What follows belongs to an exercise in optimizing a design on an open flow for small area; a production flow would make more cautious choices.
Function was checked by simulation only, so behaviour that the tests miss may differ from the original.
Not every run is shown, and edits may drop behaviour that the tests do not exercise.

`flow/flow/run.sh`:
```
#!/bin/bash
# Own flow: the standard synthesis (unchanged), then its combinational
# logic re-mapped by ABC with an area-oriented script (the registers, their
# names and cell types are left as they are), then the standard layout
# from floorplan to finish, with buf_1 as the port buffer and a clock tree
# without dummy loads.
set -euo pipefail
W=$(pwd)
R=$W/orfs/results/$FLOW_PLATFORM/LCD_instance/base
YOSYS=$FLOW_HOME/../tools/install/yosys/bin/yosys
[[ -x $YOSYS ]] || YOSYS=yosys

bash standard.sh synth > $W/flow_1_synth.log 2>&1

cp $R/1_2_yosys.v $W/standard_1_2_yosys.v
RESYN_LIB=$FLOW_HOME/platforms/$FLOW_PLATFORM/lib/sky130_fd_sc_hd__tt_025C_1v80.lib \
RESYN_IN=$W/standard_1_2_yosys.v \
RESYN_OUT=$W/resyn_1_2_yosys.v \
RESYN_ABC=$W/flow/resyn.abc \
RESYN_TOP=$FLOW_TOP \
  $YOSYS -c $W/flow/resyn.tcl > $W/flow_2_resyn.log 2>&1
cp $W/resyn_1_2_yosys.v $R/1_2_yosys.v

# Port buffers: the standard flow's buffer_ports, with the smallest buffer.
export BUFFER_PORTS_ARGS="-buffer_cell sky130_fd_sc_hd__buf_1"
# Clock tree: the standard flow's CTS with clkbuf_8 buffers and no dummy
# loads.
export CTS_ARGS="-sink_clustering_enable -repair_clock_nets -buf_list sky130_fd_sc_hd__clkbuf_8 -dont_use_dummy_load"
bash standard.sh finish > $W/flow_3_layout.log 2>&1
```
`flow/flow/resyn.abc`:
```
strash
&get -n
&deepsyn -T 90
&put
dch -f
amap
mfs2
strash
dch -f
amap
```
`flow/flow/resyn.tcl`:
```
# Re-map the combinational logic of the standard synthesis netlist for area.
# Registers (and their names and cell types) are kept as they are.
yosys -import
set lib $::env(RESYN_LIB)
set in  $::env(RESYN_IN)
set out $::env(RESYN_OUT)
set scr $::env(RESYN_ABC)
read_liberty -ignore_miss_func $lib
blackbox sky130_fd_sc_hd__df* sky130_fd_sc_hd__ed* sky130_fd_sc_hd__sdf* sky130_fd_sc_hd__dl* sky130_fd_sc_hd__sed*
read_verilog $in
hierarchy -top $::env(RESYN_TOP)
flatten
opt_clean -purge
read_liberty -lib -ignore_redef $lib
set du {}
foreach c {probe_p_8 probec_p_8 lpflow_bleeder_1 lpflow_clkbufkapwr_1 lpflow_clkbufkapwr_16 lpflow_clkbufkapwr_2 lpflow_clkbufkapwr_4 lpflow_clkbufkapwr_8 lpflow_clkinvkapwr_1 lpflow_clkinvkapwr_16 lpflow_clkinvkapwr_2 lpflow_clkinvkapwr_4 lpflow_clkinvkapwr_8 lpflow_inputiso0n_1 lpflow_inputiso0p_1 lpflow_inputiso1n_1 lpflow_inputiso1p_1 lpflow_isobufsrc_1 lpflow_isobufsrc_16 lpflow_isobufsrc_2 lpflow_isobufsrc_4 lpflow_isobufsrc_8 lpflow_isobufsrckapwr_16 lpflow_lsbuf_lh_hl_isowell_tap_1 lpflow_lsbuf_lh_hl_isowell_tap_2 lpflow_lsbuf_lh_hl_isowell_tap_4 lpflow_lsbuf_lh_isowell_4 lpflow_lsbuf_lh_isowell_tap_1 lpflow_lsbuf_lh_isowell_tap_2 lpflow_lsbuf_lh_isowell_tap_4} {
  lappend du -dont_use sky130_fd_sc_hd__$c
}
abc -liberty $lib {*}$du -script $scr
opt_clean -purge
splitnets
opt_clean -purge
hilomap -singleton -hicell sky130_fd_sc_hd__conb_1 HI -locell sky130_fd_sc_hd__conb_1 LO
insbuf -buf sky130_fd_sc_hd__buf_1 A X
opt_clean -purge
stat -liberty $lib
check -assert -mapped
write_verilog -noattr -nohex -nodec $out
```
`flow/standard.sh`:
```
#!/bin/bash
# synth_recipe.tcl (not shown) runs the flow's synth.tcl, then flattens the netlist and writes it again
# the make line also repeats each setting of config.mk as NAME=value (left out here)
make -C /OpenROAD-flow-scripts/flow DESIGN_CONFIG=/design/flow/config.mk WORK_HOME=/design/flow/orfs CLKGATE_MAP_FILE= SYNTH_SCRIPT=/design/flow/synth_recipe.tcl "${@:-finish}"
```
`flow/config.mk`:
```
export PLATFORM = sky130hd
export DESIGN_NAME = LCD_instance
export DESIGN_NICKNAME = LCD_instance
export VERILOG_FILES = /design/flow/design.v
export SDC_FILE = /design/flow/constraint.sdc
export NUM_CORES = 4
export LEC_CHECK = 0
export ABC_AREA = 1
export CAP_MARGIN = 20
export CORE_MARGIN = 2
export CORE_UTILIZATION = 70
export CTS_BUF_LIST = sky130_fd_sc_hd__clkbuf_8
export SLEW_MARGIN = 20
```
`flow/constraint.sdc`:
```
create_clock -name core_clock -period 10.0 [get_ports {clk}]
set_input_delay 2.0000 -clock core_clock [delete_from_list [all_inputs] [get_ports {clk}]]
set_output_delay 2.0000 -clock core_clock [all_outputs]
set_load 0.01 [all_outputs]
```
`flow/design.v`:
```
module BlockROM16(addr, data);
  input [7:0] addr;
  wire [7:0] addr;
  output [15:0] data;
  wire [15:0] data;
  wire _000_;
  wire _001_;
  wire _002_;
  wire _003_;
  wire _004_;
  wire _005_;
  wire _006_;
  wire _007_;
  wire _008_;
  wire _009_;
  wire _010_;
  wire _011_;
  wire _012_;
  wire _013_;
  wire _014_;
  wire _015_;
  wire _016_;
  wire _017_;
  wire _018_;
  wire _019_;
  wire _020_;
  wire _021_;
  wire _022_;
  wire _023_;
  wire _024_;
  wire _025_;
  wire _026_;
  wire _027_;
  wire _028_;
  wire _029_;
  wire _030_;
  wire _031_;
  wire _032_;
  wire _033_;
  wire _034_;
  wire _035_;
  wire _036_;
  wire _037_;
  wire _038_;
  wire _039_;
  wire _040_;
  wire _041_;
  wire _042_;
  wire _043_;
  wire _044_;
  wire _045_;
  wire _046_;
  wire _047_;
  wire _048_;
  wire _049_;
  wire _050_;
  wire _051_;
  wire _052_;
  wire _053_;
  wire _054_;
  wire _055_;
  wire _056_;
  wire _057_;
  wire _058_;
  wire _059_;
  wire _060_;
  wire _061_;
  wire _062_;
  wire _063_;
  wire _064_;
  wire _065_;
  wire _066_;
  wire _067_;
  wire _068_;
  wire _069_;
  wire _070_;
  wire _071_;
  wire _072_;
  wire _073_;
  wire _074_;
  wire _075_;
  wire _076_;
  wire _077_;
  wire _078_;
  wire _079_;
  wire _080_;
  wire _081_;
  wire _082_;
  wire _083_;
  wire _084_;
  wire _085_;
  wire _086_;
  wire _087_;
  wire _088_;
  wire _089_;
  wire _090_;
  wire _091_;
  wire _092_;
  wire _093_;
  wire _094_;
  wire _095_;
  wire _096_;
  wire _097_;
  wire _098_;
  wire _099_;
  wire _100_;
  wire _101_;
  wire _102_;
  wire _103_;
  wire _104_;
  wire _105_;
  wire _106_;
  wire _107_;
  wire _108_;
  wire _109_;
  wire _110_;
  wire _111_;
  wire _112_;
  wire _113_;
  wire _114_;
  wire _115_;
  wire _116_;
  wire _117_;
  wire _118_;
  wire _119_;
  wire _120_;
  wire _121_;
  wire _122_;
  wire _123_;
  wire _124_;
  wire _125_;
  wire _126_;
  wire _127_;
  wire _128_;
  wire _129_;
  wire _130_;
  wire _131_;
  wire _132_;
  wire _133_;
  wire _134_;
  wire _135_;
  wire _136_;
  wire _137_;
  wire _138_;
  wire _139_;
  wire _140_;
  wire _141_;
  wire _142_;
  wire _143_;
  wire _144_;
  wire _145_;
  wire _146_;
  wire _147_;
  wire _148_;
  wire _149_;
  wire _150_;
  wire _151_;
  wire _152_;
  wire _153_;
  wire _154_;
  wire _155_;
  wire _156_;
  wire _157_;
  wire _158_;
  wire _159_;
  wire _160_;
  wire _161_;
  wire _162_;
  wire _163_;
  wire _164_;
  wire _165_;
  wire _166_;
  wire _167_;
  wire _168_;
  wire _169_;
  wire _170_;
  wire _171_;
  wire _172_;
  wire _173_;
  wire _174_;
  wire _175_;
  wire _176_;
  wire _177_;
  wire _178_;
  wire _179_;
  wire _180_;
  wire _181_;
  wire _182_;
  wire _183_;
  wire _184_;
  wire _185_;
  wire _186_;
  wire _187_;
  wire _188_;
  wire _189_;
  wire _190_;
  wire _191_;
  wire _192_;
  wire _193_;
  wire _194_;
  wire _195_;
  wire _196_;
  wire _197_;
  wire _198_;
  wire _199_;
  wire _200_;
  wire _201_;
  wire _202_;
  wire _203_;
  wire _204_;
  wire _205_;
  wire _206_;
  wire _207_;
  wire _208_;
  wire _209_;
  wire _210_;
  wire _211_;
  wire _212_;
  wire _213_;
  wire _214_;
  wire _215_;
  wire _216_;
  wire _217_;
  wire _218_;
  wire _219_;
  wire _220_;
  wire _221_;
  wire _222_;
  wire _223_;
  wire _224_;
  wire _225_;
  wire _226_;
  wire _227_;
  wire _228_;
  wire _229_;
  wire _230_;
  wire _231_;
  wire _232_;
  wire _233_;
  wire _234_;
  wire _235_;
  wire _236_;
  wire _237_;
  wire _238_;
  wire _239_;
  wire _240_;
  wire _241_;
  wire _242_;
  wire _243_;
  wire _244_;
  wire _245_;
  wire _246_;
  wire _247_;
  wire _248_;
  wire _249_;
  wire _250_;
  wire _251_;
  wire _252_;
  wire _253_;
  wire _254_;
  wire _255_;
  wire _256_;
  wire _257_;
  wire _258_;
  wire _259_;
  wire _260_;
  wire _261_;
  wire _262_;
  wire _263_;
  wire _264_;
  wire _265_;
  wire _266_;
  wire _267_;
  wire _268_;
  wire _269_;
  wire _270_;
  wire _271_;
  wire _272_;
  wire _273_;
  wire _274_;
  wire _275_;
  wire _276_;
  wire _277_;
  wire _278_;
  wire _279_;
  wire _280_;
  wire _281_;
  wire _282_;
  wire _283_;
  wire _284_;
  wire _285_;
  wire _286_;
  wire _287_;
  assign _088_ = ~addr[3];
  assign _099_ = ~addr[4];
  assign _109_ = ~addr[5];
  assign _120_ = ~addr[1];
  assign _131_ = ~addr[0];
  assign _141_ = ~addr[7];
  assign _151_ = ~addr[2];
  assign _162_ = addr[0] & ~(addr[1]);
  assign _172_ = _162_ | ~(addr[4]);
  assign _183_ = ~_172_;
  assign _193_ = _131_ | ~(_099_);
  assign _204_ = ~_193_;
  assign _215_ = _204_ | ~(_172_);
  assign _222_ = addr[4] | ~(addr[3]);
  assign _223_ = ~_222_;
  assign _224_ = _222_ | ~(addr[1]);
  assign _225_ = _224_ | ~(addr[0]);
  assign _226_ = _131_ & ~(_120_);
  assign _227_ = _162_ | _226_;
  assign _228_ = _099_ | ~(_088_);
  assign _229_ = ~_228_;
  assign _230_ = _227_ & ~(_228_);
  assign _231_ = _230_ | ~(_225_);
  assign _232_ = addr[2] | ~(addr[7]);
  assign _233_ = _232_ | ~(_231_);
  assign _234_ = addr[7] | ~(addr[6]);
  assign _235_ = _234_ | ~(addr[5]);
  assign _236_ = addr[2] | ~(addr[1]);
  assign _237_ = ~_236_;
  assign _238_ = _224_ | ~(_151_);
  assign _239_ = _151_ | ~(addr[0]);
  assign _240_ = _239_ | ~(addr[1]);
  assign _241_ = _099_ | ~(addr[3]);
  assign _242_ = ~(_240_ | _241_);
  assign _243_ = _238_ & ~(_242_);
  assign _244_ = ~(_235_ | _243_);
  assign data[11] = _244_ | ~(_233_);
  assign _245_ = ~(_215_ & data[11]);
  assign data[8] = ~_245_;
  assign _246_ = addr[1] | ~(addr[3]);
  assign _247_ = addr[5] | ~(addr[3]);
  assign _248_ = _151_ & ~(addr[5]);
  assign _249_ = _247_ | ~(_237_);
  assign _250_ = _249_ | ~(addr[4]);
  assign _251_ = _204_ & ~(addr[2]);
  assign _252_ = _251_ | ~(_250_);
  assign _253_ = _120_ | ~(addr[5]);
  assign _254_ = addr[1] | ~(_109_);
  assign _255_ = _131_ | ~(_254_);
  assign _256_ = _255_ | ~(_253_);
  assign _257_ = _234_ | ~(_256_);
  assign _258_ = _252_ & ~(_257_);
  assign _259_ = _258_ | ~(_245_);
  assign _260_ = ~_259_;
  assign _261_ = _260_ | ~(_246_);
  assign _262_ = _141_ & ~(addr[6]);
  assign _263_ = _151_ | ~(_109_);
  assign _264_ = ~_263_;
  assign _265_ = _264_ & ~(addr[0]);
  assign _266_ = _229_ | ~(_224_);
  assign _267_ = _265_ & ~(_266_);
  assign _268_ = addr[2] | ~(addr[0]);
  assign _269_ = addr[5] & ~(_268_);
  assign _270_ = addr[1] | ~(addr[4]);
  assign _271_ = ~_270_;
  assign _272_ = _270_ | ~(_269_);
  assign _273_ = _222_ | ~(_120_);
  assign _274_ = _151_ | ~(addr[5]);
  assign _275_ = ~_274_;
  assign _276_ = _273_ | ~(_275_);
  assign _277_ = _272_ & _276_;
  assign _278_ = _277_ & ~(_267_);
  assign _279_ = addr[4] | ~(_088_);
  assign _280_ = ~_279_;
  assign _281_ = _280_ & ~(_109_);
  assign _282_ = _120_ | ~(_281_);
  assign _283_ = _239_ | _282_;
  assign _284_ = _131_ | ~(_109_);
  assign _285_ = _225_ | ~(_109_);
  assign _286_ = _284_ | ~(_229_);
  assign _287_ = _239_ | ~(_109_);
  assign _000_ = _286_ | ~(addr[2]);
  assign _001_ = _265_ & ~(_241_);
  assign _002_ = _001_ | ~(_000_);
  assign _003_ = _285_ & ~(_002_);
  assign _004_ = addr[1] & ~(addr[4]);
  assign _005_ = addr[2] | ~(_131_);
  assign _006_ = ~_005_;
  assign _007_ = _005_ | ~(_004_);
  assign _008_ = ~_007_;
  assign _009_ = _249_ | ~(_131_);
  assign _010_ = _009_ & ~(_008_);
  assign _011_ = addr[1] | ~(_088_);
  assign _012_ = ~_011_;
  assign _013_ = _011_ | ~(_269_);
  assign _014_ = ~(_283_ & _013_);
  assign _015_ = _014_ | ~(_010_);
  assign _016_ = _015_ | ~(_278_);
  assign _017_ = _003_ & ~(_016_);
  assign _018_ = _262_ & ~(_017_);
  assign data[7] = _018_ | ~(_261_);
  assign _019_ = _279_ | ~(_226_);
  assign _020_ = _019_ | ~(_109_);
  assign _021_ = _247_ | ~(addr[2]);
  assign _022_ = ~_021_;
  assign _023_ = _263_ | ~(addr[1]);
  assign _024_ = _023_ | ~(_223_);
  assign _025_ = _020_ & _024_;
  assign _026_ = _241_ | ~(_254_);
  assign _027_ = _026_ | ~(_006_);
  assign _028_ = _023_ | ~(_280_);
  assign _029_ = _027_ & _028_;
  assign _030_ = addr[0] & ~(_276_);
  assign _031_ = _279_ | ~(addr[2]);
  assign _032_ = _031_ | ~(_131_);
  assign _033_ = ~(_013_ & _032_);
  assign _034_ = _025_ & ~(_030_);
  assign _035_ = _033_ | ~(_029_);
  assign _036_ = _035_ | ~(_034_);
  assign _037_ = _003_ & ~(_036_);
  assign _038_ = _262_ & ~(_037_);
  assign data[6] = _038_ | ~(_260_);
  assign _039_ = _273_ | ~(_151_);
  assign _040_ = _039_ & ~(_259_);
  assign _041_ = addr[5] & ~(_040_);
  assign _042_ = _234_ | _041_;
  assign _043_ = _009_ & ~(_042_);
  assign _044_ = _032_ | ~(_120_);
  assign _045_ = _039_ | ~(_131_);
  assign _046_ = _234_ | ~(_045_);
  assign _047_ = _044_ & ~(_046_);
  assign _048_ = _047_ | ~(_264_);
  assign _049_ = _237_ | ~(_231_);
  assign _050_ = _109_ & ~(_049_);
  assign _051_ = _047_ & ~(_050_);
  assign _052_ = _048_ & ~(_051_);
  assign _053_ = _052_ | ~(_043_);
  assign _054_ = ~_053_;
  assign _055_ = _004_ | ~(_270_);
  assign _056_ = ~_055_;
  assign _057_ = _055_ | ~(_131_);
  assign _058_ = _021_ | ~(_057_);
  assign _059_ = _273_ & ~(_058_);
  assign _060_ = _059_ | ~(_054_);
  assign _061_ = _266_ & ~(_005_);
  assign _062_ = addr[7] & ~(_061_);
  assign _063_ = _239_ & ~(_006_);
  assign _064_ = _063_ | ~(_012_);
  assign _065_ = _099_ & ~(_064_);
  assign _066_ = _065_ | ~(_062_);
  assign _067_ = _060_ & _066_;
  assign _068_ = data[7] | _067_;
  assign _069_ = _239_ & _031_;
  assign _070_ = _069_ | ~(_120_);
  assign _071_ = _011_ & ~(_193_);
  assign _072_ = _070_ & ~(_071_);
  assign _073_ = _072_ | ~(_274_);
  assign _074_ = _287_ | ~(_228_);
  assign _075_ = _228_ | ~(_120_);
  assign _076_ = _075_ | ~(_248_);
  assign _077_ = _183_ & ~(_076_);
  assign _078_ = _077_ | ~(_024_);
  assign _079_ = _078_ | ~(_074_);
  assign _080_ = ~(_073_ & _079_);
  assign _081_ = _033_ | ~(_281_);
  assign _082_ = _008_ & ~(_109_);
  assign _083_ = _262_ & ~(_082_);
  assign _084_ = _012_ & ~(addr[5]);
  assign _085_ = _012_ & ~(_287_);
  assign _086_ = _085_ | ~(_081_);
  assign _087_ = _086_ | ~(_083_);
  assign _089_ = _080_ & ~(_087_);
  assign _090_ = _285_ & ~(_229_);
  assign _091_ = ~(_268_ | _090_);
  assign _092_ = _131_ & ~(_109_);
  assign _093_ = _274_ | ~(_131_);
  assign _094_ = _271_ & ~(_093_);
  assign _095_ = _023_ & ~(_094_);
  assign _096_ = _095_ | ~(_088_);
  assign _097_ = _225_ | ~(_275_);
  assign _098_ = _091_ | ~(_277_);
  assign _100_ = _098_ | ~(_096_);
  assign _101_ = _100_ | ~(_089_);
  assign _102_ = _097_ & ~(_101_);
  assign data[5] = _068_ & ~(_102_);
  assign _103_ = _268_ | ~(addr[3]);
  assign _104_ = _237_ & ~(_193_);
  assign _105_ = _224_ & ~(_104_);
  assign _106_ = _105_ | ~(_103_);
  assign _107_ = _103_ | ~(_056_);
  assign _108_ = addr[2] & ~(_215_);
  assign _110_ = _108_ | ~(_106_);
  assign _111_ = _110_ | ~(_107_);
  assign _112_ = addr[7] & ~(addr[1]);
  assign _113_ = _241_ | ~(_120_);
  assign _114_ = _113_ | ~(_092_);
  assign _115_ = _183_ & ~(_284_);
  assign _116_ = _114_ & ~(_115_);
  assign _117_ = _116_ | ~(_151_);
  assign _118_ = _204_ & ~(addr[1]);
  assign _119_ = addr[0] & ~(_273_);
  assign _121_ = _119_ | ~(_117_);
  assign _122_ = _121_ | ~(_089_);
  assign _123_ = _122_ | ~(_282_);
  assign _124_ = addr[0] & ~(_039_);
  assign _125_ = _124_ | ~(_062_);
  assign _126_ = _125_ | ~(_044_);
  assign _127_ = addr[7] & ~(_120_);
  assign _128_ = _127_ | ~(_235_);
  assign _129_ = _128_ | ~(_111_);
  assign _130_ = _111_ | _112_;
  assign _132_ = _042_ & ~(_130_);
  assign _133_ = _129_ & ~(_132_);
  assign _134_ = _133_ | ~(_123_);
  assign data[4] = _126_ & ~(_134_);
  assign _135_ = _120_ & ~(_215_);
  assign _136_ = _022_ & ~(_135_);
  assign _137_ = _136_ | ~(_054_);
  assign _138_ = _103_ | ~(_254_);
  assign _139_ = _012_ & ~(_274_);
  assign _140_ = _240_ & _253_;
  assign _142_ = _140_ | ~(_229_);
  assign _143_ = _138_ & ~(_139_);
  assign _144_ = _094_ | ~(_262_);
  assign _145_ = _144_ | ~(_142_);
  assign _146_ = _145_ | ~(_143_);
  assign _147_ = _025_ & ~(_146_);
  assign _148_ = _147_ | ~(_137_);
  assign _149_ = _076_ & _148_;
  assign data[3] = _066_ & ~(_149_);
  assign _150_ = _078_ | ~(_043_);
  assign _152_ = _073_ & ~(_150_);
  assign _153_ = _007_ & ~(_269_);
  assign _154_ = _280_ & ~(_153_);
  assign _155_ = _230_ & ~(_253_);
  assign _156_ = _083_ & ~(_154_);
  assign _157_ = _155_ | ~(_097_);
  assign _158_ = _156_ & ~(_157_);
  assign _159_ = _057_ | ~(_022_);
  assign _160_ = _240_ & ~(_286_);
  assign _161_ = _159_ & ~(_160_);
  assign _163_ = ~(_028_ & _114_);
  assign _164_ = _163_ | ~(_019_);
  assign _165_ = _164_ | ~(_161_);
  assign _166_ = _165_ | ~(_158_);
  assign _167_ = _152_ | ~(_126_);
  assign data[2] = _166_ & ~(_167_);
  assign _168_ = _260_ & ~(addr[4]);
  assign _169_ = _168_ | ~(_053_);
  assign _170_ = _079_ | ~(_047_);
  assign _171_ = _170_ | ~(_169_);
  assign _173_ = _236_ & ~(_118_);
  assign _174_ = _173_ | ~(addr[5]);
  assign _175_ = _075_ | ~(_264_);
  assign _176_ = ~(_246_ | _093_);
  assign _177_ = _176_ | ~(_107_);
  assign _178_ = _177_ | ~(_174_);
  assign _179_ = _178_ | ~(_158_);
  assign _180_ = _179_ | ~(_175_);
  assign _181_ = _000_ & ~(_180_);
  assign _182_ = _181_ | ~(_171_);
  assign _184_ = _248_ & ~(_273_);
  assign _185_ = _184_ | ~(_024_);
  assign _186_ = _185_ | ~(_182_);
  assign _187_ = _055_ & ~(_141_);
  assign _188_ = _187_ | ~(_066_);
  assign data[1] = _186_ & ~(_188_);
  assign _189_ = _113_ | _148_;
  assign _190_ = _011_ | ~(_006_);
  assign _191_ = _282_ & _285_;
  assign _192_ = _191_ | ~(addr[2]);
  assign _194_ = _267_ | ~(_262_);
  assign _195_ = _194_ | ~(_192_);
  assign _196_ = _019_ & ~(_195_);
  assign _197_ = _196_ | ~(_190_);
  assign _198_ = _071_ | ~(addr[0]);
  assign _199_ = _198_ | ~(_252_);
  assign _200_ = _287_ | ~(_271_);
  assign _201_ = _253_ | ~(addr[4]);
  assign _202_ = _223_ & ~(addr[5]);
  assign _203_ = _202_ | ~(_075_);
  assign _205_ = _201_ & ~(_203_);
  assign _206_ = _006_ & ~(_205_);
  assign _207_ = _206_ | ~(_199_);
  assign _208_ = _207_ | ~(_197_);
  assign _209_ = _208_ | ~(_200_);
  assign _210_ = _209_ | ~(_189_);
  assign _211_ = _056_ | ~(_265_);
  assign _212_ = _223_ & ~(_287_);
  assign _213_ = _211_ & ~(_212_);
  assign _214_ = ~(_084_ | _104_);
  assign _216_ = ~(_250_ & _214_);
  assign _217_ = _216_ | ~(_213_);
  assign _218_ = _217_ | ~(_283_);
  assign _219_ = _218_ | ~(_245_);
  assign _220_ = _047_ & ~(_219_);
  assign _221_ = _188_ | _220_;
  assign data[0] = _210_ & ~(_221_);
  assign { data[15:12], data[10:9] } = { data[11], data[11], data[11], data[11], data[8], data[8] };
endmodule
module BlockROM1(addr, data);
  input [7:0] addr;
  wire [7:0] addr;
  output [0:0] data;
  wire [0:0] data;
  wire _00_;
  wire _01_;
  wire _02_;
  wire _03_;
  wire _04_;
  wire _05_;
  wire _06_;
  wire _07_;
  wire _08_;
  wire _09_;
  wire _10_;
  wire _11_;
  wire _12_;
  wire _13_;
  wire _14_;
  wire _15_;
  wire _16_;
  wire _17_;
  wire _18_;
  wire _19_;
  wire _20_;
  wire _21_;
  wire _22_;
  wire _23_;
  wire _24_;
  wire _25_;
  wire _26_;
  wire _27_;
  wire _28_;
  wire _29_;
  wire _30_;
  wire _31_;
  wire _32_;
  wire _33_;
  wire _34_;
  wire _35_;
  wire _36_;
  wire _37_;
  wire _38_;
  wire _39_;
  wire _40_;
  wire _41_;
  wire _42_;
  wire _43_;
  wire _44_;
  wire _45_;
  wire _46_;
  wire _47_;
  assign _00_ = ~addr[2];
  assign _01_ = ~addr[3];
  assign _02_ = ~addr[4];
  assign _03_ = ~addr[5];
  assign _04_ = _01_ | ~(addr[1]);
  assign _05_ = addr[0] | ~(addr[2]);
  assign _06_ = addr[0] & ~(_01_);
  assign _07_ = _06_ | ~(_05_);
  assign _08_ = ~_07_;
  assign _09_ = _04_ | ~(_08_);
  assign _10_ = _01_ & ~(addr[0]);
  assign _11_ = _10_ | ~(_00_);
  assign _12_ = _11_ | ~(_09_);
  assign _13_ = _06_ | _10_;
  assign _14_ = _13_ | ~(addr[4]);
  assign _15_ = _14_ | ~(_12_);
  assign _16_ = _07_ & ~(addr[1]);
  assign _17_ = _16_ | ~(_13_);
  assign _18_ = _02_ & ~(_17_);
  assign _19_ = _15_ & ~(_18_);
  assign _20_ = _19_ | ~(addr[1]);
  assign _21_ = _01_ | ~(addr[2]);
  assign _22_ = _08_ | ~(_21_);
  assign _23_ = addr[5] & ~(addr[4]);
  assign _24_ = addr[1] | _23_;
  assign _25_ = _22_ | ~(_24_);
  assign _26_ = _03_ | ~(addr[1]);
  assign _27_ = _21_ | ~(addr[4]);
  assign _28_ = _26_ & ~(_27_);
  assign _29_ = _25_ & ~(_28_);
  assign _30_ = _29_ | ~(addr[6]);
  assign _31_ = _30_ | ~(_20_);
  assign _32_ = addr[6] | ~(_03_);
  assign _33_ = addr[0] | ~(_09_);
  assign _34_ = addr[6] | ~(_02_);
  assign _35_ = _00_ & ~(_24_);
  assign _36_ = _34_ & ~(_35_);
  assign _37_ = _36_ | ~(_33_);
  assign _38_ = _22_ & ~(_37_);
  assign _39_ = _38_ | ~(_32_);
  assign _40_ = _39_ | ~(_31_);
  assign _41_ = _19_ & ~(_32_);
  assign _42_ = addr[7] | _41_;
  assign _43_ = _42_ | ~(_40_);
  assign _44_ = _05_ & ~(addr[1]);
  assign _45_ = _04_ & ~(_44_);
  assign _46_ = _45_ | ~(addr[7]);
  assign _47_ = _12_ & ~(_46_);
  assign data = _43_ & ~(_47_);
endmodule
module LCD_instance(
    input                 clk,
    input                 rstn,
    input       [3:0]     col,
    output      [3:0]     row,
    output                LCD_CS,
    output                LCD_RST,
    output                LCD_RS,
    output                LCD_WR,
    output                LCD_RD,
    output       [15:0]   LCD_DATA,
    output                LCD_BLK
);
assign LCD_RST = rstn;
assign LCD_RD  = 1'b1;
assign LCD_BLK = 1'b1;
reg [11:0] scnt;             
reg        sclk;             
wire       scan_end = (scnt == 12'd1316);           
wire [11:0] scnt_step = {scnt[10:0], ~(scnt[11] ^ scnt[10])};
always @(posedge clk) begin
    if (!rstn) begin
        scnt <= 12'd0;
        sclk <= 1'b0;
    end else if (scan_end) begin
        scnt <= 12'd0;
        sclk <= ~sclk;
    end else begin
        scnt <= scnt_step;
    end
end
reg [1:0] ridx;              
always @(posedge clk or negedge rstn) begin
    if (!rstn)                 ridx <= 2'd0;
    else if (scan_end & ~sclk) ridx <= ridx + 1'b1;
end
assign row = ~(4'b0001 << ridx);
wire sample = scan_end & sclk & (ridx == 2'd0);
wire kphase = (scnt == 12'd1048) & sclk & (ridx == 2'd2);   
reg [5:0] kc0, kc1;
always @(posedge clk or negedge rstn) begin
    if (!rstn) begin
        kc0 <= 6'd0;
        kc1 <= 6'd0;
    end else if (sample) begin
        kc0 <= col[0] ? 6'd0 : (kc0 == 6'd59) ? kc0 : {kc0[4:0], ~(kc0[5] ^ kc0[0])};
        kc1 <= col[1] ? 6'd0 : (kc1 == 6'd59) ? kc1 : {kc1[4:0], ~(kc1[5] ^ kc1[0])};
    end
end
wire kp0 = kphase & (kc0 == 6'd61);
wire kp1 = kphase & (kc1 == 6'd61);
reg         Initial_finish;
reg         crst;            
reg  [7:0]  L;               
reg  [10:0] H;               
reg         rep;             
wire [10:0] H_step = {H[9:0], ~(H[10] ^ H[1])};
wire        H_300  = (H == 11'd952);     
wire        H_400  = (H == 11'd1553);    
wire        H_1999 = (H == 11'd1152);    
wire       kill    = Initial_finish & ~crst;
wire [7:0] addr_nc = (~Initial_finish & rep) ? 8'd106 : L;
wire [7:0] addr    = kill ? 8'h7F : addr_nc;
wire color_finish = (addr == 8'h8C);     
wire clear_finish = (addr == 8'h9C);     
reg       wact;
reg [1:0] wph;
wire      addr_en = wact & (wph == 2'd3);
wire      write_en;
wire      w_en    = Initial_finish ? write_en : kp0;
wire      w_stop  = Initial_finish & (color_finish | clear_finish);
wire      if_set  = ~Initial_finish & ~rep & (L == 8'd107);
always @(posedge clk or negedge rstn) begin
    if (!rstn) begin
        wact <= 1'b0;
        wph  <= 2'd0;
    end else if (if_set) begin
        wact <= 1'b0;
        wph  <= 2'd0;
    end else if (wact) begin
        wph <= wph + 1'b1;
        if ((wph == 2'd3) & w_stop) wact <= 1'b0;
    end else if (w_en) begin
        wact <= 1'b1;
    end
end
assign LCD_CS = ~wact;
assign LCD_WR = ~(wact & (wph == 2'd1));
always @(posedge clk or negedge rstn) begin
    if (!rstn)       Initial_finish <= 1'b0;
    else if (if_set) Initial_finish <= 1'b1;
end
localparam S_IDLE = 3'd0;
localparam S_CWE  = 3'd2;
localparam S_CW   = 3'd3;
localparam S_DLY  = 3'd4;
localparam S_CCE  = 3'd5;
localparam S_CC   = 3'd6;
localparam S_AC   = 3'd1;
reg [2:0] cst, nst;
wire delay_finish = H_1999;
always @(*) begin
    case (cst)
        S_IDLE: nst = (kp1 & Initial_finish) ? S_CWE : S_IDLE;
        S_AC:   nst = S_CWE;
        S_CWE:  nst = S_CW;
        S_CW:   nst = color_finish ? S_DLY : S_CW;
        S_DLY:  nst = delay_finish ? S_CCE : S_DLY;
        S_CCE:  nst = S_CC;
        S_CC:   nst = clear_finish ? S_AC : S_CC;
        default: nst = S_IDLE;
    endcase
end
always @(posedge clk or negedge rstn) begin
    if (!rstn) cst <= S_IDLE;
    else       cst <= nst;
end
always @(negedge clk or negedge rstn) begin
    if (!rstn) crst <= 1'b0;
    else       crst <= (cst[2] | cst[1]) & ~(cst == 3'd7);    
end
assign write_en = ((cst == S_IDLE) & kp1 & Initial_finish) | (cst == S_AC) | ((cst == S_DLY) & delay_finish);    
wire L_inc  = addr_en;
wire [7:0] L_p1 = L + 1'b1;
wire rep_c = (L == 8'h8B) | (L == 8'h9B);     
wire [7:0] L_nx = (L[3:0] == 4'd12) ? {L[7:4] + 4'd1, 4'd0} : L_p1;
always @(posedge clk or negedge rstn) begin
    if (!rstn) begin
        L   <= 8'd0;
        H   <= 11'd0;
        rep <= 1'b0;
    end else if (Initial_finish) begin
        if (!crst) begin
            L <= 8'h7F;
            H <= 11'd0;
        end else begin
            if (cst == S_DLY)
                H <= H_step;
            else if (rep_c)
                H <= addr_en ? (H_400 ? 11'd0 : H_step) : H;
            else
                H <= 11'd0;
            if (addr_en) begin
                if (rep_c & ~H_400) L <= L;
                else if (L == 8'h9C) L <= 8'h7F;
                else L <= L_nx;
            end
        end
    end else if (addr_en) begin
        L <= L_p1;
        if (L == 8'd255) H <= H_step;
        if (L == 8'd105) rep <= ~H_300;
    end
end
reg [3:0] ci, ri;
always @(posedge clk or negedge rstn) begin
    if (!rstn) begin
        ci <= 4'd0;
        ri <= 4'd0;
    end else if ((cst == S_CC) & clear_finish) begin    
        if (ci == 4'd11) begin
            ci <= 4'd0;
            ri <= ri + 1'b1;
        end else begin
            ci <= ci + 1'b1;
        end
    end
end
wire [3:0] slot    = addr_nc[3:0];
wire       par_row = (slot >= 4'd6) & (slot <= 4'd9);
wire       par_end = (slot == 4'd4) | (slot == 4'd8) | (slot == 4'd9);
wire [3:0] par_idx = par_row ? ri : ci;
wire [8:0] par_val = {1'b0, par_idx, 4'b0} + {3'b0, par_idx, 2'b0} + (par_end ? 9'd19 : 9'd0);
reg [7:0] addr_q;
always @(posedge clk) addr_q <= addr;
wire [15:0] B_DATA;
BlockROM16 BlockROM_Data(.addr(addr_q), .data(B_DATA));
BlockROM1  BlockROM_Flag(.addr(addr_q), .data(LCD_RS));
reg [15:0] win;
always @(*) begin
    case (slot)
        4'd0:       win = 16'h002A;
        4'd1, 4'd3: win = 16'h0000;
        4'd2, 4'd4,
        4'd7, 4'd9: win = {8'b0, par_val[7:0]};
        4'd5:       win = 16'h002B;
        4'd6, 4'd8: win = {15'b0, par_val[8]};
        4'd10:      win = 16'h002C;
        default:    win = addr_nc[4] ? 16'hF800 : 16'hFFE0;
    endcase
end
wire [15:0] data_nc = addr_nc[7] ? win : B_DATA;
assign LCD_DATA = kill ? B_DATA : data_nc;
endmodule
```
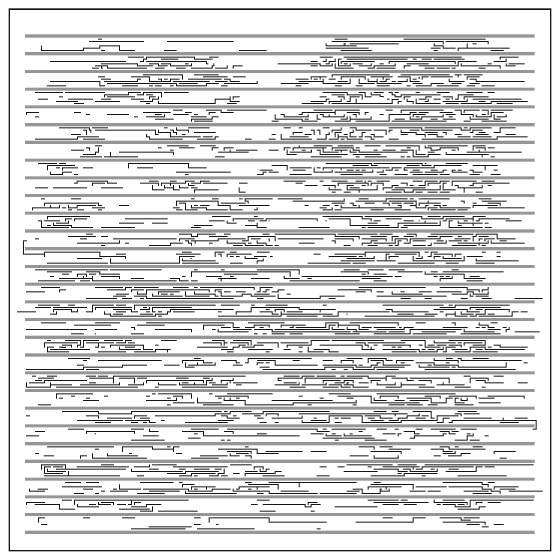
**Above:** run 1 (metal 1).
Supply wires on this layer in gray.
- wire length on this layer: 4,860 um
- longest straight run: 20.2 um
- share of all routed wire: 40%

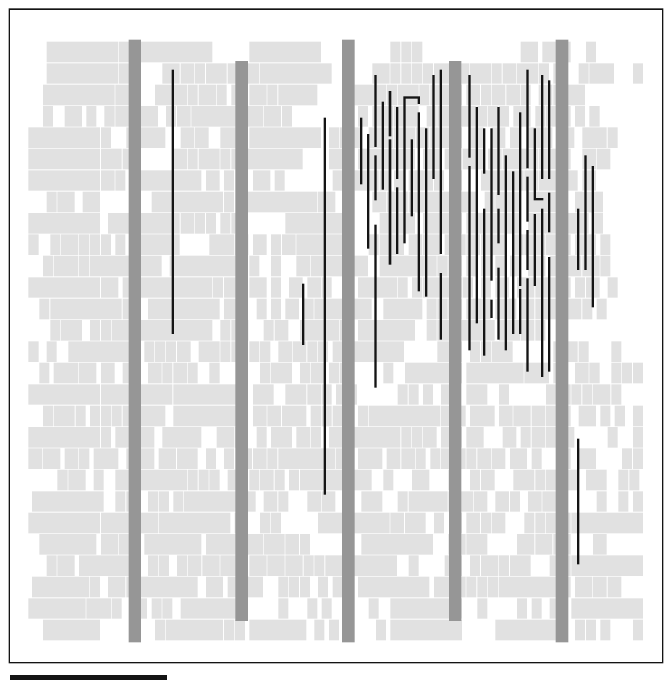
**Above:** run 1 (M4 wires).
The bar under the picture is 20 um long. Supply wires on this layer in gray. Cells faint in the background.
- nets with wire on the layer: 45
- wire length on this layer: 687 um
- share of all routed wire: 5.6%
- main direction: vertical
- longest straight run: 47.6 um

==> run summary, run 1 <==
STA
The tightest hold path in the finished design has a slack of approximately 0.43 ns. Setup violations remaining at the end of the flow were counted as 0. Across all setup checks in the final design, the least slack found is 0.477 ns. The final-report max-slew violation count was 0.

The number of hold violations in the final report is 0. In the final timing run, aggregate negative setup slack is 0 ns. The post-route clock skew is approximately 0.026 ns. The worst pin sits at a relative slew slack of a little under 60%. The slew at the pin with the worst max-slew slack is between 0.6 and 0.7 ns. Setup repair after global routing left no endpoint under its margin.

Clock tree
In this run the post-CTS setup repair buffer count came out at 0. The number of buffers between clock root and the deepest sink is 2. The latest clock arrival within the worst-skew pair is roughly 0.34 ns. The clock transition at the register clock pins on the worst setup and hold paths after CTS is approximately 0.08 ns.

The number of buffers added to fix hold violations after cts is 0. The number of gates given a new drive strength after cts is 0. Clock tree synthesis inserted a total of 9 buffers. CTS saw between 70 and 80 sinks. The clock tree from TritonCTS is done. The root cell of the clock tree is sky130_fd_sc_hd__clkbuf_8. The H-tree was split into 3 levels.

Final layout
0 antenna diodes ended up in the layout. In the final layout, the share of cells above drive strength 1 is 1.86%. Compared with the post-synthesis result, the final layout area differs by 5.80%. In the final design database the tool counted ~650 nets.

Worst setup path
Along the worst path, the maximum fanout reaches 10. The category of the most critical setup path is reg2out. The signal on the critical path passes through nor2_1 > nor2_1 > buf_4 > nand2_1 > clkinv_1 > nor2_1 > o21ai_0 > o32ai_1 > buf_1.

In this design, the stage delay of the slowest critical-path cell is about 0.36 ns. The endpoint identified for the worst register-to-register timing path is ri[3]. The worst register-to-register path begins at crst. The category of the worst setup path capture point is an output port. The number of cells on the worst reg-to-reg path is 14. The element type at the critical path start is a register. The endpoint arrival time on the critical path is 7.52 ns. The reg2reg setup slack is roughly 2 ns. The cell with the largest stage delay on the worst path is sky130_fd_sc_hd__dfrtn_1. The most frequent cell on the critical path is sky130_fd_sc_hd__nor2_1.

Worst hold path
The launch point of the worst hold path is scnt[7]. The path category of the worst min-delay check is reg2reg. The hold-critical path endpoint is scnt[8]. The number of instances on the worst hold path is 2.

Drt
The first TritonRoute pass finished after 12 iterations. After detailed routing, the average wire length per cell comes to around 17 um. The DRC violation count after routing is 0. In the routed layout, each cell is associated on average with a via count of roughly 6.6. The remaining antenna violation count after routing is 0.

The iteration-0 DRC count of the detailed router is between 900 and 1,000. The overall via count from detail_route is 4,755.

Floorplan
32 I/O pins were placed. After floorplanning, the core was divided into 28 placement rows. The die footprint is 6870 um^2. The core region is 5960 um^2. The initial utilization of the core area, before any placement, comes to ~73%. Measured along the x axis, the die boundary spans about 83 um. The die is 82.9 um tall.

Logic synthesis
For this run, the number of Yosys warnings is 1. The combined area of all synthesized cells is between 4000 and 5000 um^2. Counting every instance in the synthesized netlist gives roughly 630. Dividing the synthesized area by the synthesized cell count gives between 6 and 7 um^2.

Global routing
The number of global-route vias before repair is around 4,300. Across every metal layer, demand over resource in global routing totals between 30 and 40%. The global-route wire length before repair is roughly 20 mm. Entering global routing, the biggest net connects 52 pins.

The initial antenna violation count is 0. The overall overflow remaining after global route is 0.

Place
The count of input and output buffers is 27. The minimum setup slack after placement is approximately 0.9 ns. Routability-driven placement finished with a final weighted congestion of 1.31. The HPWL reported at the end of detailed placement is slightly above 9 mm.

Job
Max-cap violations in this run came to 0.

Status
The flow ran to the end and the layout has no timing, DRC or antenna violations.
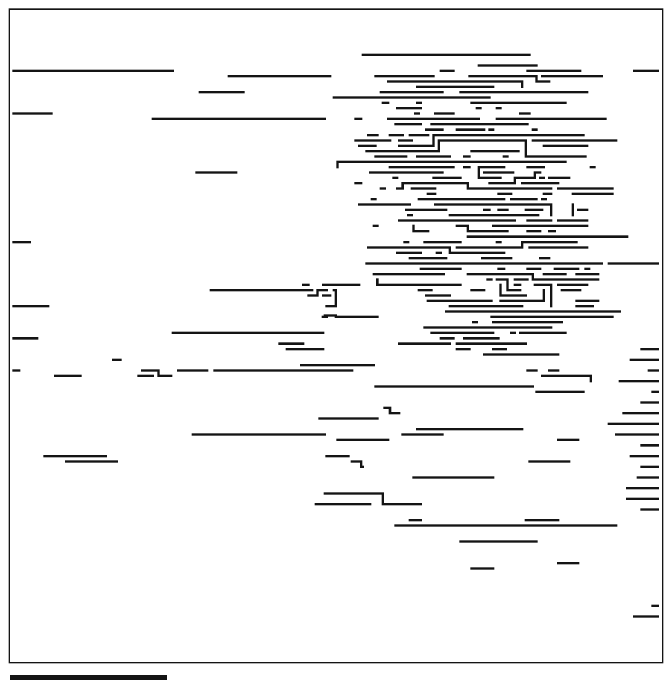
**Above:** run 1 (the metal 3 layer).
The bar under the picture is 20 um long.
- share of all routed wire: 11%
- main direction: horizontal
- wire length on this layer: 1,290 um
- nets with wire on the layer: 139
- longest straight run: 29.9 um

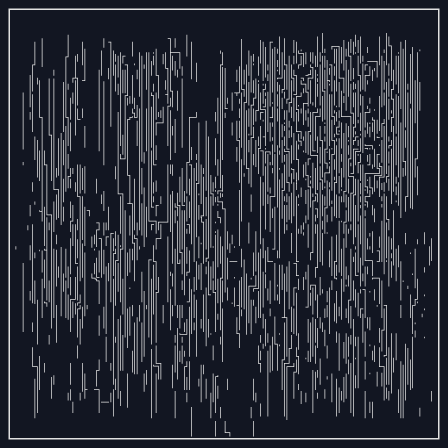
**Above:** run 1 (M2 wires).
- share of all routed wire: 44%
- longest straight run: 32.6 um
- wire length on this layer: 5,350 um
- nets with wire on the layer: 578
- main direction: vertical

==> run 1: final cells by class <==
class | instances | area, um^2
Timing Repair Buffer | 29 | 118
Tap cell | 75 | 93.8
Sequential cell | 71 | 1670
Multi-Input combinational cell | 430 | 2210
Fill cell | 451 | 1350
Clock buffer | 9 | 124
Inverter | 105 | 394
==> run 1: placed cells by master (no fill, tap or decap), types with 8 or more instances in the layout <==
| cell type | n |
|---|---|
| sky130_fd_sc_hd__nor2_1 | 129 |
| sky130_fd_sc_hd__clkinv_1 | 105 |
| sky130_fd_sc_hd__nand2_1 | 53 |
| sky130_fd_sc_hd__dfrtp_1 | 49 |
| sky130_fd_sc_hd__o21ai_0 | 42 |
| sky130_fd_sc_hd__nor3_1 | 34 |
| sky130_fd_sc_hd__o22ai_1 | 29 |
| sky130_fd_sc_hd__buf_1 | 26 |
| sky130_fd_sc_hd__a21oi_1 | 24 |
| sky130_fd_sc_hd__dfxtp_1 | 21 |
| sky130_fd_sc_hd__nand3_1 | 13 |
| sky130_fd_sc_hd__a31oi_1 | 10 |
| sky130_fd_sc_hd__nor4_1 | 9 |
| sky130_fd_sc_hd__clkbuf_8 | 9 |
| sky130_fd_sc_hd__o211ai_1 | 8 |
==> run 1: worst max path at each step <==
stage | start | end | slack [ns] | depth (start not counted)
floorplan | crst | LCD_DATA[0] | 1.26 | 8
global placement | crst | LCD_DATA[0] | 0.97 | 9
detailed placement | crst | LCD_DATA[0] | 0.89 | 9
CTS | crst | LCD_DATA[0] | 0.54 | 9
global route | crst | LCD_DATA[0] | 0.31 | 9
finish | crst | LCD_DATA[0] | 0.48 | 9
==> run 1: sequential cells by signal (all words and copies together), names as in the netlist <==
register,flops
scnt,12
H,11
L,8
addr_q,8
kc0,6
kc1,6
ci,4
ri,4
cst,3
ridx,2
wph,2
Initial_finish,1
crst,1
rep,1
sclk,1
wact,1
==> run 1: critical path: cells and delay by family (launching register included) <==
family | cells | cell delay, ns
AO/OA/AOI/OAI | 2 | 0.45
buffers and inverters | 3 | 0.65
flip-flops | 1 | 0.36
AND/OR/NAND/NOR | 4 | 0.75
==> run 1: through the flow <==
stage / utilization (%) / cell area [um^2] / std cells
3_5_place_dp: 75.3 / 4480 / 710
2_1_floorplan: - / 4360 / 629
4_1_cts: 77.4 / 4610 / 719
6_report: 77.4 / 4610 / 719
3_3_place_gp: 75.3 / 4480 / 710
5_1_grt: 77.4 / 4610 / 719
==> run 1: routing by layer <==
| layer | global-route usage (%) | wire [um] | vias to the layer above |
|---|---|---|---|
| met5 | 0 | 0 | - |
| met4 | 15.2 | 686 | 0 |
| met3 | 10.1 | 1290 | 106 |
| met2 | 55.1 | 5350 | 337 |
| met1 | 48.5 | 4860 | 2108 |
| li1 | - | - | 2204 |
**Run 1: wires after detailed routing**

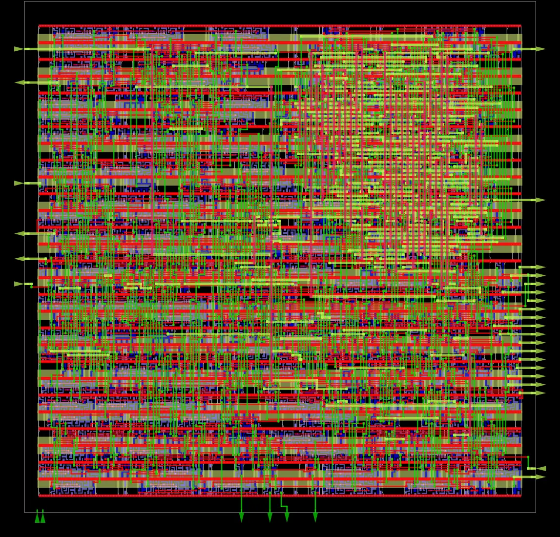

==> run 2: changes to the inputs <==
--- a/flow/design.v
+++ b/flow/design.v
@@ -735,13 +735,4 @@
 wire kphase = (scnt == 12'd1048) & sclk & (ridx == 2'd2);   
 reg [5:0] kc0, kc1;
-always @(posedge clk or negedge rstn) begin
-    if (!rstn) begin
-        kc0 <= 6'd0;
-        kc1 <= 6'd0;
-    end else if (sample) begin
-        kc0 <= col[0] ? 6'd0 : (kc0 == 6'd59) ? kc0 : {kc0[4:0], ~(kc0[5] ^ kc0[0])};
-        kc1 <= col[1] ? 6'd0 : (kc1 == 6'd59) ? kc1 : {kc1[4:0], ~(kc1[5] ^ kc1[0])};
-    end
-end
 wire kp0 = kphase & (kc0 == 6'd61);
 wire kp1 = kphase & (kc1 == 6'd61);
@@ -750,9 +741,10 @@
 reg  [7:0]  L;               
 reg  [10:0] H;               
-reg         rep;             
 wire [10:0] H_step = {H[9:0], ~(H[10] ^ H[1])};
 wire        H_300  = (H == 11'd952);     
 wire        H_400  = (H == 11'd1553);    
 wire        H_1999 = (H == 11'd1152);    
+wire        L_ge106 = (L >= 8'd106);
+wire        rep = (H == 11'd0) ? L_ge106 : (H_300 ? ~L_ge106 : 1'b1);
 wire       kill    = Initial_finish & ~crst;
 wire [7:0] addr_nc = (~Initial_finish & rep) ? 8'd106 : L;
@@ -787,16 +779,18 @@
     else if (if_set) Initial_finish <= 1'b1;
 end
-localparam S_IDLE = 3'd0;
-localparam S_CWE  = 3'd2;
-localparam S_CW   = 3'd3;
-localparam S_DLY  = 3'd4;
-localparam S_CCE  = 3'd5;
-localparam S_CC   = 3'd6;
-localparam S_AC   = 3'd1;
-reg [2:0] cst, nst;
-wire delay_finish = H_1999;
+localparam S_CWE  = 3'd0;
+localparam S_CW   = 3'd1;
+localparam S_DLY  = 3'd2;
+localparam S_CCE  = 3'd3;
+localparam S_CC   = 3'd4;
+localparam S_AC   = 3'd5;
+reg        blk;
+wire [2:0] cst = kc0[5:3];
+wire       blk_start = ~blk & kp1 & Initial_finish;
+wire       in_dly = blk & (cst == S_DLY);
+wire       delay_finish = H_1999;
+reg  [2:0] nst;
 always @(*) begin
     case (cst)
-        S_IDLE: nst = (kp1 & Initial_finish) ? S_CWE : S_IDLE;
         S_AC:   nst = S_CWE;
         S_CWE:  nst = S_CW;
@@ -805,16 +799,16 @@
         S_CCE:  nst = S_CC;
         S_CC:   nst = clear_finish ? S_AC : S_CC;
-        default: nst = S_IDLE;
+        default: nst = S_CWE;
     endcase
 end
 always @(posedge clk or negedge rstn) begin
-    if (!rstn) cst <= S_IDLE;
-    else       cst <= nst;
+    if (!rstn)          blk <= 1'b0;
+    else if (blk_start) blk <= 1'b1;
 end
 always @(negedge clk or negedge rstn) begin
     if (!rstn) crst <= 1'b0;
-    else       crst <= (cst[2] | cst[1]) & ~(cst == 3'd7);    
+    else       crst <= blk & (cst != S_AC);    
 end
-assign write_en = ((cst == S_IDLE) & kp1 & Initial_finish) | (cst == S_AC) | ((cst == S_DLY) & delay_finish);    
+assign write_en = blk_start | (blk & (cst == S_AC)) | (in_dly & delay_finish);
 wire L_inc  = addr_en;
 wire [7:0] L_p1 = L + 1'b1;
@@ -825,5 +819,4 @@
         L   <= 8'd0;
         H   <= 11'd0;
-        rep <= 1'b0;
     end else if (Initial_finish) begin
         if (!crst) begin
@@ -831,5 +824,5 @@
             H <= 11'd0;
         end else begin
-            if (cst == S_DLY)
+            if (in_dly)
                 H <= H_step;
             else if (rep_c)
@@ -846,19 +839,29 @@
         L <= L_p1;
         if (L == 8'd255) H <= H_step;
-        if (L == 8'd105) rep <= ~H_300;
     end
 end
-reg [3:0] ci, ri;
+wire [3:0] ci = kc1[3:0];
+wire [3:0] ri = {kc1[5:4], kc0[1:0]};
+wire [3:0] ri_p1 = ri + 1'b1;
 always @(posedge clk or negedge rstn) begin
     if (!rstn) begin
-        ci <= 4'd0;
-        ri <= 4'd0;
-    end else if ((cst == S_CC) & clear_finish) begin    
-        if (ci == 4'd11) begin
-            ci <= 4'd0;
-            ri <= ri + 1'b1;
-        end else begin
-            ci <= ci + 1'b1;
+        kc0 <= 6'd0;
+        kc1 <= 6'd0;
+    end else if (blk) begin
+        kc0[5:3] <= nst;
+        if ((cst == S_CC) & clear_finish) begin    
+            if (ci == 4'd11) begin
+                kc1 <= {ri_p1[3:2], 4'd0};
+                kc0[1:0] <= ri_p1[1:0];
+            end else begin
+                kc1[3:0] <= ci + 1'b1;
+            end
         end
+    end else if (blk_start) begin
+        kc0 <= {S_CWE, 3'd0};
+        kc1 <= 6'd0;
+    end else if (sample) begin
+        kc0 <= col[0] ? 6'd0 : (kc0 == 6'd59) ? kc0 : {kc0[4:0], ~(kc0[5] ^ kc0[0])};
+        kc1 <= col[1] ? 6'd0 : (kc1 == 6'd59) ? kc1 : {kc1[4:0], ~(kc1[5] ^ kc1[0])};
     end
 end
--- a/flow/config.mk
+++ b/flow/config.mk
@@ -9,5 +9,5 @@
 export CAP_MARGIN = 20
 export CORE_MARGIN = 2
-export CORE_UTILIZATION = 70
+export CORE_UTILIZATION = 65
 export CTS_BUF_LIST = sky130_fd_sc_hd__clkbuf_8
 export SLEW_MARGIN = 20
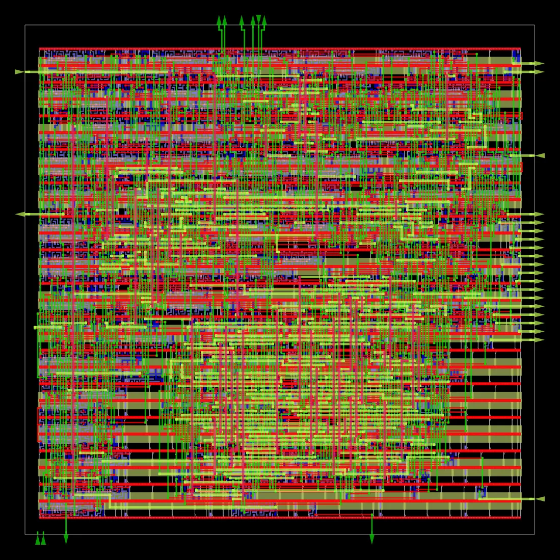
**Above:** run 2 (wires after detailed routing).
routed wirelength normalized by instance count: 19.1 um
routed length on met3: 1.85 mm
total detailed-routing wirelength: 13.1 mm
GRT Overall Usage: 39.3%
Vias: 4,738

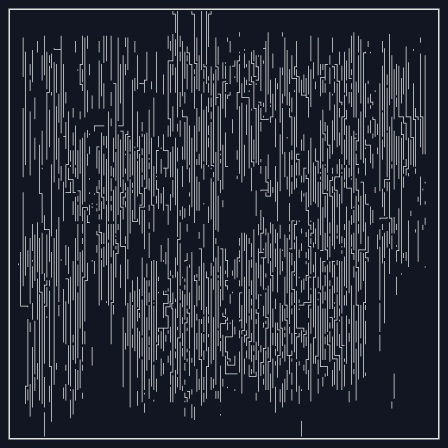
**Above:** run 2 (M2 wires).
- longest straight run: 28.2 um
- share of all routed wire: 42%
- wire length on this layer: 5,560 um
- nets with wire on the layer: 554

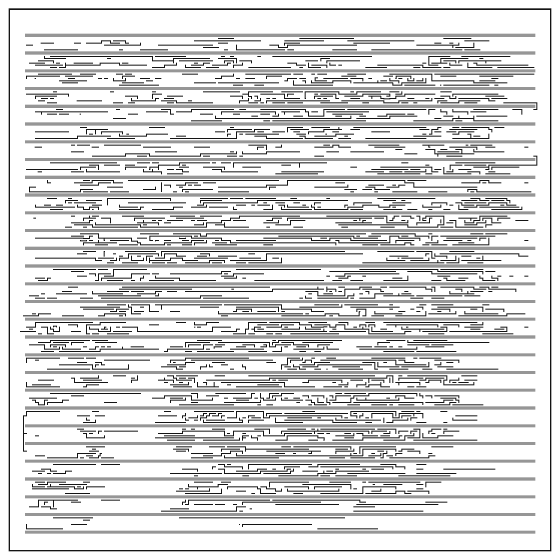
**Above:** run 2 (metal 1).
Supply wires on this layer in gray.
- nets with wire on the layer: 576
- main direction: horizontal
- wire length on this layer: 5,020 um
- longest straight run: 28.1 um
- share of all routed wire: 38%

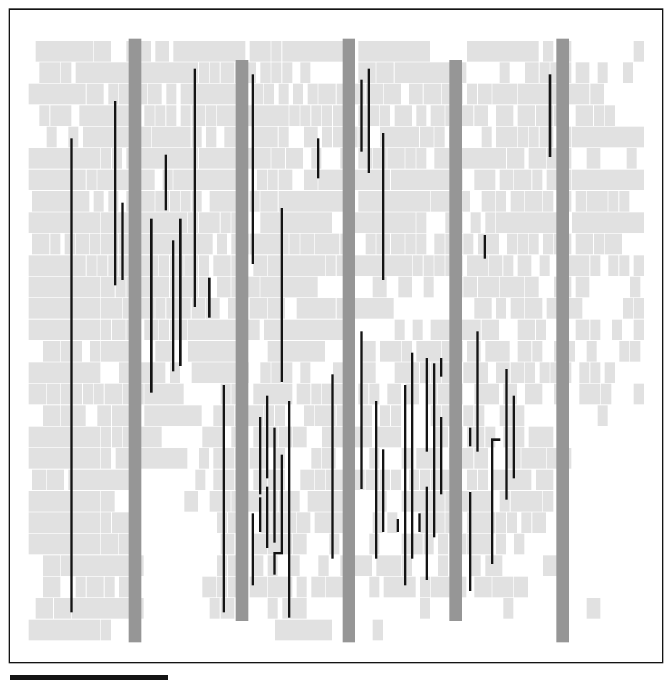
**Above:** run 2 (M4 wires).
The bar under the picture is 20 um long. Supply wires on this layer in gray. Cells faint in the background.
- longest straight run: 59.8 um
- nets with wire on the layer: 40

==> run 2 against run 1 <==
Still clean on timing, DRC and antenna. Global-route usage rose by 3.2 points. First-iteration DRC count fell by 19%. Critical path type unchanged. Critical endpoint is now LCD_DATA[1]. Highest routed layer unchanged.
==> run summary, run 2 <==
Status
The flow ran to the end and the layout has no timing, DRC or antenna violations.

Worst hold path
The number of instances on the worst hold path is 2. The worst hold path belongs to the class reg2reg.

Drt
In the routed design, unresolved DRC markers number 0. The remaining antenna violation count after routing is 0. The detailed router finished its first iteration with between 700 and 800 violations. The first detailed-routing pass ran for 6 iterations. The post-detailed-route via-to-cell ratio is between 6 and 7.

Global routing
After global routing the overflow that remains totals 0. The initial antenna violation count is 0. Entering global routing, the biggest net connects between 40 and 50 pins. The number of global-route vias before repair came to 4,258. The first global-routing pass estimated slightly above 20 mm of wire.

Final layout
In the final design database the tool counted 619 nets. After filler insertion, the fill cell instance count of the layout stands at 476. The fraction of final layout cells with drive strength greater than 1 is 1.96%. Excluding fillers, the count of instances in the completed layout stands at between 600 and 700. The top cell types in the final layout, fill and taps aside, are sky130_fd_sc_hd__nor2_1, sky130_fd_sc_hd__clkinv_1, sky130_fd_sc_hd__o21ai_0. Leaving out fill and tap cells, the most frequent cell in the layout is sky130_fd_sc_hd__nor2_1. scnt holds more flip-flops than any other register. The number of inserted diodes is 0. The largest registers in the layout are scnt: 12 flops, H: 11 flops.

The fraction of the core area covered by cells at the end of the flow is slightly above 70%. The area growth from synthesis to layout is 6.27%. The number of flip-flops in the largest register is 12.

Clock tree
After clock tree synthesis, the flow added hold-fix buffers numbering 0. The number of sinks driven by the clock tree is 60. The clock transition at the register clock pins on the worst setup and hold paths after CTS is roughly 0.050 ns. The count of H-tree levels built during CTS is 3.

The buffer count from post-CTS setup fixing is 0. At the later pin of the worst-skew pair, clock insertion delay measures ~0.34 ns. The root cell of the clock tree is sky130_fd_sc_hd__clkbuf_8. After clock tree synthesis, the repair step resized 0 gates. TritonCTS built the clock tree. The number of buffers between clock root and the deepest sink is 2. Counting the buffers created by CTS gives 9.

Place
The HPWL reported at the end of detailed placement is approximately 9.9 mm. Counting tap cells, the placed design contains a total of a little under 700 instances. Port buffering added 27 buffers.

At the end of routability-driven placement, the weighted congestion stood at 1.12.

Worst setup path
The endpoint arrival time on the critical path is 7.57 ns. By startpoint and endpoint, the worst setup path is classified as reg2out. The cell with the largest stage delay on the worst path is sky130_fd_sc_hd__nor2_1. Counting both buffers and inverters, the worst setup path holds a total of 3.

On the worst path, the slowest cell contributes a delay of ~0.46 ns. STA classifies the critical path startpoint as a register. The critical path goes through nor2_1 > clkinv_1 > o21ai_0 > nor2_1 > clkinv_1 > or2_0 > o21ai_0 > buf_1. The worst-path maximum fanout is 8.

The number of cells on the worst reg-to-reg path is 13. Counting buffers and inverters, the worst setup path is 8 cells deep. The worst setup path is captured at an output port.

STA
The worst relative slew slack is 49.8%. The final-report max-slew violation count is 0. At the pin with the least slew margin, the transition time is between 0.7 and 0.8 ns.

The total setup violations reported at the end of the flow is 0. The post-route clock skew is around 0.028 ns. The number of hold violations in the final report is 0. In the final timing run, aggregate negative setup slack is 0 ns. Setup repair after global routing left no endpoint under its margin.

Floorplan
The die boundary width is a little over 80 um. Measured along the y axis, the die boundary spans 82.8 um. The effective utilization at floorplan is about 68%. The floorplan step defined a die boundary enclosing between 6000 and 7000 um^2. The core region area is between 5000 and 6000 um^2.

The standard-cell row count is 28. 32 I/O pins were placed.

Logic synthesis
For this run, the number of Yosys warnings is 1. The synthesized instance count is 596. The combined area of all synthesized cells is between 4000 and 5000 um^2. The average footprint of a synthesized cell is 6.76 um^2.

Job
Across the run, the number of max-cap violations was 0.
==> run 2: worst paths after layout <==
| check | start | end | slack (ns) |
|---|---|---|---|
| setup / recovery | crst | LCD_DATA[1] | 0.43 |
| hold / removal | scnt[7] | scnt[8] | 0.43 |
| setup reg to reg | crst | kc1[5] | 2.01 |
| hold reg to reg | scnt[7] | scnt[8] | 0.43 |
| max in group asynchronous | rstn | crst | 3.46 |
| min in group asynchronous | rstn | H[5] | 1.84 |
==> run 2: routing by layer <==
layer  vias up  global-route usage [%]  share of wire, %
met4         0                    20.3               5.1
met1      2110                    50.1                38
li1       2118                       -                 -
met3        95                    14.7                14
met5         -                       0                 0
met2       415                    58.2                42
==> run 2: through the flow <==
stage	instance area [um^2]	hold WS, ns	worst slack [ns]
5_1_grt	4280	0.440	0.262
2_1_floorplan	4040	0.403	1.30
6_report	4280	0.427	0.434
3_5_place_dp	4150	0.421	0.888
3_3_place_gp	4150	0.409	0.953
4_1_cts	4280	0.429	0.539
==> run 2: cell type report <==
class	count	area [um^2]	area share [%]
inverter	97	364	8.50
multi-input combinational	417	2200	51.3
sequential	60	1400	32.6
timing repair buffer	28	110	2.57
clock buffer	9	124	2.89
tap	75	93.8	2.19
==> run 2: worst reg2reg max path: stages (launching register included) <==
cell and delay, ns:
sky130_fd_sc_hd__dfrtn_1 0.41, sky130_fd_sc_hd__nor2_1 0.08, sky130_fd_sc_hd__clkinv_1 0.14, sky130_fd_sc_hd__o21ai_0 0.13, sky130_fd_sc_hd__or3_1 0.44, sky130_fd_sc_hd__or2_0 0.29
sky130_fd_sc_hd__nor4_1 0.37, sky130_fd_sc_hd__nor2b_1 0.25, sky130_fd_sc_hd__nand4_1 0.14, sky130_fd_sc_hd__nor2_1 0.14, sky130_fd_sc_hd__nand2_1 0.11, sky130_fd_sc_hd__nor2_1 0.18
sky130_fd_sc_hd__a221oi_1 0.07, sky130_fd_sc_hd__a31oi_1 0.16
**Run 2: the metal 3 layer**

The bar under the picture is 20 um long.
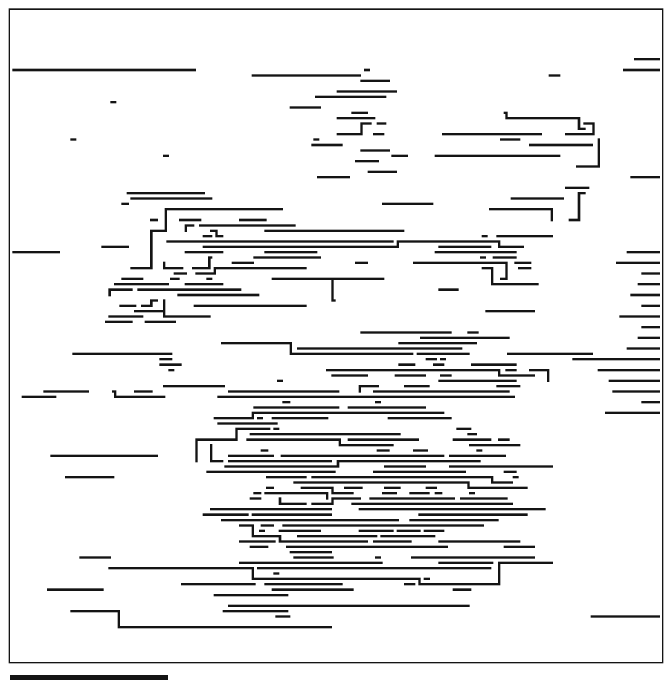

==> run 3: changes to the inputs <==
--- a/flow/design.v
+++ b/flow/design.v
@@ -779,10 +779,10 @@
     else if (if_set) Initial_finish <= 1'b1;
 end
-localparam S_CWE  = 3'd0;
-localparam S_CW   = 3'd1;
-localparam S_DLY  = 3'd2;
-localparam S_CCE  = 3'd3;
-localparam S_CC   = 3'd4;
-localparam S_AC   = 3'd5;
+localparam S_CWE  = 3'd7;
+localparam S_CW   = 3'd6;
+localparam S_DLY  = 3'd4;
+localparam S_CCE  = 3'd5;
+localparam S_CC   = 3'd1;
+localparam S_AC   = 3'd0;
 reg        blk;
 wire [2:0] cst = kc0[5:3];
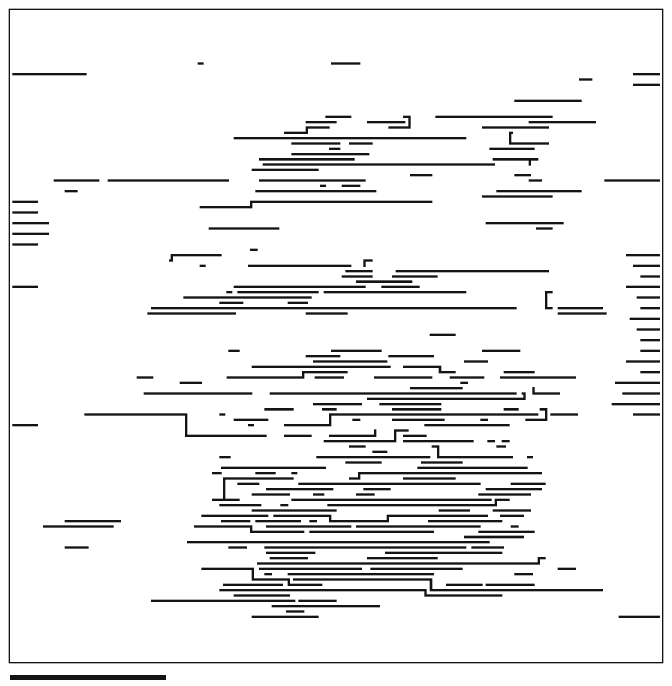
**Above:** run 3 (the metal 3 layer).
The bar under the picture is 20 um long.
- main direction: horizontal
- wire length on this layer: 1,720 um

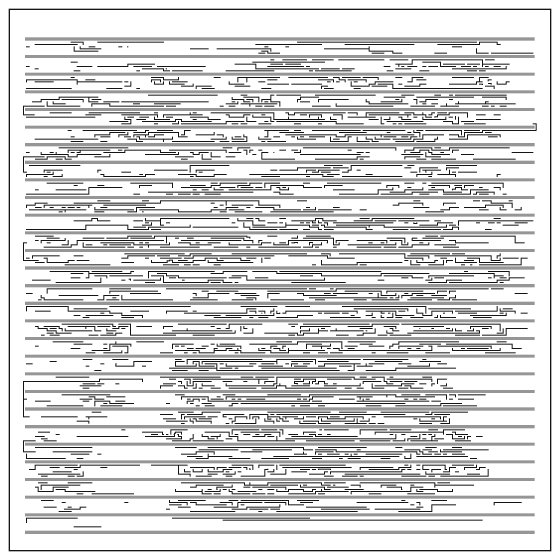
**Above:** run 3 (metal 1).
Supply wires on this layer in gray.
- wire length on this layer: 5,210 um
- main direction: horizontal
- share of all routed wire: 41%
- nets with wire on the layer: 588

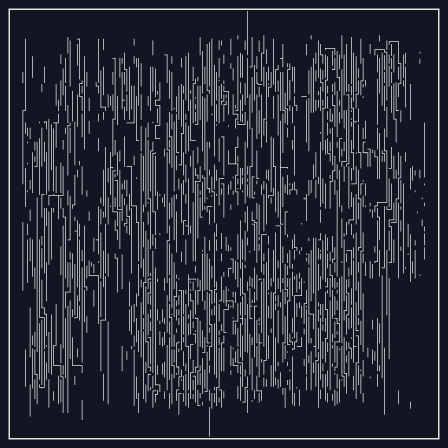
**Above:** run 3 (M2 wires).
- main direction: vertical
- wire length on this layer: 5,210 um
- share of all routed wire: 41%
- longest straight run: 29.9 um
- nets with wire on the layer: 558

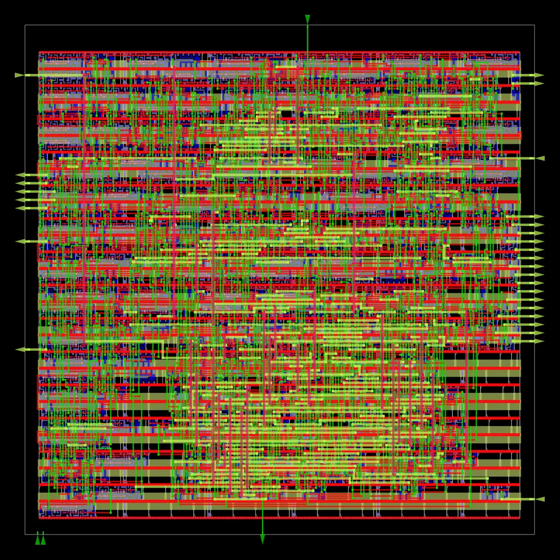
**Above:** run 3 (wires after detailed routing).
topmost layer with routed signal wires: met4
Vias: 4,814
routed length on met2: 5.21 mm
GRT Overall Usage: 36.7%
M1 WL: 5.21 mm

==> run 3 against run 2 <==
Still clean on timing, DRC and antenna. First-iteration DRC count rose by 2.9%. Die area rose by 1.4%. Via count increased by 1.6%. Critical path type unchanged.
==> run summary, run 3 <==
Global routing
The overall overflow remaining after global route is 0. The initial antenna violation count is 0. The number of global-route vias before repair is around 4,300. Entering global routing, the biggest net connects 43 pins. The global-route wire length before repair is roughly 21 mm.

Final layout
The number of antenna diodes in the final layout is 0. The library cell used most frequently in the layout, excluding fill and tap cells, is sky130_fd_sc_hd__nor2_1. Cells fill 72.7% of the core in the end. The net total in the final layout is between 600 and 700. The library cells used most frequently in the layout, excluding fill and tap cells, are sky130_fd_sc_hd__nor2_1, sky130_fd_sc_hd__clkinv_1, sky130_fd_sc_hd__nand2_1. The register with the most flip-flops in the layout has 12 of them.

The number of filler instances in the final layout is slightly below 500. The signed area change from the synthesized netlist to the final layout is 6.36%. The largest registers in the layout are scnt: 12 flops, H: 11 flops. The fraction of final layout cells with drive strength greater than 1 is under 10%. Counting flops per register, the top entry is scnt. The finished layout holds between 700 and 800 standard cells, fillers aside.

Clock tree
The clock reaches the later pin of the worst-skew pair after roughly 0.34 ns. The clock transition at the register clock pins on the worst setup and hold paths after CTS is about 0.08 ns. The clock tree from TritonCTS is done. The number of buffers between clock root and the deepest sink is 2. The number of buffers inserted during clock tree synthesis is 9. The tree is rooted in a sky130_fd_sc_hd__clkbuf_8.

The clock tree synthesis step divided the H-tree into 3 levels. The number of sinks driven by the clock tree is 60. The number of gates resized after CTS was 0.

After clock tree synthesis, the flow added hold-fix buffers numbering 0. Once the clock tree was built, the setup fixing pass inserted 0 buffers.

Worst setup path
The category of the worst setup path capture point is an output port. The endpoint required time on the critical path is ~8.0 ns. The endpoint arrival time on the critical path is around 7.5 ns. The signal on the critical path passes through nor2_1 > or2_0 > nor2_1 > clkinv_1 > o22ai_1 > buf_1. For this run, the slowest stage of the critical path takes about 0.47 ns.

The cell family with the largest share of critical-path delay is simple AND/OR/NAND/NOR gates. Of all nets on the critical path, the largest fanout is 9. The sum of buffers and inverters on the critical path is 2. By instance count, the cell type seen most on the critical path is sky130_fd_sc_hd__nor2_1. The element type at the critical path start is a register. The cell with the largest stage delay on the worst path is sky130_fd_sc_hd__nor2_1.

The category of the most critical setup path is reg2out.

STA
Across the routed clock network, the largest skew measured is 0.0273 ns. After layout, the worst setup slack is 0.532 ns. Setup total negative slack on the finished layout was measured at 0 ns.

The total setup violations reported at the end of the flow is 0. The worst relative slew slack is between 30% and 40%. Setup repair after global routing left no endpoint under its margin. The slew at the pin with the worst max-slew slack is 0.986 ns. The number of hold violations in the final report is 0. The final-report max-slew violation count is 0.

Drt
In the final routed layout, each cell accounts on average for around 18 um. The first routing iteration left around 800 violations. The DRC violation count after routing is 0. The post-detailed-route via-to-cell ratio is just under 7. The remaining antenna violation count after routing is 0. The routed wire length is 12.6 mm.

The number of detailed-routing iterations run before antenna repair is 19.

Place
The congestion estimate from routability-driven global placement came to between 1 and 1.5. Input and output buffers added on the ports amount to 27. The minimum setup slack after placement is 0.943 ns. The HPWL reported at the end of detailed placement is about 9.4 mm. The number of cells in the design after placement is 699.

Floorplan
The core region area is ~6000 um^2. For this design the top-level I/O count stands at 32. Row generation in the floorplan step produced 28 rows. The die is around 83 um wide.

For this configuration, the core starts out at a cell density of 68.3%. The die covers a little under 7000 um^2. The height of the die is 83.4 um.

Worst hold path
The path category of the worst min-delay check is reg2reg.

Logic synthesis
In this run the cell area of the synthesized design comes to slightly above 4000 um^2. The synthesized instance count is slightly above 600. The Yosys warning count is 1. The average footprint of a synthesized cell is 6.64 um^2.

Job
The number of max-cap violations is 0.

Status
The flow ran to the end and the layout has no timing, DRC or antenna violations.
## run 3: cell type report
cell class                      count  area, um^2  area share [%]
Sequential cell                    60        1400            32.1
Timing Repair Buffer               30         125            2.87
Multi-Input combinational cell    440        2260            51.9
Clock buffer                        9         124            2.85
Inverter                           94         353            8.11
Tap cell                           75        93.8            2.16
## run 3: worst reg2reg max path, cell delays in order (launching register included)
cell                      delay (ns)
sky130_fd_sc_hd__dfrtn_1        0.40
sky130_fd_sc_hd__nor2_1         0.10
sky130_fd_sc_hd__or3_1          0.40
sky130_fd_sc_hd__nor4_1         0.38
sky130_fd_sc_hd__nor4b_1        0.74
sky130_fd_sc_hd__nand2_1        0.21
sky130_fd_sc_hd__nor4_1         0.35
sky130_fd_sc_hd__nor3_1         0.16
sky130_fd_sc_hd__nor3_1         0.33
sky130_fd_sc_hd__o21ai_0        0.14
sky130_fd_sc_hd__o21ai_0        0.11
## run 3: stage by stage
step | hold slack, ns | instance area, um^2
2_1_floorplan | 0.403 | 4100
3_3_place_gp | 0.421 | 4230
3_5_place_dp | 0.423 | 4230
4_1_cts | 0.434 | 4350
5_1_grt | 0.460 | 4350
6_report | 0.436 | 4350
## run 3: per-layer routing
| metal | wire length [um] | vias up | GRT usage (%) |
|---|---|---|---|
| met1 | 5210 | 2185 | 51.7 |
| met3 | 1720 | 68 | 11.2 |
| met2 | 5210 | 383 | 51.7 |
| met4 | 453 | 0 | 16.5 |
| li1 | - | 2178 | - |
| met5 | 0 | - | 0 |
## run 3: final timing paths
check                      startpoint            to  slack, ns  cells after the start
hold / removal               scnt[10]      scnt[11]       0.44                      2
max in group asynchronous        rstn          crst       2.95                      2
hold reg to reg              scnt[10]      scnt[11]       0.44                      2
setup reg to reg                 crst        kc1[4]       1.60                     10
min in group asynchronous        rstn          H[5]       1.75                      2
setup / recovery                 crst  LCD_DATA[11]       0.53                      6
**Run 3: M4 wires**

The bar under the picture is 20 um long. Supply wires on this layer in gray. Cells faint in the background.
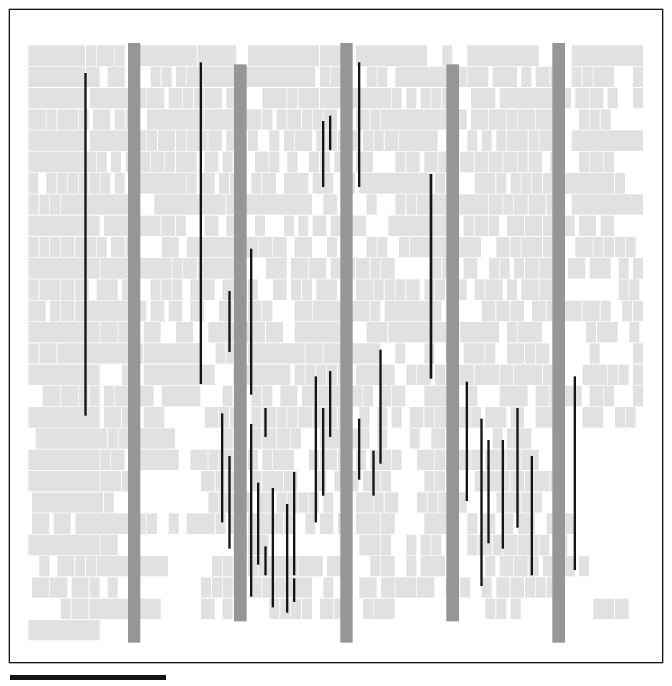

==> run 4: changes to the inputs <==
--- a/flow/flow/run.sh
+++ b/flow/flow/run.sh
@@ -14,11 +14,28 @@
 
 cp $R/1_2_yosys.v $W/standard_1_2_yosys.v
-RESYN_LIB=$FLOW_HOME/platforms/$FLOW_PLATFORM/lib/sky130_fd_sc_hd__tt_025C_1v80.lib \
-RESYN_IN=$W/standard_1_2_yosys.v \
-RESYN_OUT=$W/resyn_1_2_yosys.v \
-RESYN_ABC=$W/flow/resyn.abc \
-RESYN_TOP=$FLOW_TOP \
-  $YOSYS -c $W/flow/resyn.tcl > $W/flow_2_resyn.log 2>&1
-cp $W/resyn_1_2_yosys.v $R/1_2_yosys.v
+# Four re-mappings with different random seeds of ABC's &deepsyn, run in
+# parallel; the one with the least cell area is kept.
+for k in 1 2 3 4; do
+  sed "s/SEED/$k/" $W/flow/resyn.abc > $W/resyn_$k.abc
+  RESYN_LIB=$FLOW_HOME/platforms/$FLOW_PLATFORM/lib/sky130_fd_sc_hd__tt_025C_1v80.lib \
+  RESYN_IN=$W/standard_1_2_yosys.v \
+  RESYN_OUT=$W/resyn_$k.v \
+  RESYN_ABC=$W/resyn_$k.abc \
+  RESYN_TOP=$FLOW_TOP \
+    $YOSYS -c $W/flow/resyn.tcl > $W/flow_2_resyn_$k.log 2>&1 &
+done
+wait
+best=
+best_area=
+for k in 1 2 3 4; do
+  a=$(grep "Chip area for module" $W/flow_2_resyn_$k.log | tail -1 | awk '{print $NF}' || true)
+  [[ -n "$a" && -s $W/resyn_$k.v ]] || continue
+  if [[ -z "$best" ]] || awk -v a="$a" -v b="$best_area" 'BEGIN { exit !(a < b) }'; then
+    best=$k; best_area=$a
+  fi
+done
+[[ -n "$best" ]]
+echo "re-mapping $best kept: $best_area um2" > $W/flow_2_resyn_choice.log
+cp $W/resyn_$best.v $R/1_2_yosys.v
 
 # Port buffers: the standard flow's buffer_ports, with the smallest buffer.
==> flow/flow/resyn.abc (replaced) <==
strash
&get -n
&deepsyn -T 90 -S SEED
&put
dch -f
amap
mfs2
strash
dch -f
amap
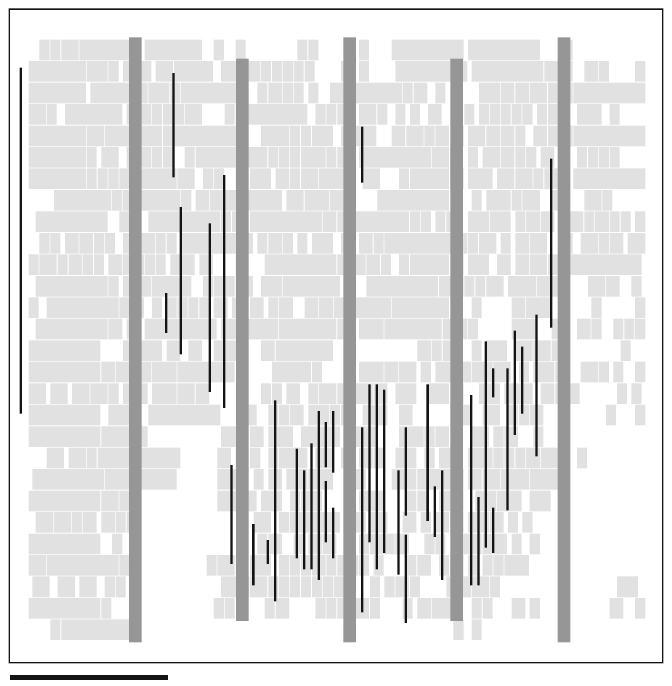
**Above:** run 4 (M4 wires).
The bar under the picture is 20 um long. Supply wires on this layer in gray. Cells faint in the background.
- wire length on this layer: 578 um
- nets with wire on the layer: 34
- longest straight run: 43.5 um
- main direction: vertical

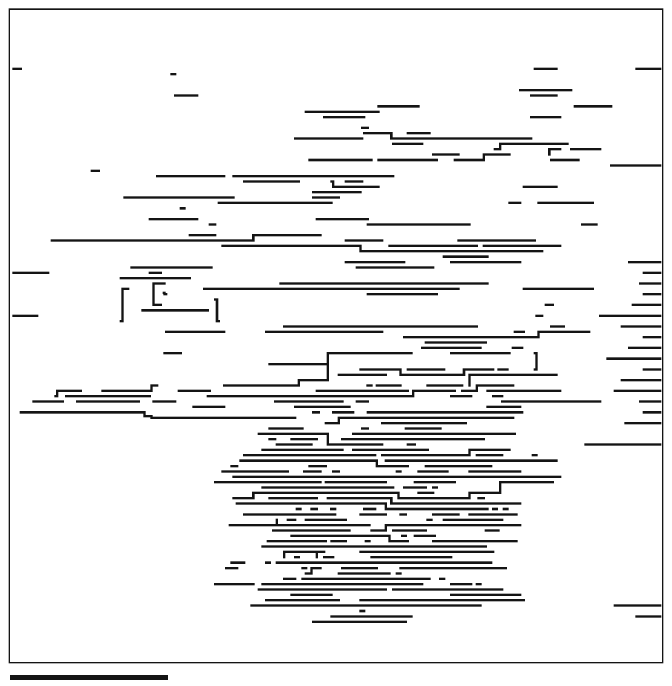
**Above:** run 4 (the metal 3 layer).
The bar under the picture is 20 um long.
- main direction: horizontal
- wire length on this layer: 1,860 um

==> run 4 against run 3 <==
Still clean. Sequential cell count stayed put. Count of clock-buffer cells in the layout stayed put. First-iteration DRC count is 6.5% lower. Hold slack worse by 0.0026 ns. Sequential share of layout area is 0.65 points higher. Synthesized area is 1.9% lower. Critical path depth is 2 higher. Die area is 1.8% lower. Synthesized cell count is 4.4% lower. Critical path type unchanged.
==> run summary, run 4 <==
Status
The run finished with no timing, DRC or antenna violations.

Floorplan
The die footprint is between 6000 and 7000 um^2. The boundary pin count is 32. The effective utilization at floorplan is about two thirds.

The core region area is just under 6000 um^2. The floorplan has 28 rows. The height of the die is just over 80 um. The die boundary width is between 80 and 90 um.

Worst hold path
The startpoint identified for the worst hold timing path is scnt[9]. The hold-critical path endpoint is scnt[10]. The tightest min-delay check is of the reg2reg type. Counting instances, the worst hold path has a depth of 2.

Global routing
The global-route wire length before repair is around 20 mm. Summed over all layers, the global routing overflow is 0. The number of global-route vias before repair came to 4,183.

The initial antenna violation count is 0. The largest net degree at the start of global routing is 43.

Logic synthesis
Synthesis produced 589 cells. For this run, the number of Yosys warnings is 1. The cell area that synthesis handed to floorplanning was roughly 4000 um^2.

After synthesis, the mean cell area works out to just under 7 um^2.

Clock tree
Clock-pin slew was measured on the worst setup and hold paths at ~0.060 ns. The clock tree from TritonCTS is done. The number of sinks driven by the clock tree is 60. Once the clock tree was built, the setup fixing pass inserted 0 buffers. In this run the deepest clock path goes through 2 buffers. The number of buffers added to fix hold violations after cts is 0. The latest clock arrival within the worst-skew pair is about 0.34 ns. The root buffer cell chosen for the clock tree is sky130_fd_sc_hd__clkbuf_8. In this run, post-CTS repair resized a total of 0 instances.

The count of H-tree levels built during CTS is 3. The number of buffers inserted during clock tree synthesis is 9.

Drt
In the routed layout, each cell is associated on average with a via count of between 6 and 7. The number of detailed-routing iterations run before antenna repair is 8. After detailed routing, the number of remaining DRC violations is 0. The routed wire length is around 12 mm. The overall via count from detail_route is approximately 4,700. The routed length per placed instance is roughly 18 um. The remaining antenna violation count after routing is 0. For this block, the initial DRC count from the detailed router was between 700 and 800.

Worst setup path
The number of cells on the worst reg-to-reg path is 9. Counting both buffers and inverters, the worst setup path holds a total of 4. STA puts the critical path data required time at ~8 ns. Traced cell by cell, the critical path runs through nor2_1 > nor3_1 > buf_4 > clkinv_1 > o21ai_0 > clkinv_1 > a32o_1 > buf_1. The start of the worst register-to-register path is crst. The cell with the largest stage delay on the worst path is sky130_fd_sc_hd__dfrtn_1.

The endpoint of the worst-slack reg-to-reg timing path is kc1[3]. In this run the number of cells on the critical path is 8. The cell family with the largest share of critical-path delay is buffers and inverters. The endpoint arrival time on the critical path is 7.01 ns. The category of the most critical setup path is reg2out.

The element type at the critical path start is a register. Counting stages on the worst path, the most repeated cell is sky130_fd_sc_hd__clkinv_1. The worst-path maximum fanout is 11. The category of the worst setup path capture point is an output port.

For flop-to-flop paths, the worst setup slack is ~2.1 ns. The delay of the slowest cell on the worst path is 0.38 ns.

Final layout
The fraction of the core area covered by cells at the end of the flow is between 70% and 80%. The most flop-heavy register is scnt. The signed area change from the synthesized netlist to the final layout is 6.30%.

The register with the most flip-flops in the layout has 12 of them. For this run, the post-layout net count is 613. The library cell used most frequently in the layout, excluding fill and tap cells, is sky130_fd_sc_hd__nor2_1. The number of inserted diodes is 0.

After the flow finishes, the layout carries non-filler instances totaling about 700. The largest registers in the layout are scnt: 12 flops, H: 11 flops. The fraction of final layout cells with drive strength greater than 1 is under 10%. Leaving out fill and tap cells, the most frequent cells in the layout are sky130_fd_sc_hd__nor2_1, sky130_fd_sc_hd__clkinv_1, sky130_fd_sc_hd__nand2_1.

Place
The count of input and output buffers is 27. The number of placed instances, taps included, is 671. The placer's final routability congestion estimate is between 1 and 1.5. After legalization and detailed placement, the total HPWL measured between 9 and 10 mm.

STA
Setup repair after global routing left no endpoint under its margin. The number of hold violations in the final report came to 0. The worst relative slew slack is ~45%. The clock arrives with roughly 0.033 ns of skew. The worst hold slack is ~0.43 ns.

The final-report max-slew violation count is 0. The total setup violations reported at the end of the flow is 0. The slew at the pin with the worst max-slew slack is a little over 0.8 ns. The total negative slack for setup checks is 0 ns.

Job
Max-cap violations in this run came to 0.
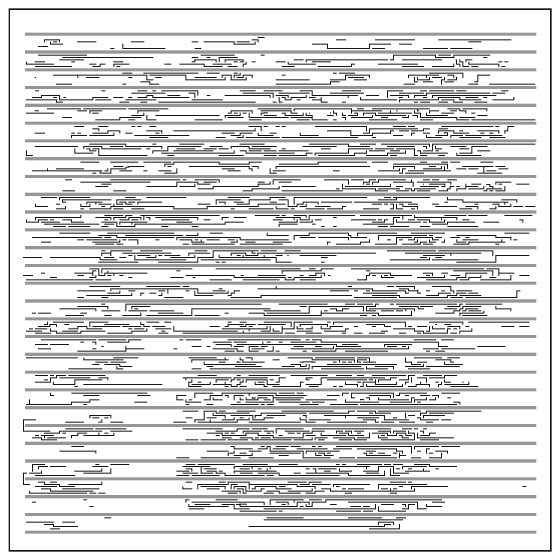
**Above:** run 4 (metal 1).
Supply wires on this layer in gray.
- nets with wire on the layer: 566
- longest straight run: 21.2 um
- main direction: horizontal

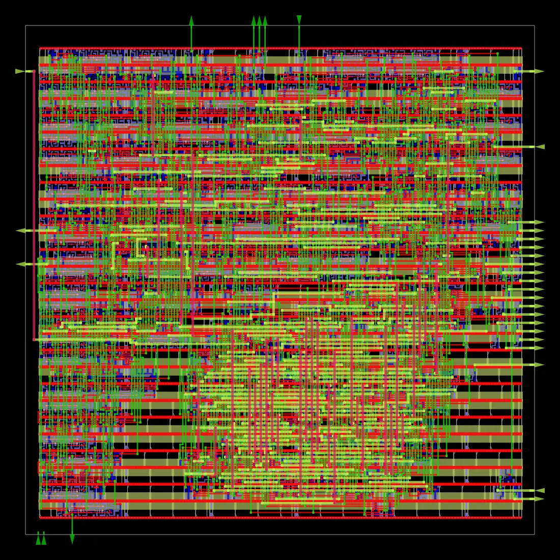
**Above:** run 4 (wires after detailed routing).
GRT Overall Usage: 38.3%
routed length on met3: 1.86 mm
routed length on met2: 5.18 mm

## run 4: changes by cell type in the layout (fill, tap and decap cells not counted), moves of 3 or more
cell | before | now
sky130_fd_sc_hd__a211oi_1 | 9 | 5
sky130_fd_sc_hd__a41oi_1 | 0 | 4
sky130_fd_sc_hd__clkinv_1 | 94 | 98
sky130_fd_sc_hd__nand2_1 | 52 | 49
sky130_fd_sc_hd__nand3_1 | 14 | 22
sky130_fd_sc_hd__nor2_1 | 131 | 104
sky130_fd_sc_hd__nor3_1 | 35 | 27
sky130_fd_sc_hd__nor4_1 | 12 | 7
sky130_fd_sc_hd__o221ai_1 | 3 | 7
sky130_fd_sc_hd__o22ai_1 | 22 | 30
sky130_fd_sc_hd__or3_1 | 7 | 3
## run 4: worst max-delay path by stage
stage / from / endpoint / slack, ns
6_report: crst / LCD_DATA[2] / 0.99
3_5_place_dp: crst / LCD_DATA[4] / 1.36
3_3_place_gp: crst / LCD_DATA[4] / 1.44
2_1_floorplan: crst / LCD_DATA[2] / 1.04
4_1_cts: crst / LCD_DATA[4] / 1.02
5_1_grt: crst / LCD_DATA[5] / 0.88
## run 4: cell type report
type / count / area (um^2)
tap: 75 / 93.8
multi-input combinational: 409 / 2170
clock buffer: 9 / 124
timing repair buffer: 29 / 118
inverter: 98 / 368
sequential: 60 / 1400
fill: 478 / 1690
## run 4: stage by stage
stage	setup slack [ns]	area, um^2
floorplan	1.04	4020
global placement	1.44	4140
detailed placement	1.36	4140
CTS	1.02	4270
global route	0.880	4270
finish	0.994	4270
## run 4: worst min-delay path: cells and delay by family, from the launching register on
kind / cells / cell delay [ns]
simple gates: 1 / 0.04
buf+inv: 1 / 0.05
flops: 1 / 0.30
## run 4: per-layer routing
layer	track usage (%)	vias up	routed length (um)
li1	-	2116	-
met1	51.0	2063	4880
met2	54.6	405	5180
met3	15.1	87	1860
met4	17.2	0	578
met5	0	-	0
**Run 4: M2 wires**

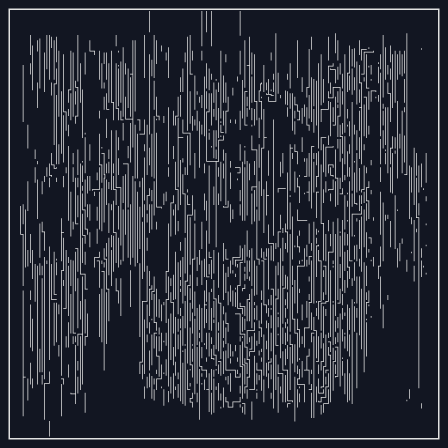

==> run 5: changes to the inputs <==
--- a/flow/config.mk
+++ b/flow/config.mk
@@ -9,5 +9,5 @@
 export CAP_MARGIN = 20
 export CORE_MARGIN = 2
-export CORE_UTILIZATION = 65
+export CORE_UTILIZATION = 55
 export CTS_BUF_LIST = sky130_fd_sc_hd__clkbuf_8
 export SLEW_MARGIN = 20
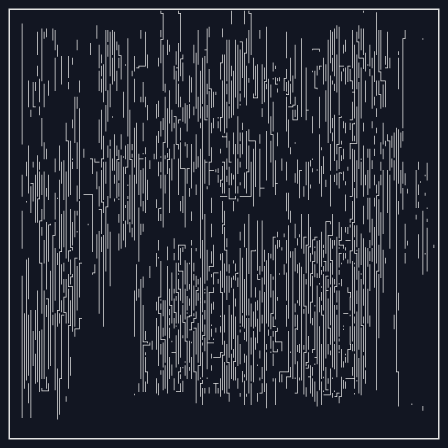
**Above:** run 5 (M2 wires).
- main direction: vertical
- wire length on this layer: 5,290 um
- nets with wire on the layer: 543

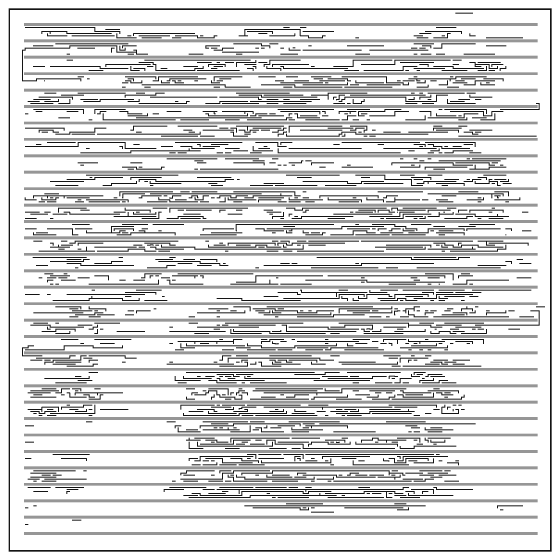
**Above:** run 5 (metal 1).
Supply wires on this layer in gray.
- wire length on this layer: 5,510 um
- nets with wire on the layer: 566
- share of all routed wire: 43%
- main direction: horizontal

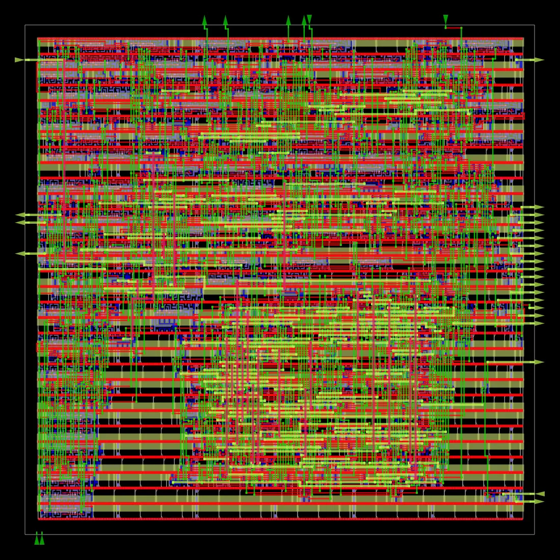
**Above:** run 5 (wires after detailed routing).
routed length on met3: 1.53 mm
total detailed-routing wirelength: 12.7 mm
GRT Overall Usage: 32.2%
routed wirelength normalized by instance count: 18.0 um

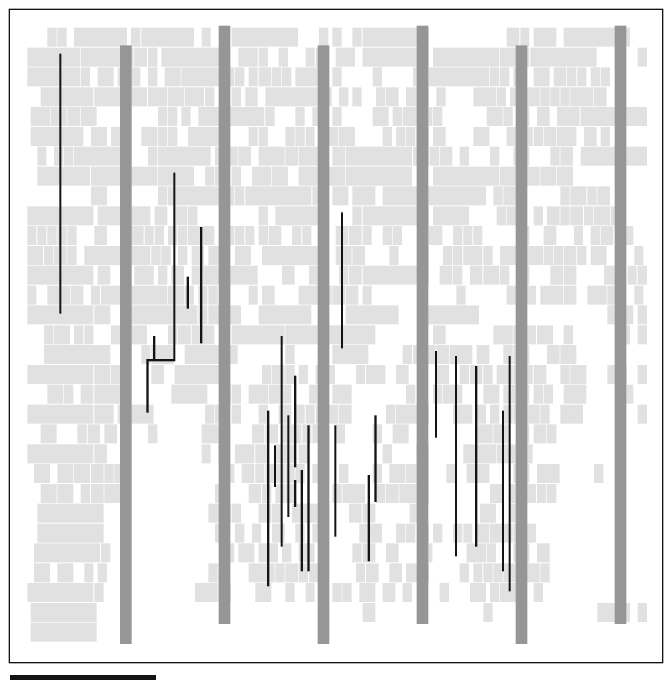
**Above:** run 5 (M4 wires).
The bar under the picture is 20 um long. Supply wires on this layer in gray. Cells faint in the background.
- wire length on this layer: 388 um
- share of all routed wire: 3.1%
- nets with wire on the layer: 18
- longest straight run: 35.4 um

==> run 5 against run 4 <==
Still clean on timing, DRC and antenna. Critical path depth unchanged. Synthesized cell count unchanged. Hold slack improved by 0.0050 ns. First-iteration DRC count decreased by 25%. Via count decreased by 2.2%. Routed wire length increased by 1.8%. Register-to-register slack got worse by 0.02 ns. Count of clock-buffer cells in the layout unchanged. Sequential cell count unchanged.
==> run summary, run 5 <==
Clock tree
The longest clock path from root to sink contains 2 buffers. The clock tree synthesis step divided the H-tree into 3 levels. The clock transition at the register clock pins on the worst setup and hold paths after CTS is 0.08 ns. The number of sinks driven by the clock tree is 60. The number of buffers added to fix hold violations after cts is 0. The latest clock arrival within the worst-skew pair is 0.34 ns. TritonCTS built the clock tree. The buffer count from post-CTS setup fixing is 0.

The number of buffers inserted during clock tree synthesis is 9. Post-CTS repair changed the size of 0 cells. The root cell of the clock tree is sky130_fd_sc_hd__clkbuf_8.

Final layout
Fill cells in the final layout number just under 700. Of the cells placed in the final design, the portion with a size suffix greater than 1 is 2.15%. The most flop-heavy register is scnt.

The signed area change from the synthesized netlist to the final layout is 7.23%. In the final layout, flip-flops and latches occupy 1400 um^2. The register with the most flip-flops in the layout has 12 of them. The leading cell type in the layout, fill and taps excluded is sky130_fd_sc_hd__nor2_1. The number of inserted diodes is 0. The library cells used most frequently in the layout, excluding fill and tap cells, are sky130_fd_sc_hd__nor2_1, sky130_fd_sc_hd__clkinv_1, sky130_fd_sc_hd__nand2_1. In the final layout, the registers with the most flip-flops are scnt: 12 flops, H: 11 flops.

The net total in the final layout is 614. Summing all multi-input logic gate instances after layout gives between 2000 and 2500 um^2.

Drt
The iteration-0 DRC count of the detailed router is ~550. The first detailed-routing pass took 6 iterations. The remaining antenna violation count after routing is 0. The overall via count from detail_route is approximately 4,600. In the routed layout, each cell is associated on average with a via count of 6.48. In the routed design, unresolved DRC markers number 0.

Floorplan
The core region area is just over 7000 um^2. The floorplan step set the die width to 89.4 um. 32 I/O pins were placed. The floorplan step defined a die boundary enclosing 8000 um^2. After floorplanning, the core was divided into 31 placement rows. Once the floorplan was initialized, standard cells occupied between 50% and 60% of the core. The height of the die is approximately 89 um.

STA
The final-report max-slew violation count came to 0. The worst relative slew slack is between 40% and 50%. The total negative slack for setup checks is 0 ns. At the pin with the least slew margin, the transition time is 0.825 ns. Setup repair after global routing left no endpoint under its margin.

On the final layout, the worst clock skew is between 0.02 and 0.03 ns. Setup violations remaining at the end of the flow were counted as 0. The smallest setup slack after layout is a little over 0.9 ns.

The number of hold violations in the final report is 0.

Global routing
The global-route wire length before repair is 19.7 mm. The number of global-route vias before repair is between 3,000 and 4,000. Entering global routing, the biggest net connects 43 pins.

The overall overflow remaining after global route is 0. The initial antenna violation count was 0.

Worst setup path
The worst-path maximum fanout is 11. In this design, the stage delay of the slowest critical-path cell is between 0.3 and 0.4 ns. Traced cell by cell, the critical path runs through nor2_1 > nor3_1 > buf_4 > clkinv_1 > o21ai_0 > clkinv_1 > a32o_1 > buf_1. The worst setup path is launched from a register. The critical path is of the reg2out type. Among all stages on the critical path, the largest delay is contributed by sky130_fd_sc_hd__dfrtn_1. For the worst setup path, the data required time is roughly 8.0 ns. The most numerous cell type found on the critical path is sky130_fd_sc_hd__clkinv_1. At the worst endpoint, the arrival time is 7.08 ns. STA classifies the critical path endpoint as an output port.

Logic synthesis
The combined area of all synthesized cells is ~4000 um^2. The Yosys warning count is 1. The average footprint of a synthesized cell is between 6 and 7 um^2. The synthesized instance count is 589.

Worst hold path
In this run the worst hold path is classified as reg2reg.

Place
Routability-driven placement finished with a final weighted congestion of 1.05. The HPWL reported at the end of detailed placement is between 9 and 10 mm. At the placement stage, the worst setup path has a slack of 1.29 ns.

The count of input and output buffers is 27.

Job
The number of max-cap violations is 0.

Status
The run finished with no timing, DRC or antenna violations.
[run 5: cell count changes in the layout (fill, tap and decap cells not counted)]
| cell | previous run | this run |
|---|---|---|
| sky130_fd_sc_hd__buf_4 | 2 | 3 |
[run 5: through the flow]
step	cells	hold slack (ns)	utilization, %	area (um^2)
after floorplan	590	0.403	-	4020
after CTS	705	0.437	60.0	4300
after detailed placement	696	0.417	58.3	4180
after global placement	696	0.418	58.3	4180
final	705	0.438	60.0	4300
after global routing	705	0.461	60.0	4300
[run 5: worst paths after layout]
kind                       depth (start not counted)          end  slack (ns)    start
max reg2reg                                        9       kc1[3]        2.07     crst
max                                                8  LCD_DATA[2]        0.92     crst
min in group asynchronous                          2       kc1[4]        1.74     rstn
min reg2reg                                        2      scnt[9]        0.44  scnt[8]
max in group asynchronous                          2         crst        2.95     rstn
min                                                2      scnt[9]        0.44  scnt[8]
[run 5: area by class of cell]
| class | count | area share (%) |
|---|---|---|
| repair buffers | 30 | 2.91 |
| flip-flops and latches | 60 | 32.4 |
| well taps | 99 | 2.88 |
| clock buffers | 9 | 2.88 |
| inverters | 98 | 8.55 |
| multi-input cells | 409 | 50.3 |
[run 5: critical path, delay by kind of cell (launching register included)]
| kind | cells | cell delay [ns] |
|---|---|---|
| buffers and inverters | 4 | 0.62 |
| AOI/OAI and AO/OA | 2 | 0.42 |
| DFF | 1 | 0.38 |
| and+or+nand+nor | 2 | 0.33 |
[run 5: layer usage]
metal | global-route usage [%] | up-vias | share of wire (%)
met4 | 10.4 | 0 | 3.1
met2 | 46.2 | 307 | 42
li1 | - | 2121 | -
met5 | 0 | - | 0
met1 | 47.5 | 2094 | 43
met3 | 8.03 | 47 | 12
**Run 5: the metal 3 layer**

The bar under the picture is 20 um long.
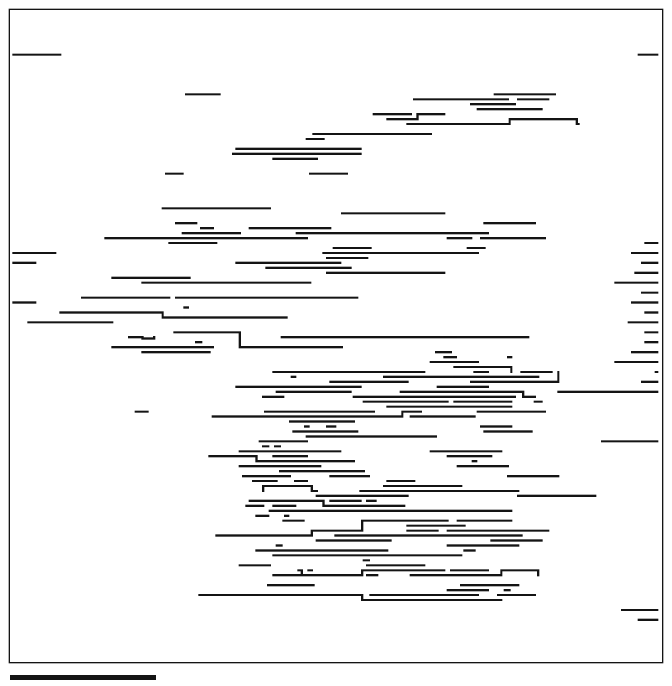

==> run 6: changes to the inputs <==
--- a/flow/design.v
+++ b/flow/design.v
@@ -735,4 +735,6 @@
 wire kphase = (scnt == 12'd1048) & sclk & (ridx == 2'd2);   
 reg [5:0] kc0, kc1;
+reg       wact;              
+reg [1:0] wph;               
 wire kp0 = kphase & (kc0 == 6'd61);
 wire kp1 = kphase & (kc1 == 6'd61);
@@ -740,18 +742,21 @@
 reg         crst;            
 reg  [7:0]  L;               
-reg  [10:0] H;               
-wire [10:0] H_step = {H[9:0], ~(H[10] ^ H[1])};
-wire        H_300  = (H == 11'd952);     
-wire        H_400  = (H == 11'd1553);    
-wire        H_1999 = (H == 11'd1152);    
+reg  [7:0]  H;
+wire [8:0]  HI      = {kc0[2], H};
+wire [8:0]  HI_step = {HI[7:0], ~(HI[8] ^ HI[3])};
+wire        HI_300  = (HI == 9'd259);    
+wire [10:0] HB      = {kc0[2], L[6:5], H};
+wire [10:0] HB_step = {HB[9:0], ~(HB[10] ^ HB[1])};
+wire        HB_400  = (HB == 11'd1553);   
+wire        HB_1999 = (HB == 11'd1152);   
 wire        L_ge106 = (L >= 8'd106);
-wire        rep = (H == 11'd0) ? L_ge106 : (H_300 ? ~L_ge106 : 1'b1);
+wire        rep = wact & ((HI == 9'd0) ? L_ge106 : (HI_300 ? ~L_ge106 : 1'b1));
 wire       kill    = Initial_finish & ~crst;
-wire [7:0] addr_nc = (~Initial_finish & rep) ? 8'd106 : L;
+wire       Lb_107  = (L[4:0] == 5'h1F);
+wire [7:0] addr_nc = Initial_finish ? {~Lb_107, Lb_107, Lb_107, L[4:0]} :
+                     rep            ? 8'd106 : L;
 wire [7:0] addr    = kill ? 8'h7F : addr_nc;
 wire color_finish = (addr == 8'h8C);     
 wire clear_finish = (addr == 8'h9C);     
-reg       wact;
-reg [1:0] wph;
 wire      addr_en = wact & (wph == 2'd3);
 wire      write_en;
@@ -785,9 +790,9 @@
 localparam S_CC   = 3'd1;
 localparam S_AC   = 3'd0;
-reg        blk;
+wire       blk = Initial_finish & L[7];    
 wire [2:0] cst = kc0[5:3];
 wire       blk_start = ~blk & kp1 & Initial_finish;
 wire       in_dly = blk & (cst == S_DLY);
-wire       delay_finish = H_1999;
+wire       delay_finish = HB_1999;
 reg  [2:0] nst;
 always @(*) begin
@@ -802,8 +807,4 @@
     endcase
 end
-always @(posedge clk or negedge rstn) begin
-    if (!rstn)          blk <= 1'b0;
-    else if (blk_start) blk <= 1'b1;
-end
 always @(negedge clk or negedge rstn) begin
     if (!rstn) crst <= 1'b0;
@@ -813,30 +814,35 @@
 wire L_inc  = addr_en;
 wire [7:0] L_p1 = L + 1'b1;
-wire rep_c = (L == 8'h8B) | (L == 8'h9B);     
-wire [7:0] L_nx = (L[3:0] == 4'd12) ? {L[7:4] + 4'd1, 4'd0} : L_p1;
+wire rep_c = (L[4:0] == 5'h0B) | (L[4:0] == 5'h1B);     
+wire [4:0] Lb_nx = (L[3:0] == 4'd12) ? {~L[4], 4'd0} : L_p1[4:0];
+reg  [10:0] hb_next;
+always @(*) begin
+    if (!crst)
+        hb_next = 11'd0;
+    else if (in_dly)
+        hb_next = HB_step;
+    else if (rep_c)
+        hb_next = addr_en ? (HB_400 ? 11'd0 : HB_step) : HB;
+    else
+        hb_next = 11'd0;
+end
+wire [8:0] hi_next = (addr_en & (L == 8'd255)) ? HI_step : HI;
 always @(posedge clk or negedge rstn) begin
     if (!rstn) begin
-        L   <= 8'd0;
-        H   <= 11'd0;
+        L <= 8'd0;
+        H <= 8'd0;
     end else if (Initial_finish) begin
+        if (blk_start) L[7] <= 1'b1;
+        {L[6:5], H} <= hb_next[9:0];
         if (!crst) begin
-            L <= 8'h7F;
-            H <= 11'd0;
-        end else begin
-            if (in_dly)
-                H <= H_step;
-            else if (rep_c)
-                H <= addr_en ? (H_400 ? 11'd0 : H_step) : H;
-            else
-                H <= 11'd0;
-            if (addr_en) begin
-                if (rep_c & ~H_400) L <= L;
-                else if (L == 8'h9C) L <= 8'h7F;
-                else L <= L_nx;
-            end
+            L[4:0] <= 5'h1F;
+        end else if (addr_en) begin
+            if (rep_c & ~HB_400) L[4:0] <= L[4:0];
+            else if (L[4:0] == 5'h1C) L[4:0] <= 5'h1F;
+            else L[4:0] <= Lb_nx;
         end
-    end else if (addr_en) begin
-        L <= L_p1;
-        if (L == 8'd255) H <= H_step;
+    end else begin
+        H <= hi_next[7:0];
+        if (addr_en) L <= L_p1;
     end
 end
@@ -850,4 +856,5 @@
     end else if (blk) begin
         kc0[5:3] <= nst;
+        kc0[2]   <= hb_next[10];
         if ((cst == S_CC) & clear_finish) begin    
             if (ci == 4'd11) begin
@@ -861,7 +868,13 @@
         kc0 <= {S_CWE, 3'd0};
         kc1 <= 6'd0;
-    end else if (sample) begin
-        kc0 <= col[0] ? 6'd0 : (kc0 == 6'd59) ? kc0 : {kc0[4:0], ~(kc0[5] ^ kc0[0])};
-        kc1 <= col[1] ? 6'd0 : (kc1 == 6'd59) ? kc1 : {kc1[4:0], ~(kc1[5] ^ kc1[0])};
+    end else begin
+        if (sample)
+            kc1 <= col[1] ? 6'd0 : (kc1 == 6'd59) ? kc1 : {kc1[4:0], ~(kc1[5] ^ kc1[0])};
+        if (~Initial_finish & wact)               
+            kc0[2] <= hi_next[8];
+        else if (~Initial_finish & kp0)           
+            kc0 <= 6'd0;
+        else if (sample)
+            kc0 <= col[0] ? 6'd0 : (kc0 == 6'd59) ? kc0 : {kc0[4:0], ~(kc0[5] ^ kc0[0])};
     end
 end
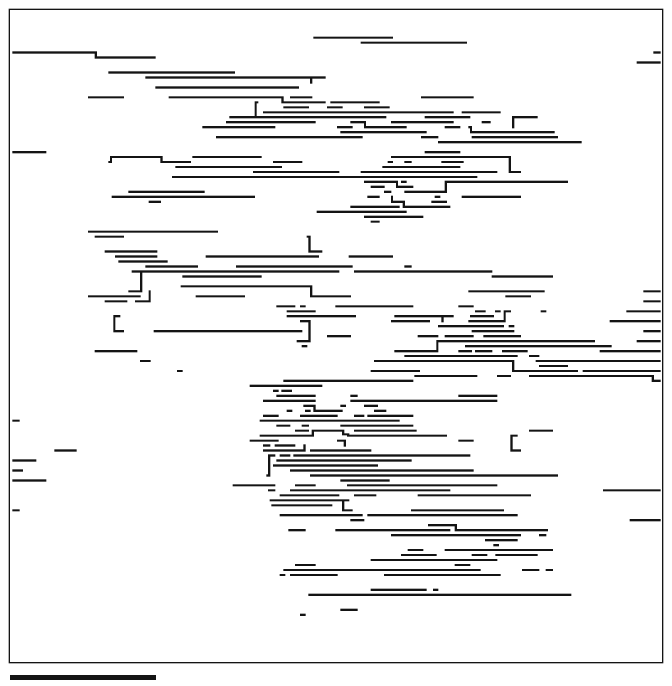
**Above:** run 6 (the metal 3 layer).
The bar under the picture is 20 um long.
- wire length on this layer: 1,820 um
- main direction: horizontal
- nets with wire on the layer: 166
- longest straight run: 41.4 um
- share of all routed wire: 14%

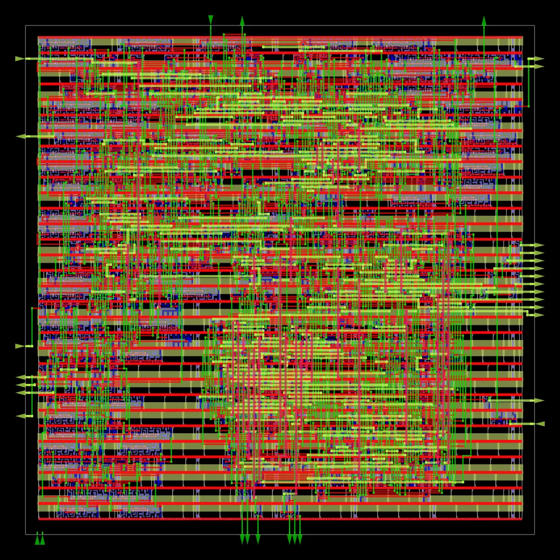
**Above:** run 6 (wires after detailed routing).
routed length on met2: 5.30 mm
routed wirelength normalized by instance count: 17.9 um
total detailed-routing wirelength: 13.0 mm
GRT Overall Usage: 32.7%
routed length on met3: 1.82 mm

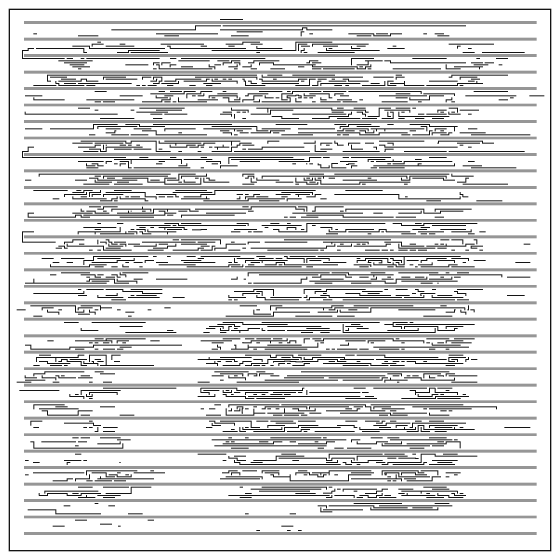
**Above:** run 6 (metal 1).
Supply wires on this layer in gray.
- nets with wire on the layer: 599
- longest straight run: 40.0 um
- wire length on this layer: 5,340 um

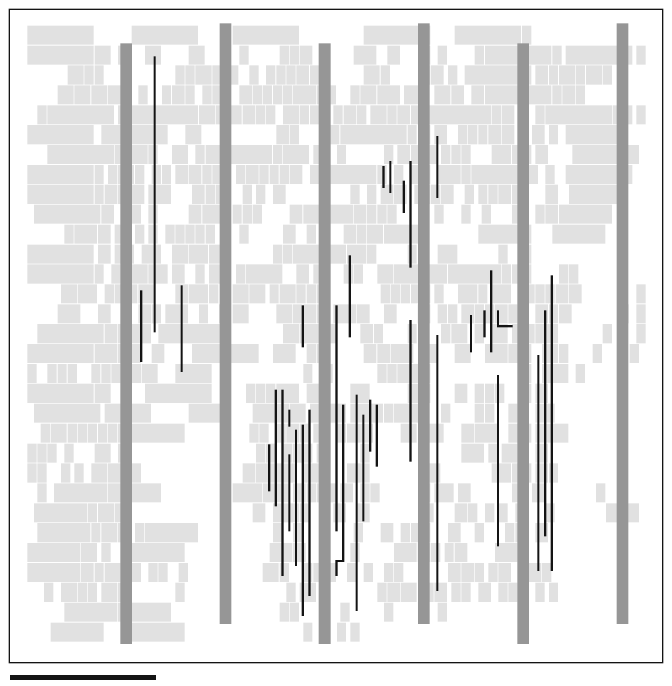
**Above:** run 6 (M4 wires).
The bar under the picture is 20 um long. Supply wires on this layer in gray. Cells faint in the background.
- wire length on this layer: 550 um
- main direction: vertical

==> run 6 against run 5 <==
Synthesized cell count is 4.4% higher. Register-to-register slack improved by 0.38 ns. Highest routed layer unchanged. Sequential share of layout area down 1.7 points. Global-route usage increased by 0.46 points. Synthesized area shrank 0.72%. Still clean on timing, DRC and antenna. Sequential cell count fell by 4. Cell area shrank 1.9%. Critical path type unchanged. Hold slack is essentially flat.
==> run summary, run 6 <==
Drt
The iteration-0 DRC count of the detailed router is 631. Detailed routing inserted a total of between 4,000 and 5,000 vias. The detail route stage leaves a number of antenna-violating nets equal to 0. For this run, design rule violations remaining after detail routing come to 0.

In the routed layout, each cell is associated on average with a via count of 6.49. The number of detailed-routing iterations run before antenna repair is 8.

Floorplan
The effective utilization at floorplan is 55.8%. The floorplan step defined a die boundary enclosing about 7900 um^2. The floorplan step set the die width to ~90 um. The floorplan has 31 rows. In this run the vertical extent of the chip is 89.1 um. The boundary pin count is 32. The total area inside the core boundary comes to 7140 um^2.

Global routing
The total overflow left after global routing is 0. The initial antenna violation count was 0. The largest net degree at the start of global routing is 39. The number of global-route vias before repair is between 4,000 and 5,000. The first global-routing pass estimated roughly 20 mm of wire.

Clock tree
The clock transition at the register clock pins on the worst setup and hold paths after CTS is approximately 0.08 ns. TritonCTS built the clock tree. The number of gates given a new drive strength after cts is 0. Buffers inserted during clock tree synthesis total 5.

Buffers added to address setup during post-CTS repair amount to 0. The tree is rooted in a sky130_fd_sc_hd__clkbuf_8. For the worst-skew pair, the clock arrives at the later sink with an insertion delay of ~0.32 ns.

In this run, post-CTS hold repair placed 0 buffers. The number of sinks driven by the clock tree is 56. The count of H-tree levels built during CTS is 2. The longest clock path from root to sink contains 2 buffers.

Final layout
Leaving out fill and tap cells, the most frequent cell in the layout is sky130_fd_sc_hd__nor2_1. The final layout contains roughly 640 nets. The number of inserted diodes is 0. The signed area change from the synthesized netlist to the final layout is 5.90%. The register cell area after layout is around 1300 um^2. Leaving out fill and tap cells, the most frequent cells in the layout are sky130_fd_sc_hd__nor2_1, sky130_fd_sc_hd__clkinv_1, sky130_fd_sc_hd__nand2_1. The area of the multi-input gates is 2240 um^2. The most flop-heavy register is scnt. The area of all placed cells without fillers is 4220 um^2. The fraction of final layout cells with drive strength greater than 1 is 1.43%. The filler cells instantiated in the layout total 687. The register with the most flip-flops in the layout has 12 of them.

STA
The worst hold slack is 0.438 ns. Setup violations remaining at the end of the flow were counted as 0. The post-route clock skew is about 0.033 ns. Headroom to the max-slew limit came out at 49.5%. The worst path meets setup with ~0.43 ns of slack.

The final-report max-slew violation count is 0. The total negative slack for setup checks is 0 ns. Setup repair after global routing left no endpoint under its margin.

The slew at the pin with the worst max-slew slack is 0.738 ns. The number of hold violations in the final report was 0.

Place
The HPWL reported at the end of detailed placement is about 10 mm. The congestion estimate from routability-driven global placement came to around 1.1. Before CTS, the worst setup slack after placement is 0.854 ns. Once placement finished, the instance area stood at slightly above 4000 um^2.

The count of input and output buffers is 27.

Worst setup path
The category of the worst setup path capture point is an output port. The worst register-to-register path ends at kc1[3]. The worst-path maximum fanout is 9. The most critical setup path has its startpoint at crst. STA classifies the critical path startpoint as a register. For the worst setup path, the data required time is roughly 8.0 ns.

The worst setup path is of the reg2out kind. The startpoint identified for the worst register-to-register timing path is crst. STA puts the critical path data arrival time at between 7 and 8 ns. The most critical setup path has its endpoint at LCD_DATA[5]. In this run the register-to-register setup slack is 2.45 ns. The number of cells on the worst reg-to-reg path is 8.

Logic synthesis
The synthesized instance count is about 620. For this run, the number of Yosys warnings is 1. The average footprint of a synthesized cell is between 6 and 7 um^2. In this run the cell area of the synthesized design comes to 3990 um^2.

Worst hold path
In this run the worst hold path is classified as reg2reg. Along the worst hold path, the cell count comes to 2.

Job
Across the run, the number of max-cap violations was 0.

Status
The run finished with no timing, DRC or antenna violations.
-- run 6: final cells by class --
cell class / instances / area share [%]
inverters: 97 / 8.63
multi-input cells: 440 / 53.1
repair buffers: 30 / 2.96
well taps: 99 / 2.94
flip-flops and latches: 56 / 30.7
clock buffers: 5 / 1.63
-- run 6: worst min path at each step --
| stage | from | endpoint | slack [ns] |
|---|---|---|---|
| final | scnt[6] | scnt[7] | 0.44 |
| after global routing | scnt[3] | scnt[4] | 0.46 |
| after CTS | scnt[6] | scnt[7] | 0.44 |
| after detailed placement | scnt[6] | scnt[7] | 0.43 |
| after global placement | scnt[4] | scnt[5] | 0.42 |
| after floorplan | scnt[0] | scnt[1] | 0.40 |
-- run 6: per-stage QoR --
step           instances  util [%]
3_3_place_gp         722      58.2
5_1_grt              727      59.1
4_1_cts              727      59.1
2_1_floorplan        616         -
3_5_place_dp         722      58.2
6_report             727      59.1
-- run 6: metal layers --
layer | routed length (um) | global-route usage (%)
met3 | 1820 | 8.68
met5 | 0 | 0
met2 | 5300 | 47.0
met4 | 549 | 12.3
met1 | 5340 | 47.0
-- run 6: critical path: stages (launching register included) --
cell	delay, ns
sky130_fd_sc_hd__dfrtn_1	0.45
sky130_fd_sc_hd__nor2_1	0.10
sky130_fd_sc_hd__nor2_1	0.21
sky130_fd_sc_hd__o21ai_0	0.17
sky130_fd_sc_hd__nor2_1	0.13
sky130_fd_sc_hd__buf_4	0.16
sky130_fd_sc_hd__clkinv_1	0.22
sky130_fd_sc_hd__o221ai_1	0.16
sky130_fd_sc_hd__nor2_1	0.08
sky130_fd_sc_hd__a311oi_1	0.38
sky130_fd_sc_hd__buf_1	0.19
